Source: an optimization exercise on an open RTL-to-GDS flow (aim: small area). Production flows keep margins and buffers that such runs may drop.
The RTL was checked by simulation tests, not by an equivalence proof against the original design.
Some runs may be left out. An edit can pass the tests and still lose a function that they never use.
Power and IR drop assume default switching activity.

`flow/design.v`:
```
module clocks(clk, rst, t, h);
  input clk;
  input rst;
  output reg [3:0] t;
  output reg [6:0] h;
  always @ (posedge clk) begin
    if (rst) begin
      t <= 4'd0;
      h <= 7'd0;
    end else begin
      t <= (t == 4'd9) ? 4'd0 : t + 4'd1;
      if (t == 4'd9) h <= (h == 7'd99) ? 7'd0 : h + 7'd1;
    end
  end
endmodule
module debounced
  (
    clk, en, rst,
    SW_C, SW_D, SW_E, SW_F, SW_G, SW_A, SW_B,
    PLAYBACK, UP, DOWN,
    note_switches, sw_changed, pb_rise, up_rise, down_rise
  );
  input clk;
  input en;
  input rst;
  input SW_C;
  input SW_D;
  input SW_E;
  input SW_F;
  input SW_G;
  input SW_A;
  input SW_B;
  input PLAYBACK;
  input UP;
  input DOWN;
  output reg [6:0] note_switches;
  output reg sw_changed;
  output reg pb_rise;
  output reg up_rise;
  output reg down_rise;
  reg pb_lvl, up_lvl, down_lvl;
  wire [6:0] sw = {SW_C, SW_D, SW_E, SW_F, SW_G, SW_A, SW_B};
  always @ (posedge clk) begin
    if (rst) begin
      note_switches <= 7'b0;
      sw_changed <= 1'b0;
      pb_lvl <= 1'b0;
      up_lvl <= 1'b0;
      down_lvl <= 1'b0;
      pb_rise <= 1'b0;
      up_rise <= 1'b0;
      down_rise <= 1'b0;
    end else if (en) begin
      note_switches <= sw;
      sw_changed <= (sw != note_switches);
      pb_lvl <= PLAYBACK;
      up_lvl <= UP;
      down_lvl <= DOWN;
      pb_rise <= PLAYBACK & ~pb_lvl;
      up_rise <= UP & ~up_lvl;
      down_rise <= DOWN & ~down_lvl;
    end
  end
endmodule
module amplifier(clk_100M, rst, octave, note, AIN, GAIN, NC, ACTIVE);
  input clk_100M;
  input rst;
  input [2:0] octave;
  input [2:0] note;
  output AIN;
  output GAIN;
  output NC;
  output ACTIVE;
  reg [19:0] counter;
  reg [19:0] clk_dv_max_base;
  wire [19:0] clk_dv_max = clk_dv_max_base >> octave;
  always @ (*) begin
    case (note)
      3'd0: clk_dv_max_base = 20'd1048575;  
      3'd1: clk_dv_max_base = 20'd30578;  
      3'd2: clk_dv_max_base = 20'd27242;  
      3'd3: clk_dv_max_base = 20'd24270;  
      3'd4: clk_dv_max_base = 20'd22908;  
      3'd5: clk_dv_max_base = 20'd20408;  
      3'd6: clk_dv_max_base = 20'd18182;  
      default: clk_dv_max_base = 20'd16198;  
    endcase
  end
  reg speaker;
  always @ (posedge clk_100M) begin
    if (rst) begin
      speaker <= 1'b0;
      counter <= 20'd0;
    end else if (counter >= clk_dv_max) begin
      speaker <= ~speaker;
      counter <= 20'd1;
    end else begin
      counter <= counter + 20'd1;
    end
  end
  assign AIN = speaker & (counter[5:0] == 6'd0);
  assign GAIN = 1;  
  assign NC = 0;
  assign ACTIVE = 1;
endmodule
module note_display(note, display);
  input [2:0] note;
  output reg [7:0] display;
  always @ (*) begin
    case (note)        
      3'd1: display = 8'b11000110;   
      3'd2: display = 8'b10100001;   
      3'd3: display = 8'b10000110;   
      3'd4: display = 8'b10001110;   
      3'd5: display = 8'b11000010;   
      3'd6: display = 8'b10001000;   
      3'd7: display = 8'b10000011;   
      default: display = 8'b11111111;
    endcase
  end
endmodule
module octave_display(octave, display);
  input [2:0] octave;
  output reg [7:0] display;
  always @ (*) begin
    case (octave)      
      3'd1: display = 8'b11111001;
      3'd2: display = 8'b10100100;
      3'd3: display = 8'b10110000;
      3'd4: display = 8'b10011001;
      3'd5: display = 8'b10010010;
      3'd6: display = 8'b10000010;
      3'd7: display = 8'b11111000;
      default: display = 8'b11111111;
    endcase
  end
endmodule
module piano
  (
    clk,
    SW_C, SW_D, SW_E, SW_F, SW_G, SW_A, SW_B,
    RST, PLAYBACK, UP, DOWN,
    AIN, GAIN, NC, ACTIVE,
    ANODE, CATHODE
  );
  input clk;
  input SW_C;
  input SW_D;
  input SW_E;
  input SW_F;
  input SW_G;
  input SW_A;
  input SW_B;
  input RST;
  input PLAYBACK;
  input UP;
  input DOWN;
  output AIN;
  output GAIN;
  output NC;
  output ACTIVE;
  output [3:0] ANODE;
  output [7:0] CATHODE;
  wire rst = RST;
  wire [3:0] t;
  wire [6:0] h;
  clocks clks(.clk(clk), .rst(rst), .t(t), .h(h));
  wire h0 = (h == 7'd0);
  wire h1 = (h == 7'd1);
  wire sample = h0 && (t == 4'd1);
  wire tick = (t == 4'd2);
  wire [6:0] note_switches;
  wire sw_changed, pb_rise, up_rise, down_rise;
  debounced inputs(.clk(clk), .en(sample), .rst(rst),
    .SW_C(SW_C),
    .SW_D(SW_D),
    .SW_E(SW_E),
    .SW_F(SW_F),
    .SW_G(SW_G),
    .SW_A(SW_A),
    .SW_B(SW_B),
    .PLAYBACK(PLAYBACK),
    .UP(UP), .DOWN(DOWN),
    .note_switches(note_switches),
    .sw_changed(sw_changed),
    .pb_rise(pb_rise), .up_rise(up_rise), .down_rise(down_rise)
  );
  wire ch = sw_changed && h1;
  wire tg = pb_rise && h1;
  wire up_e = up_rise && h1;
  wire dn_e = down_rise && h1;
  reg [2:0] octave_sel;
  reg [2:0] octave_played;
  reg [2:0] note_played;
  reg [11:0] clk_dv_rec;
  reg [7:0] idx_wr;   
  reg [7:0] idx_pb;   
  reg [3:0] pb_cnt;   
  reg wrapped;        
  reg pb_mode;
  reg [2:0] octave_prev;
  reg [2:0] note_prev;
  reg [5:0] rd;       
  reg [2:0] octave_sel_n;
  reg [2:0] octave_played_n;
  reg [2:0] note_played_n;
  reg [11:0] clk_dv_rec_n;
  reg [7:0] idx_wr_n;
  reg [7:0] idx_pb_n;
  reg [3:0] pb_cnt_n;
  reg wrapped_n;
  reg pb_mode_n;
  reg [2:0] octave_prev_n;
  reg [2:0] note_prev_n;
  reg [2:0] sw_note;
  wire pb_end = (idx_pb == idx_wr);
  always @ (*) begin
    case (note_switches)
      7'b1000000: sw_note = 3'd1;
      7'b0100000: sw_note = 3'd2;
      7'b0010000: sw_note = 3'd3;
      7'b0001000: sw_note = 3'd4;
      7'b0000100: sw_note = 3'd5;
      7'b0000010: sw_note = 3'd6;
      7'b0000001: sw_note = 3'd7;
      default: sw_note = 3'd0;
    endcase
  end
  always @ (*) begin
    octave_sel_n = octave_sel;
    octave_played_n = octave_played;
    note_played_n = note_played;
    clk_dv_rec_n = clk_dv_rec;
    idx_wr_n = idx_wr;
    idx_pb_n = idx_pb;
    pb_cnt_n = pb_cnt;
    wrapped_n = wrapped;
    pb_mode_n = pb_mode;
    octave_prev_n = octave_prev;
    note_prev_n = note_prev;
    if (octave_sel_n != 3'd7 && up_e) begin
      octave_sel_n = octave_sel_n + 3'd1;
    end
    if (octave_sel_n != 3'd1 && dn_e) begin
      octave_sel_n = octave_sel_n - 3'd1;
    end
    if (tg) begin
      idx_pb_n = 8'b0;
      pb_cnt_n = 4'd0;
      pb_mode_n = !pb_mode;
    end
    if (pb_mode_n) begin
      if (h0) begin
        if (pb_cnt == 4'd9) begin
          if (pb_end) begin
            pb_mode_n = 1'b0;
          end
          if (pb_end && !wrapped) begin
            octave_played_n = 3'd0;
            note_played_n = 3'd0;
          end else begin
            octave_played_n = rd[5:3];
            note_played_n = rd[2:0];
          end
          idx_pb_n = idx_pb + 8'b1;
          pb_cnt_n = 4'd0;
        end else begin
          pb_cnt_n = pb_cnt + 4'd1;
        end
      end
    end else if (ch) begin
      note_played_n = sw_note;
      if (|sw_note) begin
        octave_played_n = octave_sel_n;
        idx_wr_n = idx_wr + 8'b1;
        if (&idx_wr) wrapped_n = 1'b1;
        octave_prev_n = octave_sel_n;
        note_prev_n = sw_note;
        clk_dv_rec_n = 12'd1;
      end
    end else begin
      if (clk_dv_rec == 12'd4000) begin
        octave_played_n = 3'd0;
        note_played_n = 3'd0;
      end else begin
        clk_dv_rec_n = clk_dv_rec + 12'd1;
      end
    end
  end
  always @ (posedge clk) begin
    if (rst) begin
      idx_wr <= 8'b0;
      idx_pb <= 8'b0;
      pb_cnt <= 4'd0;
      wrapped <= 1'b0;
      clk_dv_rec <= 12'd4000;
      octave_sel <= 3'd4;
      octave_played <= 3'd0;
      note_played <= 3'd0;
      octave_prev <= 3'd0;
      note_prev <= 3'd0;
      pb_mode <= 1'b0;
    end else if (tick) begin
      octave_sel <= octave_sel_n;
      octave_played <= octave_played_n;
      note_played <= note_played_n;
      clk_dv_rec <= clk_dv_rec_n;
      idx_wr <= idx_wr_n;
      idx_pb <= idx_pb_n;
      pb_cnt <= pb_cnt_n;
      wrapped <= wrapped_n;
      pb_mode <= pb_mode_n;
      octave_prev <= octave_prev_n;
      note_prev <= note_prev_n;
    end
  end
  reg [1535:0] ring;
  reg [7:0] pos;
  wire [5:0] ring_in = (pos == idx_wr) ? {octave_prev, note_prev} : ring[5:0];
  always @ (posedge clk) begin
    ring <= {ring_in, ring[1535:6]};
    if (pos == idx_pb) rd <= ring[11:6];
    if (rst) pos <= 8'd0;
    else pos <= pos + 8'd1;
  end
  amplifier amp(.clk_100M(clk), .rst(rst), .octave(octave_played), .note(note_played),
    .AIN(AIN), .GAIN(GAIN), .NC(NC), .ACTIVE(ACTIVE)
  );
  reg [1:0] display_select;
  reg blank;
  reg [2:0] digit;
  always @ (posedge clk) begin
    if (rst) begin
      display_select <= 2'd0;
      blank <= 1'b1;
      digit <= 3'd0;
    end else if (sample) begin
      case (display_select)
        2'd0: digit <= note_prev;
        2'd1: digit <= octave_prev;
        2'd2: digit <= 3'd0;
        default: digit <= octave_sel;
      endcase
      blank <= 1'b0;
      display_select <= display_select + 2'd1;
    end
  end
  wire [7:0] display_note;
  wire [7:0] display_octave;
  note_display d_note(.note(digit), .display(display_note));
  octave_display d_octave(.octave(digit), .display(display_octave));
  assign CATHODE = (display_select == 2'd1) ? display_note : display_octave;
  assign ANODE = blank ? 4'b1111 :
                 (display_select == 2'd1) ? 4'b0111 :
                 (display_select == 2'd2) ? 4'b1011 :
                 (display_select == 2'd3) ? 4'b1101 : 4'b1110;
endmodule
```
`flow/run.sh`:
```
#!/bin/bash
# synth_recipe.tcl (not shown) runs the flow's synth.tcl, then flattens the netlist and writes it again
# the make line also repeats each setting of config.mk as NAME=value (left out here)
make -C /OpenROAD-flow-scripts/flow DESIGN_CONFIG=/design/flow/config.mk WORK_HOME=/design/flow/orfs CLKGATE_MAP_FILE= SYNTH_SCRIPT=/design/flow/synth_recipe.tcl finish
```
`flow/config.mk`:
```
export PLATFORM = sky130hd
export DESIGN_NAME = piano
export DESIGN_NICKNAME = piano
export VERILOG_FILES = /design/flow/design.v
export SDC_FILE = /design/flow/constraint.sdc
export NUM_CORES = 8
export LEC_CHECK = 0
export CAP_MARGIN = 40
export CORE_MARGIN = 2
export CORE_UTILIZATION = 30
export SLEW_MARGIN = 40
```
`flow/constraint.sdc`:
```
create_clock -name core_clock -period 10.0 [get_ports {clk}]
set_input_delay 2.0000 -clock core_clock [delete_from_list [all_inputs] [get_ports {clk}]]
set_output_delay 2.0000 -clock core_clock [all_outputs]
set_load 0.01 [all_outputs]
```
### Clock routing, run 1

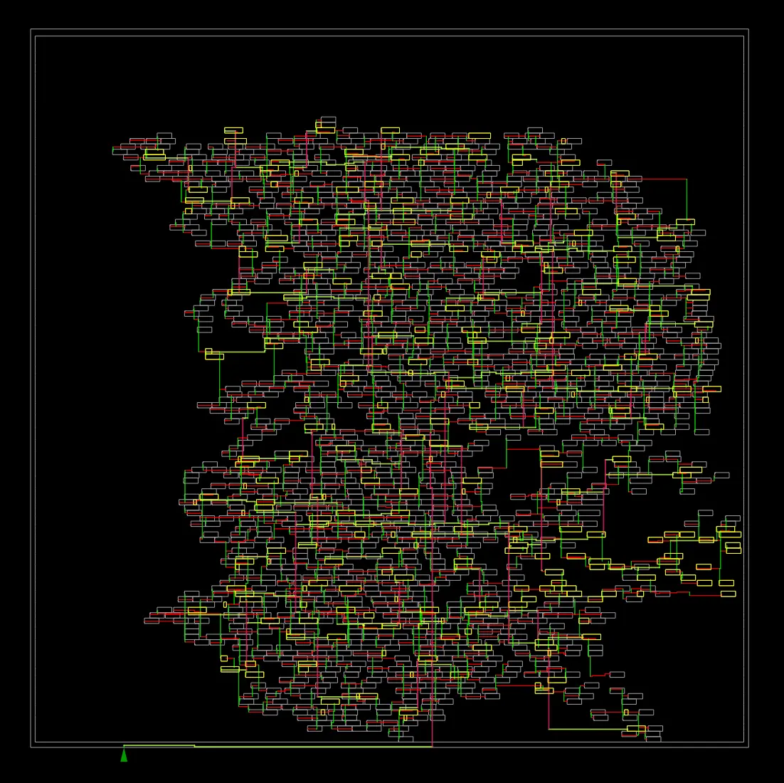
Sink Count: 1,651
Clk power: 0.00596 W
Worst Skew: 0.0311 ns
Skew-Pair Late Insertion Delay: 0.73 ns

### A small window of the routed layout, run 1

Window x 166 to 196, y 239 to 269 um. Cells in gray, sequential cells in the stronger gray; small squares are vias.
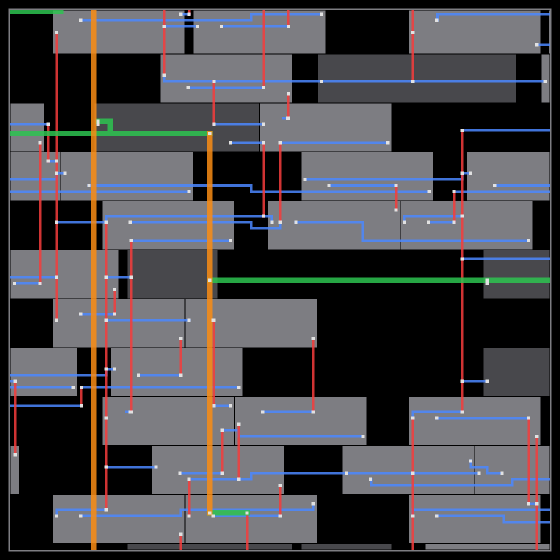
legend:
  green:
    layer: metal 3
  orange:
    layer: metal 4
  blue:
    layer: metal 1
  red:
    layer: metal 2
sequential cells in the window: 25
netlist names of flops here include: `ring` (25)
most frequent: dfxtp_1 (25), clkbuf_8 (2)
cells with their middle in the window: 29

### Track usage over the die, run 1

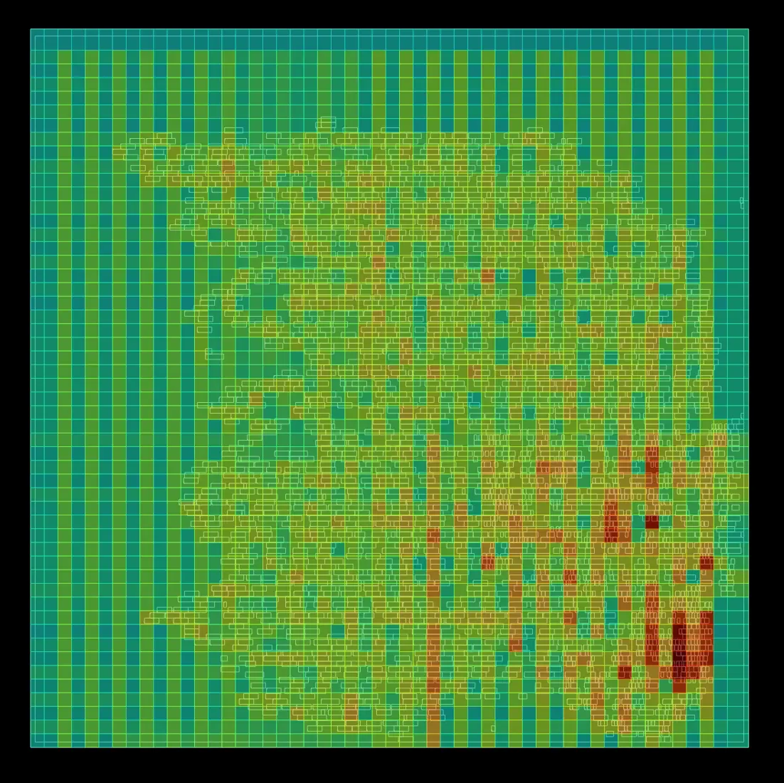
final core occ: 0.361
GRT Util Overall: 0.0762
grt peak-use layer: met1
met2 global-route usage: 0.0962

==> flow_summary.yaml, run 1 <==
floorplanning:
  n_tap_cell: 1662
  start_util: 0.303
  design.core.area_um2: 128000
grt:
  grt_pass1_wl_um: 83100
  use_met3: 0.0271
  grt-ovfl-total: 0
  grt_util_met1: 0.111
synth:
  netlist_area_um2: 38600
  synth-seq-cells: 1651
  yosysTopAreaCell: "dfxtp_1"
  yosys_warnings: 6
  syn-instance-count: 2546
  synth_most_common_cell: "dfxtp_1"
  synthTopCellsByCount: "dfxtp_1 (1,645), nor2_1 (155), nand2_1 (85)"
  synth.distinct_cells: 83
  synth_top_family_by_area: "simple AND/OR/NAND/NOR gates"
  syn_avg_cell_area_um2: 15.2
  synthArstFlopShare: 0
  synthAdderAreaFrac: 0.0136
  synth_compound_area_frac: 0.0390
  synth_mux_area_frac: 0.00645
  synth-edff-count: 6
  ys_seq_area_frac: 0.858
  synth-xor-area-share: 0.0204
detailed_routing:
  wl_met1_um: 26400
  dr.max_layer_used: "met4"
  met3_length_um: 2760
layout:
  nMultiInputCombCells: 794
  top_regs: "ring (1536), amp.counter (20), clk_dv_rec (12)"
  multi_input_area_share: 0.110
  seq_area_um2: 33100
  regMostFlops: "ring"
  area_growth_pct: 19.3
  inverters: 26
  final_cell_count_no_fill: 4444
clocking:
  cts.path.max_buffers: 3
  cts_buffers: 153
  clockRootBuffer: "clkbuf_16"
  postCtsSetupBuffers: 0
pwr:
  p_comb_frac: 0.017
  power_frac_clock: 0.466
  swShare: 0.201
  ir_worst_vdd_mv: 0.167
  seqPwrFrac: 0.517
timing:
  final-max-slew-violation-count: 0
  period_needed_ns: 4.68
critical_path:
  ff2ff_path_depth: 14
  crit_path_start_kind: "register"
  cp.arrival_ns: 2.68
  cp_num_cells: 8
  critPathKind: "reg2out"
  crit_end: "CATHODE[1]"
  crit_buf_inv: 3
run_status:
  status: "timing/DRC/antenna clean"
placed_design:
  postPlaceCellArea_um2: 40600
hold_path:
  holdPathEnd: "ring[166]"
  holdPathStages: 0
job:
  max-cap-violations: 0
### Port wiring, run 1

(2 px per um)
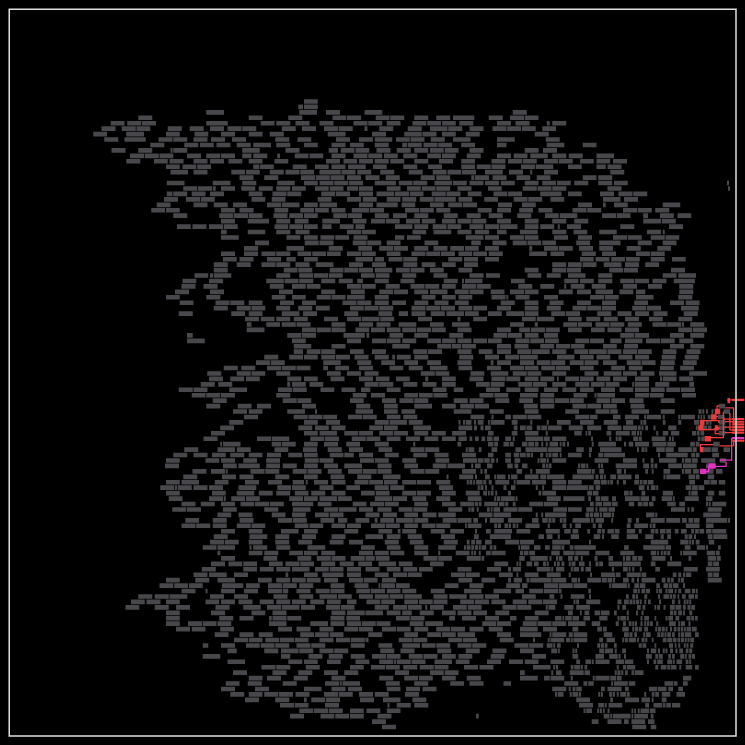

==> run 2: a larger rewrite; changed files in full <==
==> flow/design.v <==
module clocks(clk, rst, pos, c5, c25);
  input clk;
  input rst;
  output reg [7:0] pos;
  output reg [2:0] c5;
  output reg [4:0] c25;
  always @ (posedge clk) begin
    if (rst) begin
      pos <= 8'd0;
      c5 <= 3'd0;
      c25 <= 5'd0;
    end else begin
      pos <= pos + 8'd1;
      c5 <= (c5 == 3'd4) ? 3'd0 : c5 + 3'd1;
      if (c5 == 3'd4) c25 <= (c25 == 5'd24) ? 5'd0 : c25 + 5'd1;
    end
  end
endmodule
module debounced
  (
    clk, en, rst,
    SW_C, SW_D, SW_E, SW_F, SW_G, SW_A, SW_B,
    PLAYBACK, UP, DOWN,
    note_switches, sw_changed, pb_rise, up_rise, down_rise
  );
  input clk;
  input en;
  input rst;
  input SW_C;
  input SW_D;
  input SW_E;
  input SW_F;
  input SW_G;
  input SW_A;
  input SW_B;
  input PLAYBACK;
  input UP;
  input DOWN;
  output reg [6:0] note_switches;
  output reg sw_changed;
  output reg pb_rise;
  output reg up_rise;
  output reg down_rise;
  reg pb_lvl, up_lvl, down_lvl;
  wire [6:0] sw = {SW_C, SW_D, SW_E, SW_F, SW_G, SW_A, SW_B};
  always @ (posedge clk) begin
    if (rst) begin
      note_switches <= 7'b0;
      pb_lvl <= 1'b0;
      up_lvl <= 1'b0;
      down_lvl <= 1'b0;
    end else if (en) begin
      note_switches <= sw;
      pb_lvl <= PLAYBACK;
      up_lvl <= UP;
      down_lvl <= DOWN;
    end
  end
  always @ (posedge clk) begin
    if (en) begin
      sw_changed <= (sw != note_switches);
      pb_rise <= PLAYBACK & ~pb_lvl;
      up_rise <= UP & ~up_lvl;
      down_rise <= DOWN & ~down_lvl;
    end
  end
endmodule
module amplifier(clk_100M, rst, octave, note, AIN, GAIN, NC, ACTIVE);
  input clk_100M;
  input rst;
  input [2:0] octave;
  input [2:0] note;
  output AIN;
  output GAIN;
  output NC;
  output ACTIVE;
  reg [19:0] counter;
  reg [19:0] clk_dv_max_base;
  wire [19:0] clk_dv_max = clk_dv_max_base >> octave;
  always @ (*) begin
    case (note)
      3'd0: clk_dv_max_base = 20'd1048575;  
      3'd1: clk_dv_max_base = 20'd30578;  
      3'd2: clk_dv_max_base = 20'd27242;  
      3'd3: clk_dv_max_base = 20'd24270;  
      3'd4: clk_dv_max_base = 20'd22908;  
      3'd5: clk_dv_max_base = 20'd20408;  
      3'd6: clk_dv_max_base = 20'd18182;  
      default: clk_dv_max_base = 20'd16198;  
    endcase
  end
  reg speaker;
  always @ (posedge clk_100M) begin
    if (rst) begin
      speaker <= 1'b0;
      counter <= 20'd0;
    end else if (counter >= clk_dv_max) begin
      speaker <= ~speaker;
      counter <= 20'd1;
    end else begin
      counter <= counter + 20'd1;
    end
  end
  assign AIN = speaker & (counter[5:0] == 6'd0);
  assign GAIN = 1;  
  assign NC = 0;
  assign ACTIVE = 1;
endmodule
module note_display(note, display);
  input [2:0] note;
  output reg [7:0] display;
  always @ (*) begin
    case (note)        
      3'd1: display = 8'b11000110;   
      3'd2: display = 8'b10100001;   
      3'd3: display = 8'b10000110;   
      3'd4: display = 8'b10001110;   
      3'd5: display = 8'b11000010;   
      3'd6: display = 8'b10001000;   
      3'd7: display = 8'b10000011;   
      default: display = 8'b11111111;
    endcase
  end
endmodule
module octave_display(octave, display);
  input [2:0] octave;
  output reg [7:0] display;
  always @ (*) begin
    case (octave)      
      3'd1: display = 8'b11111001;
      3'd2: display = 8'b10100100;
      3'd3: display = 8'b10110000;
      3'd4: display = 8'b10011001;
      3'd5: display = 8'b10010010;
      3'd6: display = 8'b10000010;
      3'd7: display = 8'b11111000;
      default: display = 8'b11111111;
    endcase
  end
endmodule
module piano
  (
    clk,
    SW_C, SW_D, SW_E, SW_F, SW_G, SW_A, SW_B,
    RST, PLAYBACK, UP, DOWN,
    AIN, GAIN, NC, ACTIVE,
    ANODE, CATHODE
  );
  input clk;
  input SW_C;
  input SW_D;
  input SW_E;
  input SW_F;
  input SW_G;
  input SW_A;
  input SW_B;
  input RST;
  input PLAYBACK;
  input UP;
  input DOWN;
  output AIN;
  output GAIN;
  output NC;
  output ACTIVE;
  output [3:0] ANODE;
  output [7:0] CATHODE;
  wire rst = RST;
  wire [7:0] pos;
  wire [2:0] c5;
  wire [4:0] c25;
  clocks clks(.clk(clk), .rst(rst), .pos(pos), .c5(c5), .c25(c25));
  wire sample = (pos[2:0] == 3'd1) && (c5 == 3'd1) && (c25 == 5'd0);
  wire tick = !pos[0] && (c5 == 3'd2);
  wire h0 = (pos[2:0] == 3'd2) && (c25 == 5'd0);
  wire h1 = (pos[2:0] == 3'd4) && (c25 == 5'd2);
  wire [6:0] note_switches;
  wire sw_changed, pb_rise, up_rise, down_rise;
  debounced inputs(.clk(clk), .en(sample), .rst(rst),
    .SW_C(SW_C),
    .SW_D(SW_D),
    .SW_E(SW_E),
    .SW_F(SW_F),
    .SW_G(SW_G),
    .SW_A(SW_A),
    .SW_B(SW_B),
    .PLAYBACK(PLAYBACK),
    .UP(UP), .DOWN(DOWN),
    .note_switches(note_switches),
    .sw_changed(sw_changed),
    .pb_rise(pb_rise), .up_rise(up_rise), .down_rise(down_rise)
  );
  wire h0t = tick && h0;
  wire h1t = tick && h1;
  wire ch = sw_changed && h1t;
  wire tg = pb_rise && h1t;
  wire up_e = up_rise && h1t;
  wire dn_e = down_rise && h1t;
  reg [2:0] octave_sel;
  reg [2:0] octave_played;
  reg [2:0] note_played;
  reg [11:0] clk_dv_rec;
  localparam [11:0] REC_ONE = 12'he3c;
  localparam [11:0] REC_END = 12'hfff;
  reg [7:0] idx_wr;   
  reg [7:0] idx_pb;   
  reg [3:0] pb_cnt;   
  reg wrapped;        
  reg pb_mode;
  reg [2:0] octave_prev;
  reg [2:0] note_prev;
  reg [5:0] rd;       
  reg [2:0] sw_note;
  always @ (*) begin
    case (note_switches)
      7'b1000000: sw_note = 3'd1;
      7'b0100000: sw_note = 3'd2;
      7'b0010000: sw_note = 3'd3;
      7'b0001000: sw_note = 3'd4;
      7'b0000100: sw_note = 3'd5;
      7'b0000010: sw_note = 3'd6;
      7'b0000001: sw_note = 3'd7;
      default: sw_note = 3'd0;
    endcase
  end
  reg [2:0] octave_sel_n;
  always @ (*) begin
    octave_sel_n = octave_sel;
    if (octave_sel_n != 3'd7 && up_e) octave_sel_n = octave_sel_n + 3'd1;
    if (octave_sel_n != 3'd1 && dn_e) octave_sel_n = octave_sel_n - 3'd1;
  end
  wire pb_mode_n = pb_mode ^ tg;
  wire step = pb_mode && h0t && (pb_cnt == 4'd9);
  wire pb_end = (idx_pb == idx_wr);
  wire rec = tick && !pb_mode_n;
  wire wr = rec && ch && (sw_note != 3'd0);
  wire inval = rec && ch && (sw_note == 3'd0);
  wire rec_end = (clk_dv_rec == REC_END);
  wire idle = rec && !ch;
  wire timeout = idle && rec_end;
  always @ (posedge clk) begin
    if (rst) begin
      octave_sel <= 3'd4;
      octave_played <= 3'd0;
      note_played <= 3'd0;
      octave_prev <= 3'd0;
      note_prev <= 3'd0;
      idx_wr <= 8'b0;
      wrapped <= 1'b0;
      pb_mode <= 1'b0;
      clk_dv_rec <= REC_END;
    end else begin
      octave_sel <= octave_sel_n;
      if (step) begin
        if (pb_end && !wrapped) begin
          octave_played <= 3'd0;
          note_played <= 3'd0;
        end else begin
          octave_played <= rd[5:3];
          note_played <= rd[2:0];
        end
      end else if (wr) begin
        octave_played <= octave_sel_n;
        note_played <= sw_note;
      end else if (inval) begin
        note_played <= 3'd0;
      end else if (timeout) begin
        octave_played <= 3'd0;
        note_played <= 3'd0;
      end
      if (wr) begin
        octave_prev <= octave_sel_n;
        note_prev <= sw_note;
      end
      idx_wr <= idx_wr + {7'b0, wr};
      if (wr && (&idx_wr)) wrapped <= 1'b1;
      pb_mode <= pb_mode_n && !(step && pb_end);
      if (wr) clk_dv_rec <= REC_ONE;
      else if (idle && !rec_end)
        clk_dv_rec <= {clk_dv_rec[10:0],
          clk_dv_rec[11] ^ clk_dv_rec[10] ^ clk_dv_rec[9] ^ clk_dv_rec[3]};
    end
  end
  always @ (posedge clk) begin
    idx_pb <= tg ? 8'd0 : idx_pb + {7'b0, step};
    pb_cnt <= (tg || step) ? 4'd0 : pb_cnt + {3'b0, pb_mode && h0t};
  end
  reg [1535:0] ring;
  wire [5:0] ring_in = (pos == idx_wr) ? {octave_prev, note_prev} : ring[5:0];
  always @ (posedge clk) begin
    ring <= {ring_in, ring[1535:6]};
    if (pos == idx_pb) rd <= ring[11:6];
  end
  amplifier amp(.clk_100M(clk), .rst(rst), .octave(octave_played), .note(note_played),
    .AIN(AIN), .GAIN(GAIN), .NC(NC), .ACTIVE(ACTIVE)
  );
  reg [1:0] display_select;
  reg blank;
  reg [2:0] digit;
  always @ (posedge clk) begin
    if (rst) begin
      display_select <= 2'd0;
      blank <= 1'b1;
      digit <= 3'd0;
    end else if (sample) begin
      case (display_select)
        2'd0: digit <= note_prev;
        2'd1: digit <= octave_prev;
        2'd2: digit <= 3'd0;
        default: digit <= octave_sel;
      endcase
      blank <= 1'b0;
      display_select <= display_select + 2'd1;
    end
  end
  wire [7:0] display_note;
  wire [7:0] display_octave;
  note_display d_note(.note(digit), .display(display_note));
  octave_display d_octave(.octave(digit), .display(display_octave));
  assign CATHODE = (display_select == 2'd1) ? display_note : display_octave;
  assign ANODE = blank ? 4'b1111 :
                 (display_select == 2'd1) ? 4'b0111 :
                 (display_select == 2'd2) ? 4'b1011 :
                 (display_select == 2'd3) ? 4'b1101 : 4'b1110;
endmodule
==> flow/config.mk <==
export PLATFORM = sky130hd
export DESIGN_NAME = piano
export DESIGN_NICKNAME = piano
export VERILOG_FILES = /design/flow/design.v
export SDC_FILE = /design/flow/constraint.sdc
export NUM_CORES = 8
export LEC_CHECK = 0
export ABC_AREA = 1
export CAP_MARGIN = 20
export CORE_MARGIN = 2
export CORE_UTILIZATION = 60
export CTS_BUF_LIST = sky130_fd_sc_hd__clkbuf_8
export CTS_CLUSTER_DIAMETER = 50
export CTS_CLUSTER_SIZE = 16
export PLACE_DENSITY = 0.7
export SLEW_MARGIN = 20
### Port wiring, run 2

(3 px per um)
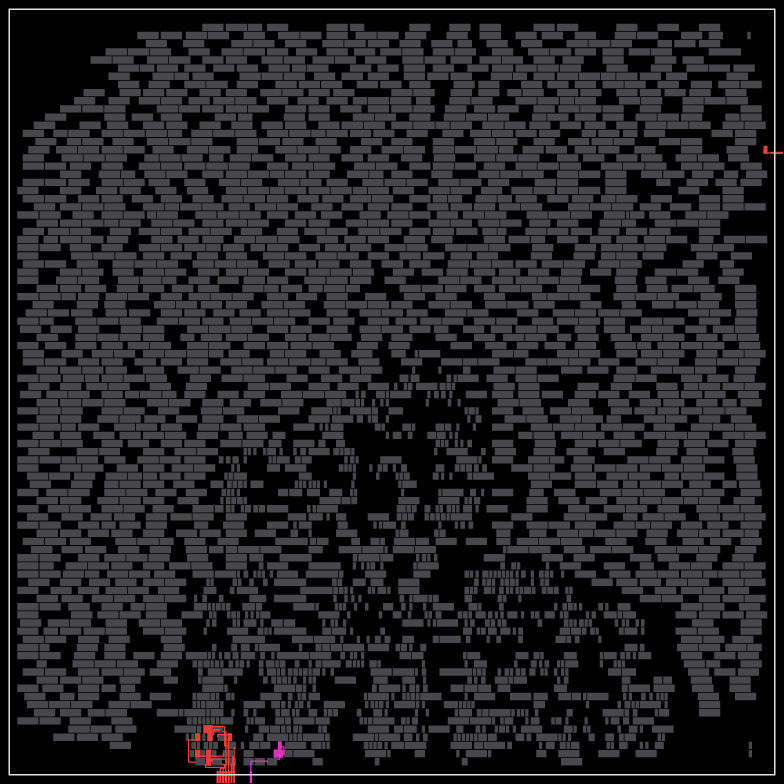
legend:
  magenta:
    port: `SW_G`
    bits: 1
    direction: input
    end_cells: 2
    buffers: 1
    wire: 18.3 um
  red:
    port: `CATHODE`
    bits: 8
    direction: output
    end_cells: 8
    buffers: 7
    wire: 120 um

### I/O pins on the die edge, run 2

(2 px per um) Pins as bars across the die edge, other pins in gray.
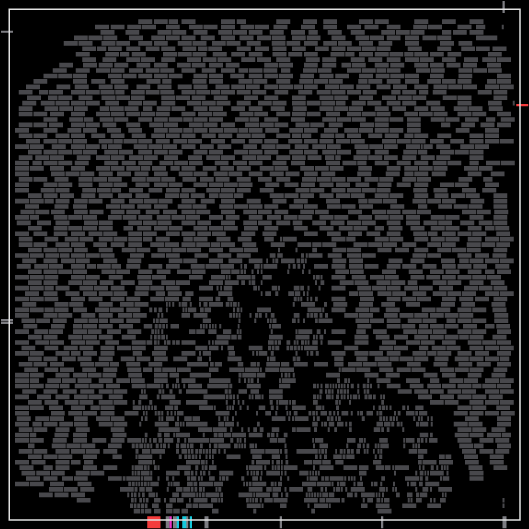
legend:
  magenta:
    port: `SW_G`
    pins: 1
    direction: input
    edge: south
  cyan:
    port: `ANODE`
    pins: 4
    direction: output
    edge: south
  red:
    port: `CATHODE`
    pins: 8
    direction: output
    edge: 7 south, 1 east

==> flow_summary.yaml, run 2 <==
layout:
  inverters: 122
  multi_input_area_share: 0.0984
  final_cell_count_no_fill: 3480
  top_regs: "ring (1536), amp.counter (20), clk_dv_rec (12)"
  seq_area_um2: 33100
  area_growth_pct: 8.27
  regMostFlops: "ring"
  buf_share: 0.00619
  nNetsFinal: 2681
pwr:
  swShare: 0.200
  power_frac_clock: 0.314
  maxPowerGroup: "sequential cells"
  seqPwrFrac: 0.675
  p_clk_w: 0.00306
  p_comb_frac: 0.011
grt:
  grt-ovfl-total: 0
  busiest_layer: "met1"
  grt_util_met1: 0.216
  grt_pass1_wl_um: 76000
  grt_use_total: 0.144
synth:
  ys_seq_area_frac: 0.878
  synth_most_common_cell: "dfxtp_1"
  netlist_area_um2: 37700
  syn_avg_cell_area_um2: 15.1
  yosys_warnings: 6
  synth.distinct_cells: 49
  synth_compound_area_frac: 0.0205
  synth-seq-cells: 1648
  synth_top_family_by_area: "simple AND/OR/NAND/NOR gates"
  synth-edff-count: 10
  synth_mux_area_frac: 0.00186
  yosysTopAreaCell: "dfxtp_1"
  synth-xor-area-share: 0.0105
  synthTopCellsByCount: "dfxtp_1 (1,638), nand2_1 (190), inv_1 (115)"
  synth_top_cell_area_share: 0.870
clocking:
  clk_latency_ns: 0.74
  clock_sinks: 1648
  clockRootBuffer: "clkbuf_8"
  postCtsSetupBuffers: 0
  cts_buffers: 119
  cts.path.max_buffers: 3
run_status:
  status: "timing/DRC/antenna clean"
critical_path:
  crit_end: "CATHODE[3]"
  ff2ff_path_depth: 18
  cp_num_cells: 4
  critPathKind: "reg2out"
  cp.arrival_ns: 2.71
  crit_buf_inv: 2
  crit_path_start_kind: "register"
timing:
  final-max-slew-violation-count: 0
  period_needed_ns: 4.71
  finClkSkew_ns: 0.0314
  tightest_slew_ns: 0.854
floorplanning:
  start_util: 0.609
  rows: 91
  design.core.area_um2: 61900
  n_tap_cell: 837
placed_design:
  postPlaceCellArea_um2: 38900
detailed_routing:
  wl_met1_um: 24100
  vias_per_cell: 4.47
  dr.max_layer_used: "met4"
  met3_length_um: 1830
hold_path:
  holdPathStages: 0
  holdPathEnd: "ring[1251]"
job:
  max-cap-violations: 0
### Track usage over the die, run 2

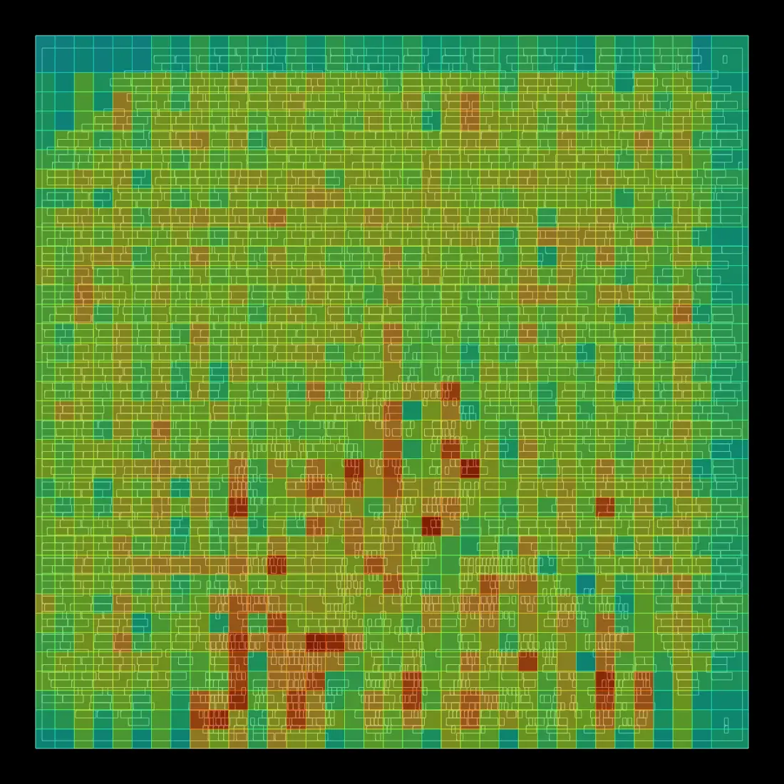
met2 global-route usage: 0.203
final core occ: 0.659
GRT met3 Usage: 0.0359

### Cell density map, run 2

(1.5 px per um) The die is cut into 25 by 25 equal tiles; white is low, dark blue is high, 0 to 100% covered.
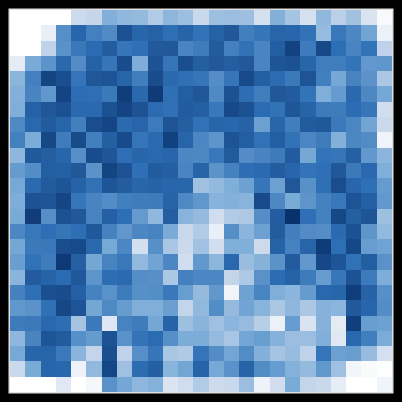

==> run 2 -> run 3 <==
==> flow/flow/run.sh (new file) <==
#!/bin/bash
# Layout: the standard flow (standard.sh), with two settings changed:
#  - clock tree synthesis adds no dummy loads and uses clkbuf_8 leaf
#    buffers, each driving up to 16 flip-flops within 50 um;
#  - the input and output ports get buffers of the smallest buffer cell.
# make's full output goes to standard.log; ORFS's own logs are under orfs/logs.
set -euo pipefail
bash standard.sh \
  "CTS_ARGS=-sink_clustering_enable -repair_clock_nets -dont_use_dummy_load -buf_list sky130_fd_sc_hd__clkbuf_8 -sink_clustering_size 16 -sink_clustering_max_diameter 50" \
  "BUFFER_PORTS_ARGS=-buffer_cell sky130_fd_sc_hd__buf_1" \
  finish > standard.log 2>&1
==> flow/standard.sh (new file) <==
#!/bin/bash
# synth_recipe.tcl (not shown) runs the flow's synth.tcl, then flattens the netlist and writes it again
# the make line also repeats each setting of config.mk as NAME=value (left out here)
make -C /OpenROAD-flow-scripts/flow DESIGN_CONFIG=/design/flow/config.mk WORK_HOME=/design/flow/orfs CLKGATE_MAP_FILE= SYNTH_SCRIPT=/design/flow/synth_recipe.tcl "${@:-finish}"
==> flow/config.mk (replaced) <==
export PLATFORM = sky130hd
export DESIGN_NAME = piano
export DESIGN_NICKNAME = piano
export VERILOG_FILES = /design/flow/design.v
export SDC_FILE = /design/flow/constraint.sdc
export NUM_CORES = 8
export LEC_CHECK = 0
export ABC_AREA = 1
export CAP_MARGIN = 20
export CORE_MARGIN = 2
export CORE_UTILIZATION = 75
export PLACE_DENSITY = 0.85
export SLEW_MARGIN = 20
removed: flow/run.sh
### Cell density map, run 3

(1.5 px per um) The die is cut into 23 by 23 equal tiles; white is low, dark blue is high, 0 to 100% covered.
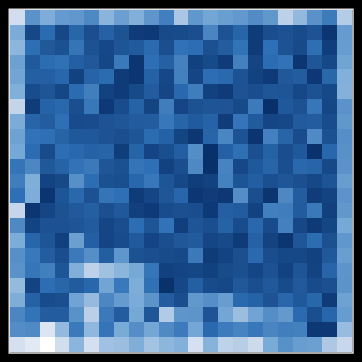
mean over tiles: 75%
tiles over 75% full: 63%
emptiest ninth of the die: south-west
fullest tile: 100%
nearly empty tiles: 0.20%

### A small window of the routed layout, run 3

Window x 99 to 129, y 145 to 175 um. Cells in gray, sequential cells in the stronger gray; small squares are vias.
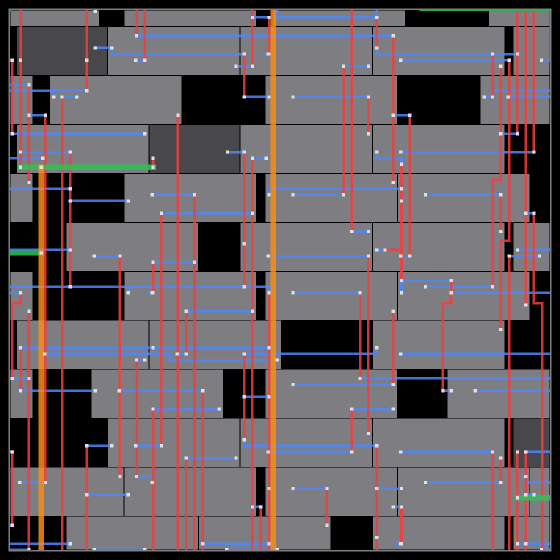

### Track usage over the die, run 3

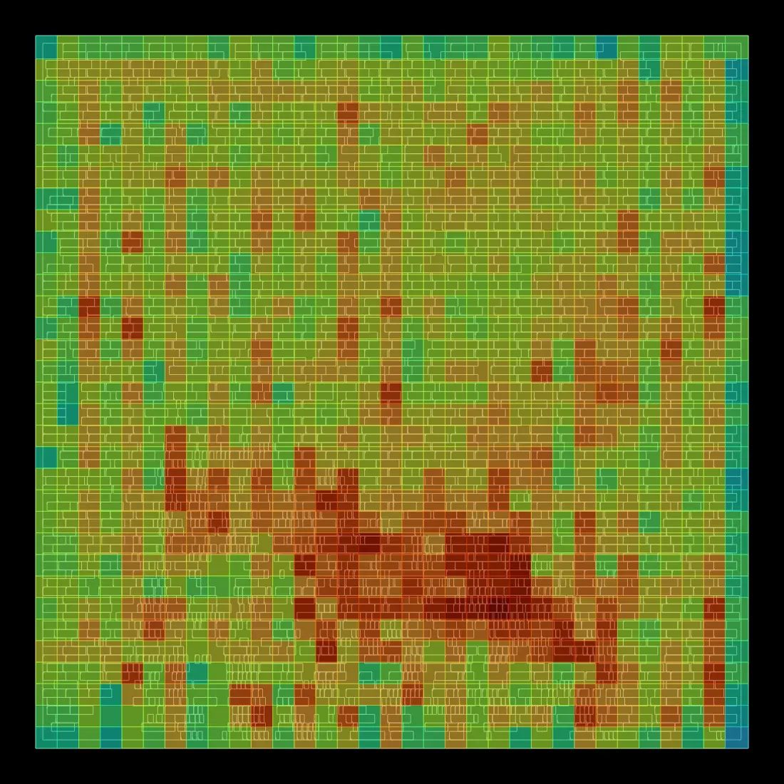
wire length per cell: 17.4 um
GRT Util Overall: 0.229

==> flow_summary.yaml, run 3 <==
floorplanning:
  rows: 82
  start_util: 0.756
  n_tap_cell: 672
synth:
  synthArstFlopShare: 0
  synthTopCellsByCount: "dfxtp_1 (1,638), nand2_1 (190), inv_1 (115)"
  synth_top_family_by_area: "simple AND/OR/NAND/NOR gates"
  syn-instance-count: 2499
  yosysTopAreaCell: "dfxtp_1"
  synth-xor-area-share: 0.0105
  synth-seq-cells: 1648
  synth_mux_area_frac: 0.00186
  ys_seq_area_frac: 0.878
  synth_compound_area_frac: 0.0205
  synth.distinct_cells: 49
  synth_top_cell_area_share: 0.870
timing:
  finClkSkew_ns: 0.0453
  final-max-slew-violation-count: 0
  period_needed_ns: 4.13
detailed_routing:
  dr.max_layer_used: "met4"
  met3_length_um: 2260
grt:
  busiest_layer: "met2"
  grt-ovfl-total: 0
  use_met3: 0.0406
  grt_util_met1: 0.287
  grt_use_met2: 0.404
layout:
  seq_area_um2: 33100
  top_regs: "ring (1536), amp.counter (20), clk_dv_rec (12)"
  nMultiInputCombCells: 703
  inverters: 122
  multi_input_area_share: 0.100
pwr:
  p_comb_frac: 0.011
  p_clk_w: 0.00279
  ir_worst_vdd_mv: 0.214
  power_frac_clock: 0.294
  maxPowerGroup: "sequential cells"
  seqPwrFrac: 0.695
placed_design:
  postPlaceCellArea_um2: 38500
critical_path:
  critPathKind: "reg2out"
  cp.arrival_ns: 2.13
  crit_path_start_kind: "register"
  ff2ff_path_depth: 17
  crit_buf_inv: 2
clocking:
  clk_latency_ns: 0.71
  clock_sinks: 1648
hold_path:
  holdPathStages: 0
  holdPathEnd: "ring[1456]"
run_status:
  status: "timing/DRC/antenna clean"
### Port wiring, run 3

(3 px per um)
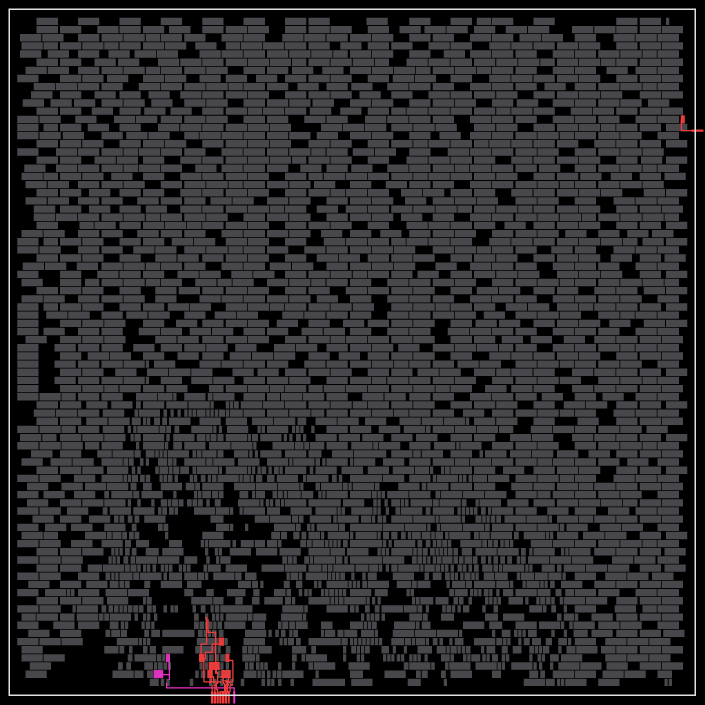

## Run 4: files that changed since run 3, shown whole
==> flow/design.v <==
module clocks(clk, rst, npos, npos_n, c5, c25);
  input clk;
  input rst;
  output reg [7:0] npos;
  output [7:0] npos_n;
  output reg [2:0] c5;
  output reg [4:0] c25;
  assign npos_n = npos - 8'd1;
  always @ (posedge clk) begin
    if (rst) begin
      npos <= 8'd0;
      c5 <= 3'd0;
      c25 <= 5'd0;
    end else begin
      npos <= npos_n;
      c5 <= (c5 == 3'd4) ? 3'd0 : c5 + 3'd1;
      if (c5 == 3'd4) c25 <= (c25 == 5'd24) ? 5'd0 : c25 + 5'd1;
    end
  end
endmodule
module debounced
  (
    clk, en, rst,
    SW_C, SW_D, SW_E, SW_F, SW_G, SW_A, SW_B,
    PLAYBACK, UP, DOWN,
    note_switches, sw_changed, pb_rise, up_rise, down_rise
  );
  input clk;
  input en;
  input rst;
  input SW_C;
  input SW_D;
  input SW_E;
  input SW_F;
  input SW_G;
  input SW_A;
  input SW_B;
  input PLAYBACK;
  input UP;
  input DOWN;
  output reg [6:0] note_switches;
  output reg sw_changed;
  output reg pb_rise;
  output reg up_rise;
  output reg down_rise;
  reg pb_lvl, up_lvl, down_lvl;
  wire [6:0] sw = {SW_C, SW_D, SW_E, SW_F, SW_G, SW_A, SW_B};
  always @ (posedge clk) begin
    if (rst) begin
      note_switches <= 7'b0;
      pb_lvl <= 1'b0;
      up_lvl <= 1'b0;
      down_lvl <= 1'b0;
    end else if (en) begin
      note_switches <= sw;
      pb_lvl <= PLAYBACK;
      up_lvl <= UP;
      down_lvl <= DOWN;
    end
  end
  always @ (posedge clk) begin
    if (en) begin
      sw_changed <= (sw != note_switches);
      pb_rise <= PLAYBACK & ~pb_lvl;
      up_rise <= UP & ~up_lvl;
      down_rise <= DOWN & ~down_lvl;
    end
  end
endmodule
module amplifier(clk_100M, rst, octave, note, AIN, GAIN, NC, ACTIVE);
  input clk_100M;
  input rst;
  input [2:0] octave;
  input [2:0] note;
  output AIN;
  output GAIN;
  output NC;
  output ACTIVE;
  reg [19:0] counter;
  reg [19:0] clk_dv_max_base;
  wire [19:0] clk_dv_max = clk_dv_max_base >> octave;
  always @ (*) begin
    case (note)
      3'd0: clk_dv_max_base = 20'd1048575;  
      3'd1: clk_dv_max_base = 20'd30578;  
      3'd2: clk_dv_max_base = 20'd27242;  
      3'd3: clk_dv_max_base = 20'd24270;  
      3'd4: clk_dv_max_base = 20'd22908;  
      3'd5: clk_dv_max_base = 20'd20408;  
      3'd6: clk_dv_max_base = 20'd18182;  
      default: clk_dv_max_base = 20'd16198;  
    endcase
  end
  reg speaker;
  always @ (posedge clk_100M) begin
    if (rst) begin
      speaker <= 1'b0;
      counter <= 20'd0;
    end else if (counter >= clk_dv_max) begin
      speaker <= ~speaker;
      counter <= 20'd1;
    end else begin
      counter <= counter + 20'd1;
    end
  end
  assign AIN = speaker & (counter[5:0] == 6'd0);
  assign GAIN = 1;  
  assign NC = 0;
  assign ACTIVE = 1;
endmodule
module note_display(note, display);
  input [2:0] note;
  output reg [7:0] display;
  always @ (*) begin
    case (note)        
      3'd1: display = 8'b11000110;   
      3'd2: display = 8'b10100001;   
      3'd3: display = 8'b10000110;   
      3'd4: display = 8'b10001110;   
      3'd5: display = 8'b11000010;   
      3'd6: display = 8'b10001000;   
      3'd7: display = 8'b10000011;   
      default: display = 8'b11111111;
    endcase
  end
endmodule
module octave_display(octave, display);
  input [2:0] octave;
  output reg [7:0] display;
  always @ (*) begin
    case (octave)      
      3'd1: display = 8'b11111001;
      3'd2: display = 8'b10100100;
      3'd3: display = 8'b10110000;
      3'd4: display = 8'b10011001;
      3'd5: display = 8'b10010010;
      3'd6: display = 8'b10000010;
      3'd7: display = 8'b11111000;
      default: display = 8'b11111111;
    endcase
  end
endmodule
module piano
  (
    clk,
    SW_C, SW_D, SW_E, SW_F, SW_G, SW_A, SW_B,
    RST, PLAYBACK, UP, DOWN,
    AIN, GAIN, NC, ACTIVE,
    ANODE, CATHODE
  );
  input clk;
  input SW_C;
  input SW_D;
  input SW_E;
  input SW_F;
  input SW_G;
  input SW_A;
  input SW_B;
  input RST;
  input PLAYBACK;
  input UP;
  input DOWN;
  output AIN;
  output GAIN;
  output NC;
  output ACTIVE;
  output [3:0] ANODE;
  output [7:0] CATHODE;
  wire rst = RST;
  wire [7:0] npos;
  wire [7:0] npos_n;
  wire [2:0] c5;
  wire [4:0] c25;
  clocks clks(.clk(clk), .rst(rst), .npos(npos), .npos_n(npos_n), .c5(c5), .c25(c25));
  wire sample = (npos[2:0] == 3'd7) && (c5 == 3'd1) && (c25 == 5'd0);
  wire tick = !npos[0] && (c5 == 3'd2);
  wire h0 = (npos[2:0] == 3'd6) && (c25 == 5'd0);
  wire h1 = (npos[2:0] == 3'd4) && (c25 == 5'd2);
  wire [6:0] note_switches;
  wire sw_changed, pb_rise, up_rise, down_rise;
  debounced inputs(.clk(clk), .en(sample), .rst(rst),
    .SW_C(SW_C),
    .SW_D(SW_D),
    .SW_E(SW_E),
    .SW_F(SW_F),
    .SW_G(SW_G),
    .SW_A(SW_A),
    .SW_B(SW_B),
    .PLAYBACK(PLAYBACK),
    .UP(UP), .DOWN(DOWN),
    .note_switches(note_switches),
    .sw_changed(sw_changed),
    .pb_rise(pb_rise), .up_rise(up_rise), .down_rise(down_rise)
  );
  wire h0t = tick && h0;
  wire h1t = tick && h1;
  wire ch = sw_changed && h1t;
  wire tg = pb_rise && h1t;
  wire up_e = up_rise && h1t;
  wire dn_e = down_rise && h1t;
  reg [2:0] octave_sel;
  reg [2:0] octave_played;
  reg [2:0] note_played;
  reg [11:0] clk_dv_rec;
  localparam [11:0] REC_ONE = 12'he3c;
  localparam [11:0] REC_END = 12'hfff;
  reg [7:0] wq;
  reg [7:0] pq;
  reg [3:0] pb_cnt;   
  reg pb_mode;
  reg [2:0] octave_prev;
  reg [2:0] note_prev;
  reg [5:0] rd;       
  reg [2:0] sw_note;
  always @ (*) begin
    case (note_switches)
      7'b1000000: sw_note = 3'd1;
      7'b0100000: sw_note = 3'd2;
      7'b0010000: sw_note = 3'd3;
      7'b0001000: sw_note = 3'd4;
      7'b0000100: sw_note = 3'd5;
      7'b0000010: sw_note = 3'd6;
      7'b0000001: sw_note = 3'd7;
      default: sw_note = 3'd0;
    endcase
  end
  reg [2:0] octave_sel_n;
  always @ (*) begin
    octave_sel_n = octave_sel;
    if (octave_sel_n != 3'd7 && up_e) octave_sel_n = octave_sel_n + 3'd1;
    if (octave_sel_n != 3'd1 && dn_e) octave_sel_n = octave_sel_n - 3'd1;
  end
  wire pb_mode_n = pb_mode ^ tg;
  wire step = pb_mode && h0t && (pb_cnt == 4'd9);
  wire pb_end = (pq == wq);
  wire rec = tick && !pb_mode_n;
  wire wr = rec && ch && (sw_note != 3'd0);
  wire inval = rec && ch && (sw_note == 3'd0);
  wire rec_end = (clk_dv_rec == REC_END);
  wire idle = rec && !ch;
  wire timeout = idle && rec_end;
  always @ (posedge clk) begin
    if (rst) begin
      octave_sel <= 3'd4;
      octave_played <= 3'd0;
      note_played <= 3'd0;
      octave_prev <= 3'd0;
      note_prev <= 3'd0;
      wq <= 8'b0;
      pb_mode <= 1'b0;
      clk_dv_rec <= REC_END;
    end else begin
      octave_sel <= octave_sel_n;
      if (step) begin
        octave_played <= rd[5:3];
        note_played <= rd[2:0];
      end else if (wr) begin
        octave_played <= octave_sel_n;
        note_played <= sw_note;
      end else if (inval) begin
        note_played <= 3'd0;
      end else if (timeout) begin
        octave_played <= 3'd0;
        note_played <= 3'd0;
      end
      if (wr) begin
        octave_prev <= octave_sel_n;
        note_prev <= sw_note;
      end
      wq <= wq - {7'b0, !wr};
      pb_mode <= pb_mode_n && !(step && pb_end);
      if (wr) clk_dv_rec <= REC_ONE;
      else if (idle && !rec_end)
        clk_dv_rec <= {clk_dv_rec[10:0],
          clk_dv_rec[11] ^ clk_dv_rec[10] ^ clk_dv_rec[9] ^ clk_dv_rec[3]};
    end
  end
  always @ (posedge clk) begin
    pq <= tg ? npos_n : pq - {7'b0, !step};
    pb_cnt <= (tg || step) ? 4'd0 : pb_cnt + {3'b0, pb_mode && h0t};
  end
  reg [1535:0] ring;
  reg clearing;
  wire [5:0] ring_in = (wq == 8'd0) ? {octave_prev, note_prev} :
                       clearing ? 6'd0 : ring[5:0];
  always @ (posedge clk) begin
    ring <= {ring_in, ring[1535:6]};
    if (pq == 8'd0) rd <= ring[11:6];
    if (rst) clearing <= 1'b1;
    else if (npos == 8'd1) clearing <= 1'b0;
  end
  amplifier amp(.clk_100M(clk), .rst(rst), .octave(octave_played), .note(note_played),
    .AIN(AIN), .GAIN(GAIN), .NC(NC), .ACTIVE(ACTIVE)
  );
  reg [1:0] display_select;
  reg blank;
  reg [2:0] digit;
  always @ (posedge clk) begin
    if (rst) begin
      display_select <= 2'd0;
      blank <= 1'b1;
      digit <= 3'd0;
    end else if (sample) begin
      case (display_select)
        2'd0: digit <= note_prev;
        2'd1: digit <= octave_prev;
        2'd2: digit <= 3'd0;
        default: digit <= octave_sel;
      endcase
      blank <= 1'b0;
      display_select <= display_select + 2'd1;
    end
  end
  wire [7:0] display_note;
  wire [7:0] display_octave;
  note_display d_note(.note(digit), .display(display_note));
  octave_display d_octave(.octave(digit), .display(display_octave));
  assign CATHODE = (display_select == 2'd1) ? display_note : display_octave;
  assign ANODE = blank ? 4'b1111 :
                 (display_select == 2'd1) ? 4'b0111 :
                 (display_select == 2'd2) ? 4'b1011 :
                 (display_select == 2'd3) ? 4'b1101 : 4'b1110;
endmodule
==> flow/flow/run.sh <==
#!/bin/bash
# Layout: the standard flow (standard.sh), with these changes:
#  - after floorplanning, OpenROAD's restructure re-synthesizes the
#    combinational logic for area (flow/restructure.tcl; registers untouched);
#  - clock tree synthesis adds no dummy loads and uses clkbuf_8 leaf
#    buffers, each driving up to 18 flip-flops within 50 um;
#  - after global routing, any clock buffer whose flip-flops would see a
#    clock slew over 110 ps is upsized (flow/clock_fix.tcl);
#  - the input and output ports get buffers of the smallest buffer cell.
# make's full output goes to standard.log; ORFS's own logs are under orfs/logs.
set -euo pipefail
here=$(pwd)
bash standard.sh \
  "POST_FLOORPLAN_TCL=$here/flow/restructure.tcl" \
  "RESTRUCTURE_FILTER=$here/flow/filter_lib.py" \
  "CTS_ARGS=-sink_clustering_enable -repair_clock_nets -dont_use_dummy_load -buf_list sky130_fd_sc_hd__clkbuf_8 -sink_clustering_size 18 -sink_clustering_max_diameter 50" \
  "POST_GLOBAL_ROUTE_TCL=$here/flow/clock_fix.tcl" \
  "CLOCK_FIX_SLEW_PS=110" \
  "BUFFER_PORTS_ARGS=-buffer_cell sky130_fd_sc_hd__buf_1" \
  finish > standard.log 2>&1
==> flow/flow/clock_fix.tcl <==
# POST_GLOBAL_ROUTE hook: with global-route parasitics, upsize each clock
# buffer whose flip-flops would see a clock slew above CLOCK_FIX_SLEW_PS
# (cells moved by the repairs after clock tree synthesis can stretch a leaf
# net), then legalize and re-route the nets that changed.
proc clock_fix_worst_slew {net} {
  set worst 0
  foreach it [$net getITerms] {
    if {[[$it getMTerm] getIoType] ne "INPUT"} continue
    set pin [get_pins "[[$it getInst] getName]/[[$it getMTerm] getName]"]
    foreach e {rise fall} {
      foreach a {min max} {
        set sl [sta::time_ui_sta [get_property $pin slew_${a}_$e]]
        if {$sl > $worst} { set worst $sl }
      }
    }
  }
  return $worst
}

set cf_target [expr {$::env(CLOCK_FIX_SLEW_PS) * 1e-12}]
set cf_sizes {sky130_fd_sc_hd__clkbuf_4 sky130_fd_sc_hd__clkbuf_8 sky130_fd_sc_hd__clkbuf_16}
set cf_db [ord::get_db]
for {set cf_pass 0} {$cf_pass < 3} {incr cf_pass} {
  estimate_parasitics -global_routing
  set cf_changed 0
  foreach net [[ord::get_db_block] getNets] {
    if {[$net getSigType] ne "CLOCK"} continue
    set drv ""
    foreach it [$net getITerms] {
      if {[[$it getMTerm] getIoType] eq "OUTPUT"} { set drv [$it getInst] }
    }
    if {$drv eq ""} continue
    set pos [lsearch $cf_sizes [[$drv getMaster] getName]]
    if {$pos < 0 || $pos + 1 >= [llength $cf_sizes]} continue
    set sl [clock_fix_worst_slew $net]
    if {$sl > $cf_target} {
      puts "clock_fix: [$drv getName] drives [$net getName] with slew [format %.1f [expr {$sl * 1e12}]] ps; upsizing"
      $drv swapMaster [$cf_db findMaster [lindex $cf_sizes [expr {$pos + 1}]]]
      incr cf_changed
    }
  }
  puts "clock_fix: pass $cf_pass upsized $cf_changed clock buffers"
  if {$cf_changed == 0} break
  global_route -start_incremental
  detailed_placement
  global_route -end_incremental
}
estimate_parasitics -global_routing
==> flow/flow/filter_lib.py <==
#!/usr/bin/env python3
"""Copy a Liberty file without the cells whose names match the given
glob patterns (the platform's don't-use list).
usage: filter_lib.py IN.lib OUT.lib PATTERN..."""
import fnmatch
import re
import sys

src, dst, pats = sys.argv[1], sys.argv[2], sys.argv[3:]
text = open(src).read()
out = []
pos = 0
cell_re = re.compile(r'^\s*cell\s*\(\s*"?([A-Za-z0-9_]+)"?\s*\)\s*\{', re.M)
while True:
    m = cell_re.search(text, pos)
    if not m:
        out.append(text[pos:])
        break
    # find the end of this cell group by brace matching
    depth = 0
    i = m.end() - 1
    while True:
        c = text[i]
        if c == '{':
            depth += 1
        elif c == '}':
            depth -= 1
            if depth == 0:
                break
        i += 1
    end = i + 1
    out.append(text[pos:m.start()])
    if not any(fnmatch.fnmatchcase(m.group(1), p) for p in pats):
        out.append(text[m.start():end])
    pos = end
open(dst, 'w').write(''.join(out))
==> flow/flow/restructure.tcl <==
# POST_FLOORPLAN hook: re-synthesize the combinational logic for area with
# OpenROAD's restructure (ABC), keeping every register as it is. ABC reads a
# copy of the library without the platform's don't-use cells.
set rs_dir $::env(OBJECTS_DIR)/restructure
file mkdir $rs_dir
set rs_lib $rs_dir/area.lib
exec python3 $::env(RESTRUCTURE_FILTER) [lindex $::env(LIB_FILES) 0] $rs_lib {*}$::env(DONT_USE_CELLS)
report_design_area
restructure -target area -liberty_file $rs_lib \
  -tielo_port sky130_fd_sc_hd__conb_1/LO -tiehi_port sky130_fd_sc_hd__conb_1/HI \
  -work_dir $rs_dir -abc_logfile $rs_dir/abc.log
report_design_area
==> flow/config.mk <==
export PLATFORM = sky130hd
export DESIGN_NAME = piano
export DESIGN_NICKNAME = piano
export VERILOG_FILES = /design/flow/design.v
export SDC_FILE = /design/flow/constraint.sdc
export NUM_CORES = 8
export LEC_CHECK = 0
export ABC_AREA = 1
export CAP_MARGIN = 20
export CORE_MARGIN = 2
export CORE_UTILIZATION = 60
export PLACE_DENSITY = 0.7
export SLEW_MARGIN = 20
### Port wiring, run 4

(3 px per um)
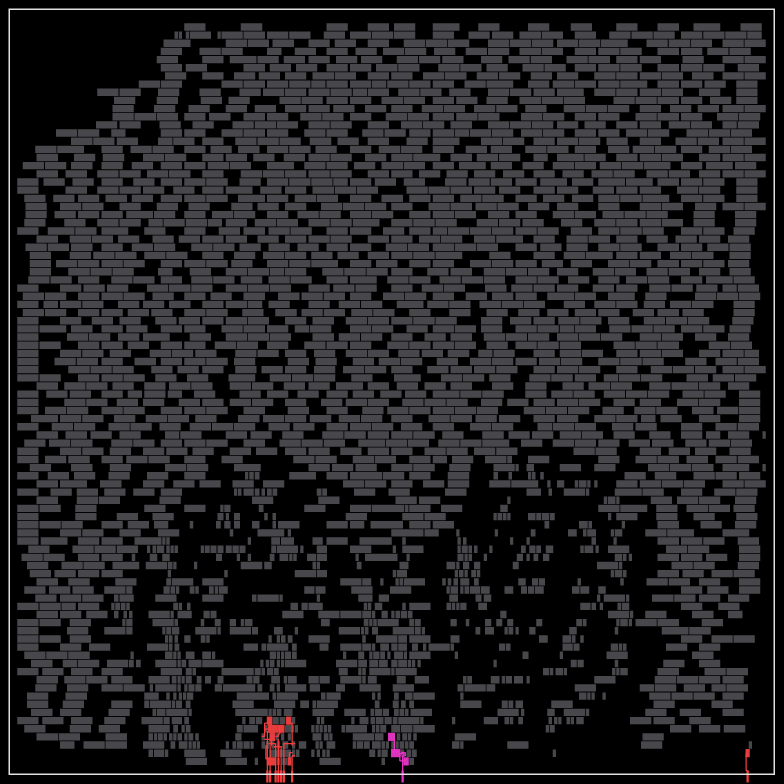
input/output buffers: 23
Ports: 28

### I/O pins on the die edge, run 4

(2 px per um) Pins as bars across the die edge, other pins in gray.
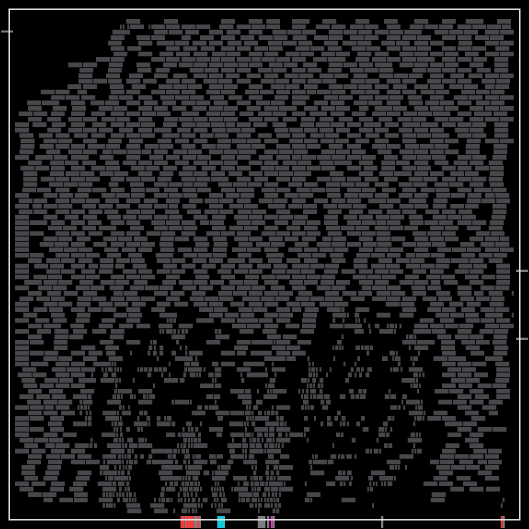
legend:
  magenta:
    port: `SW_G`
    pins: 1
    direction: input
    edge: south
  cyan:
    port: `ANODE`
    pins: 4
    direction: output
    edge: south
  red:
    port: `CATHODE`
    pins: 8
    direction: output
    edge: south

==> flow_summary.yaml, run 4 <==
layout:
  dominant_cells: "flip-flops and latches"
  top_regs: "ring (1536), amp.counter (20), clk_dv_rec (12)"
  regMostFlops: "ring"
  inverters: 128
  n_clock_buffer: 110
  nNetsFinal: 2394
  final.fill_count: 4328
  multi_input_area_share: 0.0682
  clkCellAreaFrac: 0.0550
  seq_area_um2: 33100
  buf_share: 0.00294
  seq_share: 0.835
  finish.utilization: 0.641
  final_cell_count_no_fill: 3222
  finalInstanceArea_um2: 39600
  area_growth_pct: 5.23
  nMultiInputCombCells: 467
  final_common_cell: "dfxtp_1"
clocking:
  clock_sinks: 1648
  cts_buffers: 110
  cts.path.max_buffers: 3
  cts.repair.resized: 0
  postCtsSetupBuffers: 0
  clk_latency_ns: 0.62
  clockRootBuffer: "clkbuf_8"
  htreeDepth: 3
  cts_tree: "yes"
synth:
  synth-xor-area-share: 0.0107
  synthAdderAreaFrac: 0.0166
  synth.distinct_cells: 50
  ys.flop_type: "dfxtp_1"
  yosysTopAreaCell: "dfxtp_1"
  synthTopCellsByCount: "dfxtp_1 (1,638), nand2_1 (172), nor2_1 (124)"
  synthTopCellsByArea: "dfxtp_1 (87%), nand2_1 (1.7%), ha_1 (1.7%)"
  synth_top_cell_area_share: 0.871
  synth-edff-count: 10
  netlist_area_um2: 37700
  syn-instance-count: 2484
  ys_seq_area_frac: 0.879
  synth_top_family_by_area: "simple AND/OR/NAND/NOR gates"
  syn_avg_cell_area_um2: 15.2
  yosys_warnings: 6
  synth_mux_area_frac: 0.00133
  synth_compound_area_frac: 0.0194
  synthArstFlopShare: 0
  synth-seq-cells: 1648
  synth_most_common_cell: "dfxtp_1"
timing:
  tightest_slew_ns: 0.851
  period_needed_ns: 4.54
  setup_tns_ns: 0
  fin_crit_sh: 0.454
  setup_ws_ns: 5.46
  clock.fmax_mhz: 220
  timing.final.hold_violations: 0
  finClkSkew_ns: 0.0799
  setup_viol: 0
  final-max-slew-violation-count: 0
run_status:
  status: "timing/DRC/antenna clean"
floorplanning:
  start_util: 0.609
  die-area_um2: 64800
  design.core.area_um2: 61800
  fp.dieW_um: 255
  n_tap_cell: 837
  rows: 91
critical_path:
  cp.arrival_ns: 5.02
  critPathKind: "reg2reg"
  crit_path_max_incr_delay_ns: 0.57
  end_kind: "register"
  ff2ff_path_depth: 17
  cp_num_cells: 17
  crit_end: "wq[7]"
  crit_path_start_kind: "register"
  crit_buf_inv: 5
grt:
  grt_util_met1: 0.202
  grt_pass1_wl_um: 71000
  grt-ovfl-total: 0
  busiest_layer: "met1"
  grt_max_degree: 40
hold_path:
  hold_path.class: "reg2reg"
  holdPathStages: 0
  holdPathEnd: "ring[673]"
placed_design:
  place_ws_ns: 5.52
  hpwl_um: 23700
  placedCellCount: 3107
  postPlaceCellArea_um2: 37400
  routabilityCongestion: 0.772
detailed_routing:
  vias_per_cell: 4.54
  wl_met1_um: 23100
  dr.max_layer_used: "met4"
  routed_wl_um: 44700
  vias: 14600
  met3_length_um: 1630
pwr:
  power_frac_clock: 0.330
  p_comb_frac: 0.013
  p_seq_w: 0.00663
  seqPwrFrac: 0.657
  swShare: 0.192
  powerDensity_nw_per_um2: 254
  comb_power_w: 0.000127
  p_leak_nw: 15.3
  ir_worst_vdd_mv: 0.193
  p_clk_w: 0.00333
  maxPowerGroup: "sequential cells"
job:
  max-cap-violations: 0
### Track usage over the die, run 4

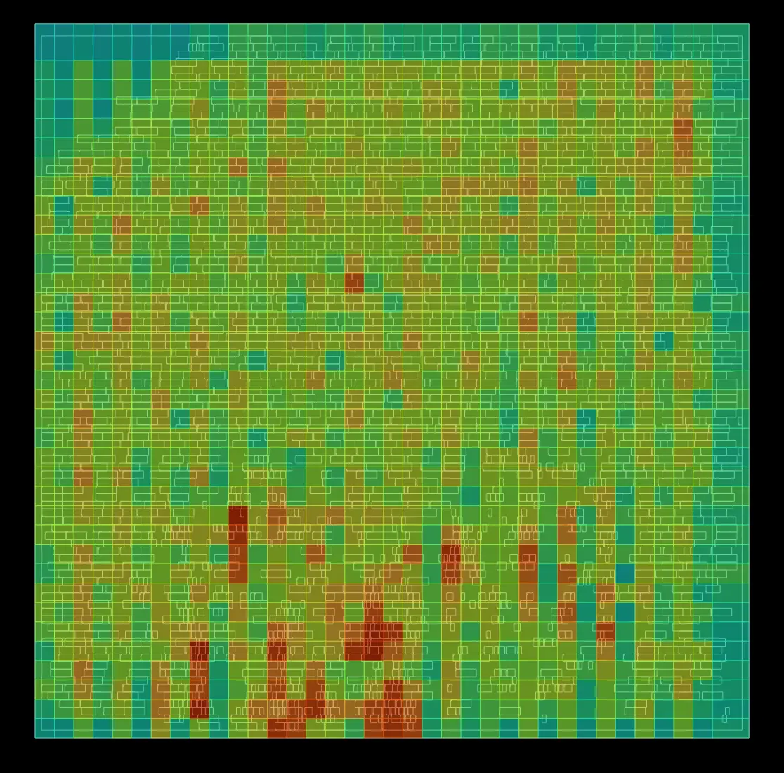
wire length per cell: 13.9 um
met2 global-route usage: 0.191
GRT met3 Usage: 0.0334
GRT Util Overall: 0.135

### Clock routing, run 4

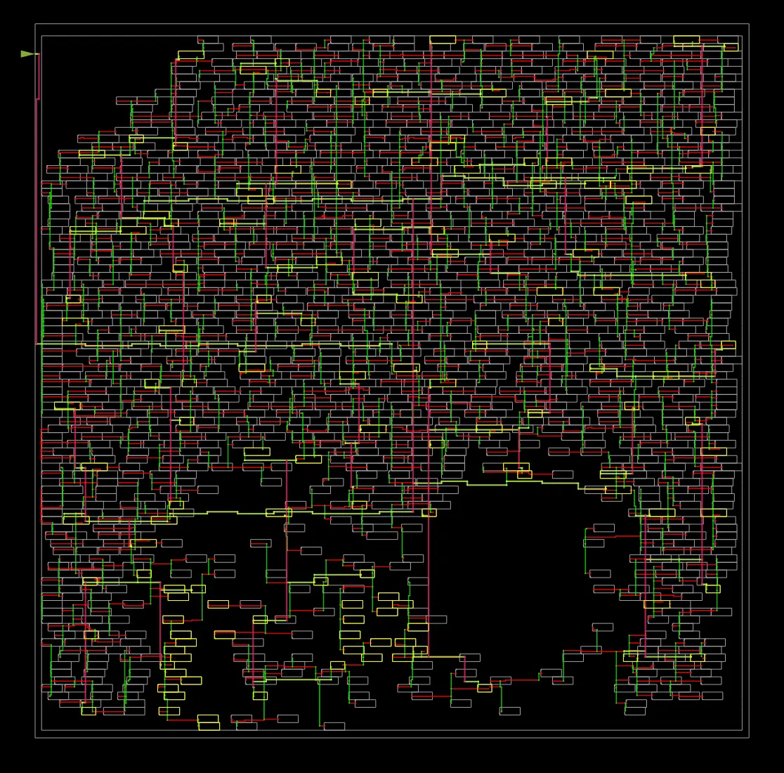

==> run 4 -> run 5 <==
==> flow/flow/run.sh (replaced) <==
#!/bin/bash
# Layout: the standard flow (standard.sh), with these changes:
#  - after floorplanning, OpenROAD's restructure re-synthesizes the
#    combinational logic for area and drops cells left without loads
#    (flow/restructure.tcl; registers untouched);
#  - clock tree synthesis adds no dummy loads and uses clkbuf_8 leaf
#    buffers, each driving up to 22 flip-flops within 60 um;
#  - after global routing, any clock buffer whose flip-flops would see a
#    clock slew over 135 ps (estimated from the global routes) is upsized (flow/clock_fix.tcl);
#  - the input and output ports get buffers of the smallest buffer cell.
# make's full output goes to standard.log; ORFS's own logs are under orfs/logs.
set -euo pipefail
here=$(pwd)
bash standard.sh \
  "POST_FLOORPLAN_TCL=$here/flow/restructure.tcl" \
  "RESTRUCTURE_FILTER=$here/flow/filter_lib.py" \
  "CTS_ARGS=-sink_clustering_enable -repair_clock_nets -dont_use_dummy_load -buf_list sky130_fd_sc_hd__clkbuf_8 -sink_clustering_size 22 -sink_clustering_max_diameter 60" \
  "POST_GLOBAL_ROUTE_TCL=$here/flow/clock_fix.tcl" \
  "CLOCK_FIX_SLEW_PS=135" \
  "BUFFER_PORTS_ARGS=-buffer_cell sky130_fd_sc_hd__buf_1" \
  finish > standard.log 2>&1
--- a/flow/flow/clock_fix.tcl
+++ b/flow/flow/clock_fix.tcl
@@ -1,11 +1,12 @@
 # POST_GLOBAL_ROUTE hook: with global-route parasitics, upsize each clock
-# buffer whose flip-flops would see a clock slew above CLOCK_FIX_SLEW_PS
+# buffer whose flip-flop clock pins would see a slew above CLOCK_FIX_SLEW_PS
 # (cells moved by the repairs after clock tree synthesis can stretch a leaf
 # net), then legalize and re-route the nets that changed.
 proc clock_fix_worst_slew {net} {
   set worst 0
   foreach it [$net getITerms] {
     if {[[$it getMTerm] getIoType] ne "INPUT"} continue
+    if {[[$it getMTerm] getName] ne "CLK"} continue
     set pin [get_pins "[[$it getInst] getName]/[[$it getMTerm] getName]"]
     foreach e {rise fall} {
       foreach a {min max} {
--- a/flow/flow/restructure.tcl
+++ b/flow/flow/restructure.tcl
@@ -10,3 +10,37 @@
   -tielo_port sky130_fd_sc_hd__conb_1/LO -tiehi_port sky130_fd_sc_hd__conb_1/HI \
   -work_dir $rs_dir -abc_logfile $rs_dir/abc.log
 report_design_area
+
+# Remove combinational cells that restructure left without any load.
+set rs_removed 1
+while {$rs_removed} {
+  set rs_removed 0
+  foreach inst [[ord::get_db_block] getInsts] {
+    set m [$inst getMaster]
+    if {[$m getType] ne "CORE" || [$m isSequential]} continue
+    set outs 0
+    set loaded 0
+    foreach it [$inst getITerms] {
+      if {[[$it getMTerm] getIoType] ne "OUTPUT"} continue
+      incr outs
+      set net [$it getNet]
+      if {$net eq "NULL"} continue
+      if {[llength [$net getITerms]] > 1 || [llength [$net getBTerms]] > 0} { set loaded 1 }
+    }
+    if {$outs > 0 && !$loaded} {
+      puts "restructure cleanup: removing [$inst getName] ([$m getName])"
+      set nets {}
+      foreach it [$inst getITerms] {
+        if {[$it getNet] ne "NULL"} { lappend nets [$it getNet] }
+      }
+      odb::dbInst_destroy $inst
+      foreach net $nets {
+        if {[llength [$net getITerms]] == 0 && [llength [$net getBTerms]] == 0} {
+          odb::dbNet_destroy $net
+        }
+      }
+      incr rs_removed
+    }
+  }
+}
+report_design_area
### Clock routing, run 5

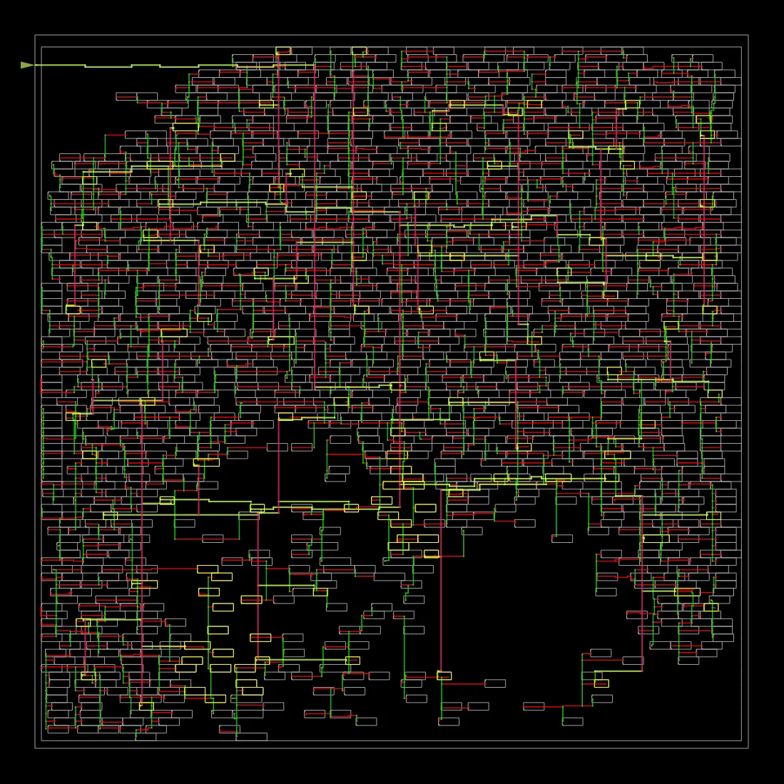
clock buffer count: 88
Worst Skew: 0.0745 ns
Sink Count: 1,648
CTS Buf Count: 88

### Track usage over the die, run 5

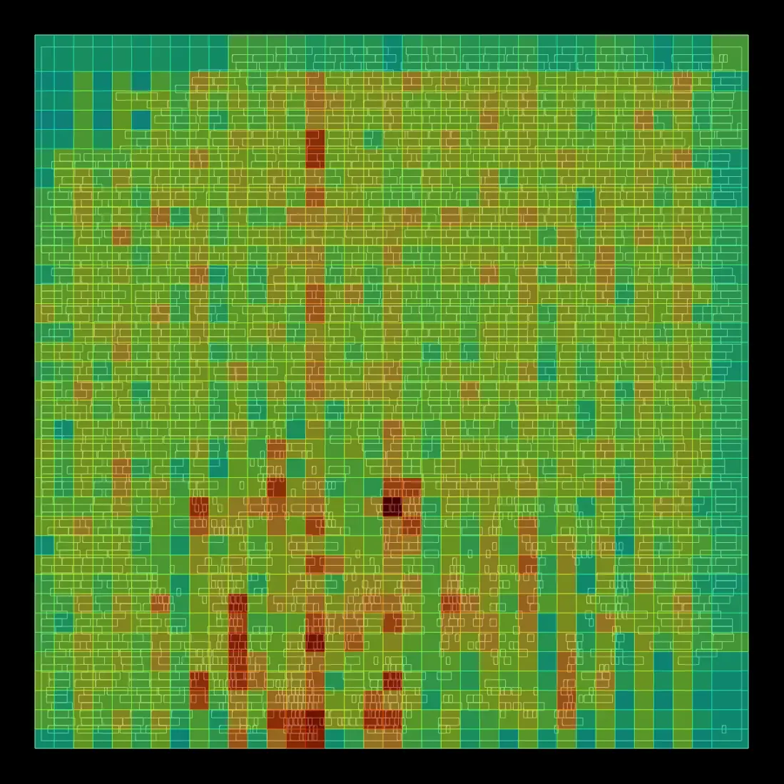
met1 Track Usage GR: 0.209
wire length per cell: 13.5 um
met2 global-route usage: 0.186

==> flow_summary.yaml, run 5 <==
run_status:
  status: "timing/DRC/antenna clean"
clocking:
  cts.repair.resized: 0
  cts_tree: "yes"
  postCtsSetupBuffers: 0
  clockRootBuffer: "clkbuf_8"
synth:
  synth_top_family_by_area: "simple AND/OR/NAND/NOR gates"
  synth_top_cell_area_share: 0.871
  synth-edff-count: 10
  synth_mux_area_frac: 0.00133
  synth_compound_area_frac: 0.0194
  yosys_warnings: 6
  netlist_area_um2: 37700
  synth.distinct_cells: 50
  yosysTopAreaCell: "dfxtp_1"
  synthTopCellsByCount: "dfxtp_1 (1,638), nand2_1 (172), nor2_1 (124)"
  ys_seq_area_frac: 0.879
  synthTopCellsByArea: "dfxtp_1 (87%), nand2_1 (1.7%), ha_1 (1.7%)"
  synth-xor-area-share: 0.0107
  synth_most_common_cell: "dfxtp_1"
timing:
  timing.final.hold_violations: 0
  period_needed_ns: 4.65
  fin_crit_sh: 0.465
  clock.fmax_mhz: 215
  final-max-slew-violation-count: 0
  setup_ws_ns: 5.35
  setup_viol: 0
  setup_tns_ns: 0
layout:
  buf_share: 0.00281
  nMultiInputCombCells: 463
  clkCellAreaFrac: 0.0345
  seq_area_um2: 33100
  final_cell_count_no_fill: 3190
  final_common_cell: "dfxtp_1"
  area_growth_pct: 2.89
  final.fill_count: 4358
  dominant_cells: "flip-flops and latches"
  seq_share: 0.854
  nNetsFinal: 2366
placed_design:
  placedCellCount: 3101
  io_buffers: 23
  routabilityCongestion: 0.788
detailed_routing:
  routed_wl_um: 42900
  vias_per_cell: 4.55
  wl_met1_um: 23300
  vias: 14500
  dr.max_layer_used: "met4"
critical_path:
  crit_path_max_incr_delay_ns: 0.73
  cp_num_cells: 12
  crit_path_start_kind: "register"
  ff2ff_path_depth: 12
  crit_end: "octave_played[1]"
  critPathKind: "reg2reg"
  crit_buf_inv: 2
  end_kind: "register"
job:
  max-cap-violations: 0
grt:
  grt_use_total: 0.136
  use_met3: 0.0312
  grt_pass1_wl_um: 71400
pwr:
  p_leak_nw: 14.9
  seqPwrFrac: 0.708
  p_comb_frac: 0.014
  power_frac_clock: 0.279
  comb_power_w: 0.000129
  swShare: 0.195
  ir_worst_vdd_mv: 0.174
  powerDensity_nw_per_um2: 242
floorplanning:
  n_tap_cell: 837
  ioPinCount: 28
hold_path:
  holdPathEnd: "ring[1109]"
  hold_path.class: "reg2reg"
### Port wiring, run 5

(3 px per um)
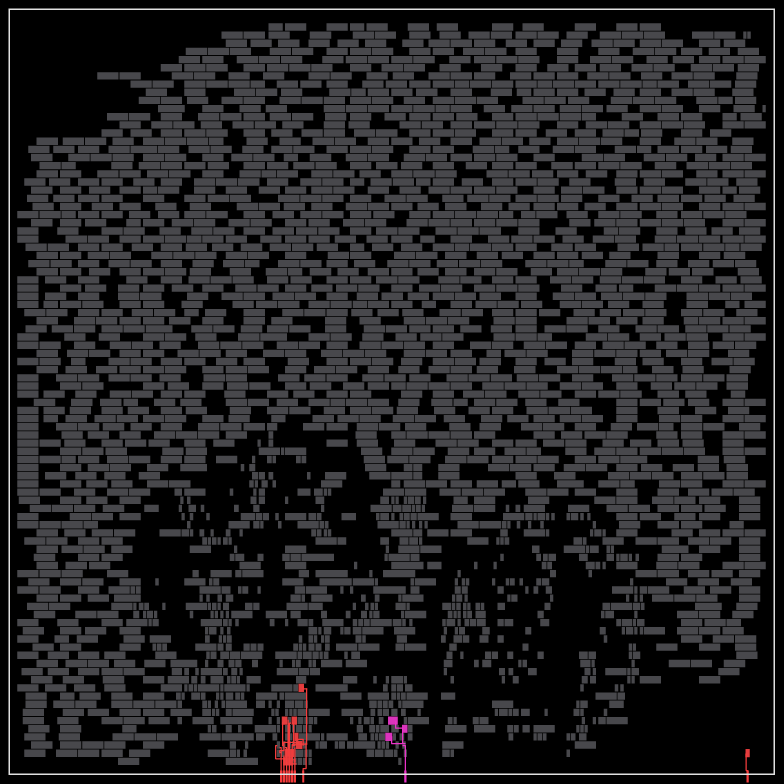
legend:
  magenta:
    port: `SW_G`
    bits: 1
    direction: input
    end_cells: 3
    buffers: 1
    wire: 26.7 um
  red:
    port: `CATHODE`
    bits: 8
    direction: output
    end_cells: 8
    buffers: 7
    wire: 154 um


==> screenshots <==
Cell density map.
picture 1
(1.5 px per um) The die is cut into 25 by 25 equal tiles; white is low, dark blue is high, 0 to 100% covered.
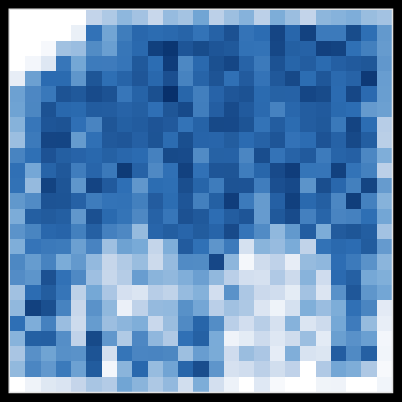
picture 2
(1 px per um) The die is cut into 36 by 36 equal tiles; white is low, dark blue is high, 0 to 100% covered.
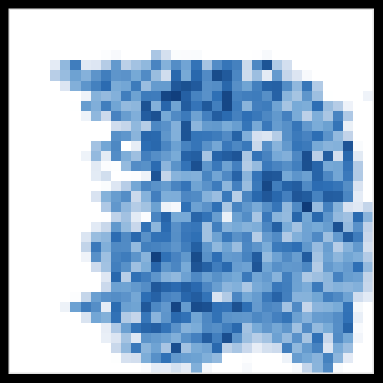
run 4 -> picture 1
run 1 -> picture 2

Key to picture 1:
tiles over 75% full: 38%
emptiest ninth of the die: south-east
fullest tile: 100%
nearly empty tiles: 3.0%
mean over tiles: 60%


==> gallery <==
A small window of the routed layout.
Window x 112 to 142, y 163 to 193 um. Cells in gray, sequential cells in the stronger gray; small squares are vias.
shot_01.png
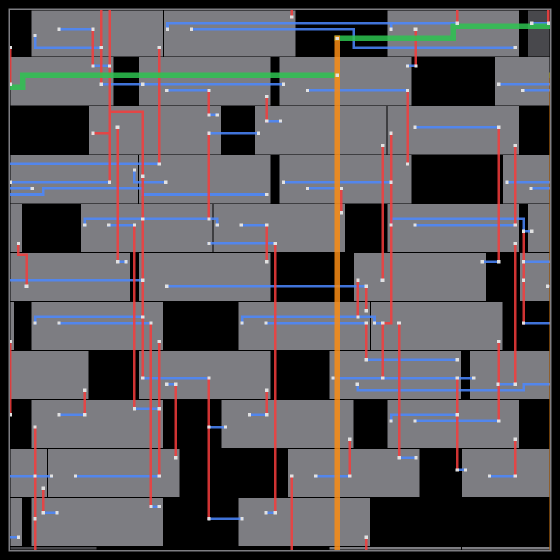
shot_02.png
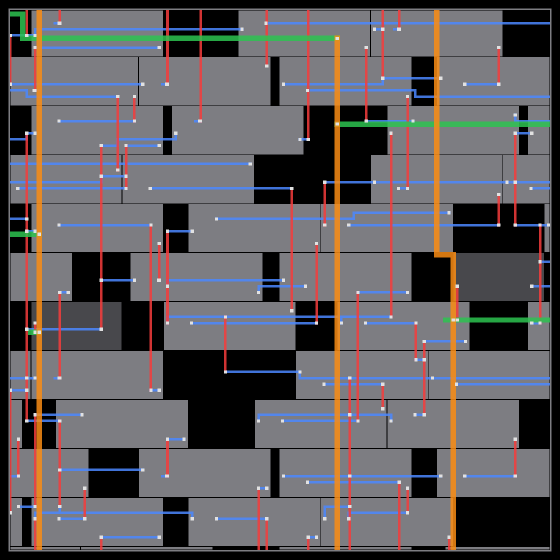
shot_03.png
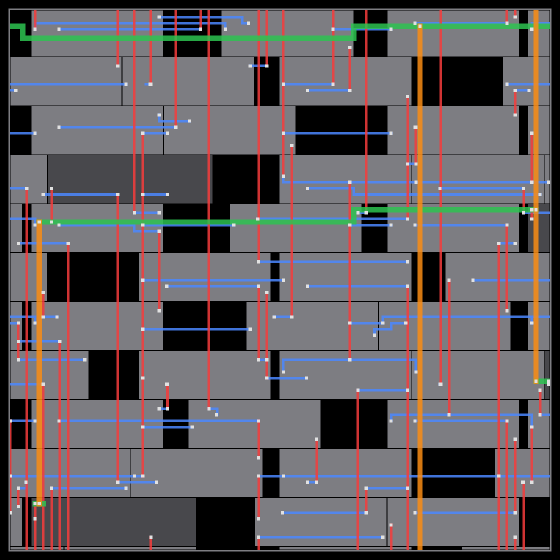
| picture | from |
|---|---|
| shot_03.png | run 4 |
| shot_01.png | run 2 |
| shot_02.png | run 5 |

Key to shot_02.png:
legend:
  green:
    layer: metal 3
  orange:
    layer: metal 4
  blue:
    layer: metal 1
  red:
    layer: metal 2
cells with their middle in the window: 35
netlist names of flops here include: `ring` (33)
most frequent: dfxtp_1 (33), clkbuf_8 (2)
sequential cells in the window: 33

what the ideal ports hide:
How much do the figures lean on ideal ports? The routed layouts below were timed once more, with nothing changed but the port constraints. Step 1, drivers: a clkbuf_16 drives clk and a buf_2 each remaining input, both assumed. Step 2 adds t to the input delays and takes it off the output delays; t is the mean of the earliest and latest rising clock arrival at the registers after step 1. Input paths then give back, and output paths get back, about the clock's delay inside the block. Three values: ideal ports, drivers, drivers and shift; two values: the first two.
| run | t, ns | setup slack, ns | worst setup path after step 2 | worst register clock-pin slew, ns | worst slew at a driven data input, ns |
|---|---|---|---|---|---|
| run 1 | 0.776 | 5.325 / 5.264 / 6.013 | register to register | 0.07 / 0.07 | 0.10 |
| run 2 | 0.776 | 5.290 / 5.236 / 5.927 | input to register | 0.10 / 0.10 | 0.07 |
| run 3 | 0.736 | 5.870 / 5.818 / 6.195 | register to register | 0.10 / 0.10 | 0.07 |
| run 4 | 0.663 | 5.464 / 5.407 / 5.464 | register to register | 0.10 / 0.10 | 0.03 |
| run 5 | 0.714 | 5.355 / 5.355 / 5.355 | register to register | 0.12 / 0.12 | 0.04 |
After both steps every run listed still meets setup and hold.
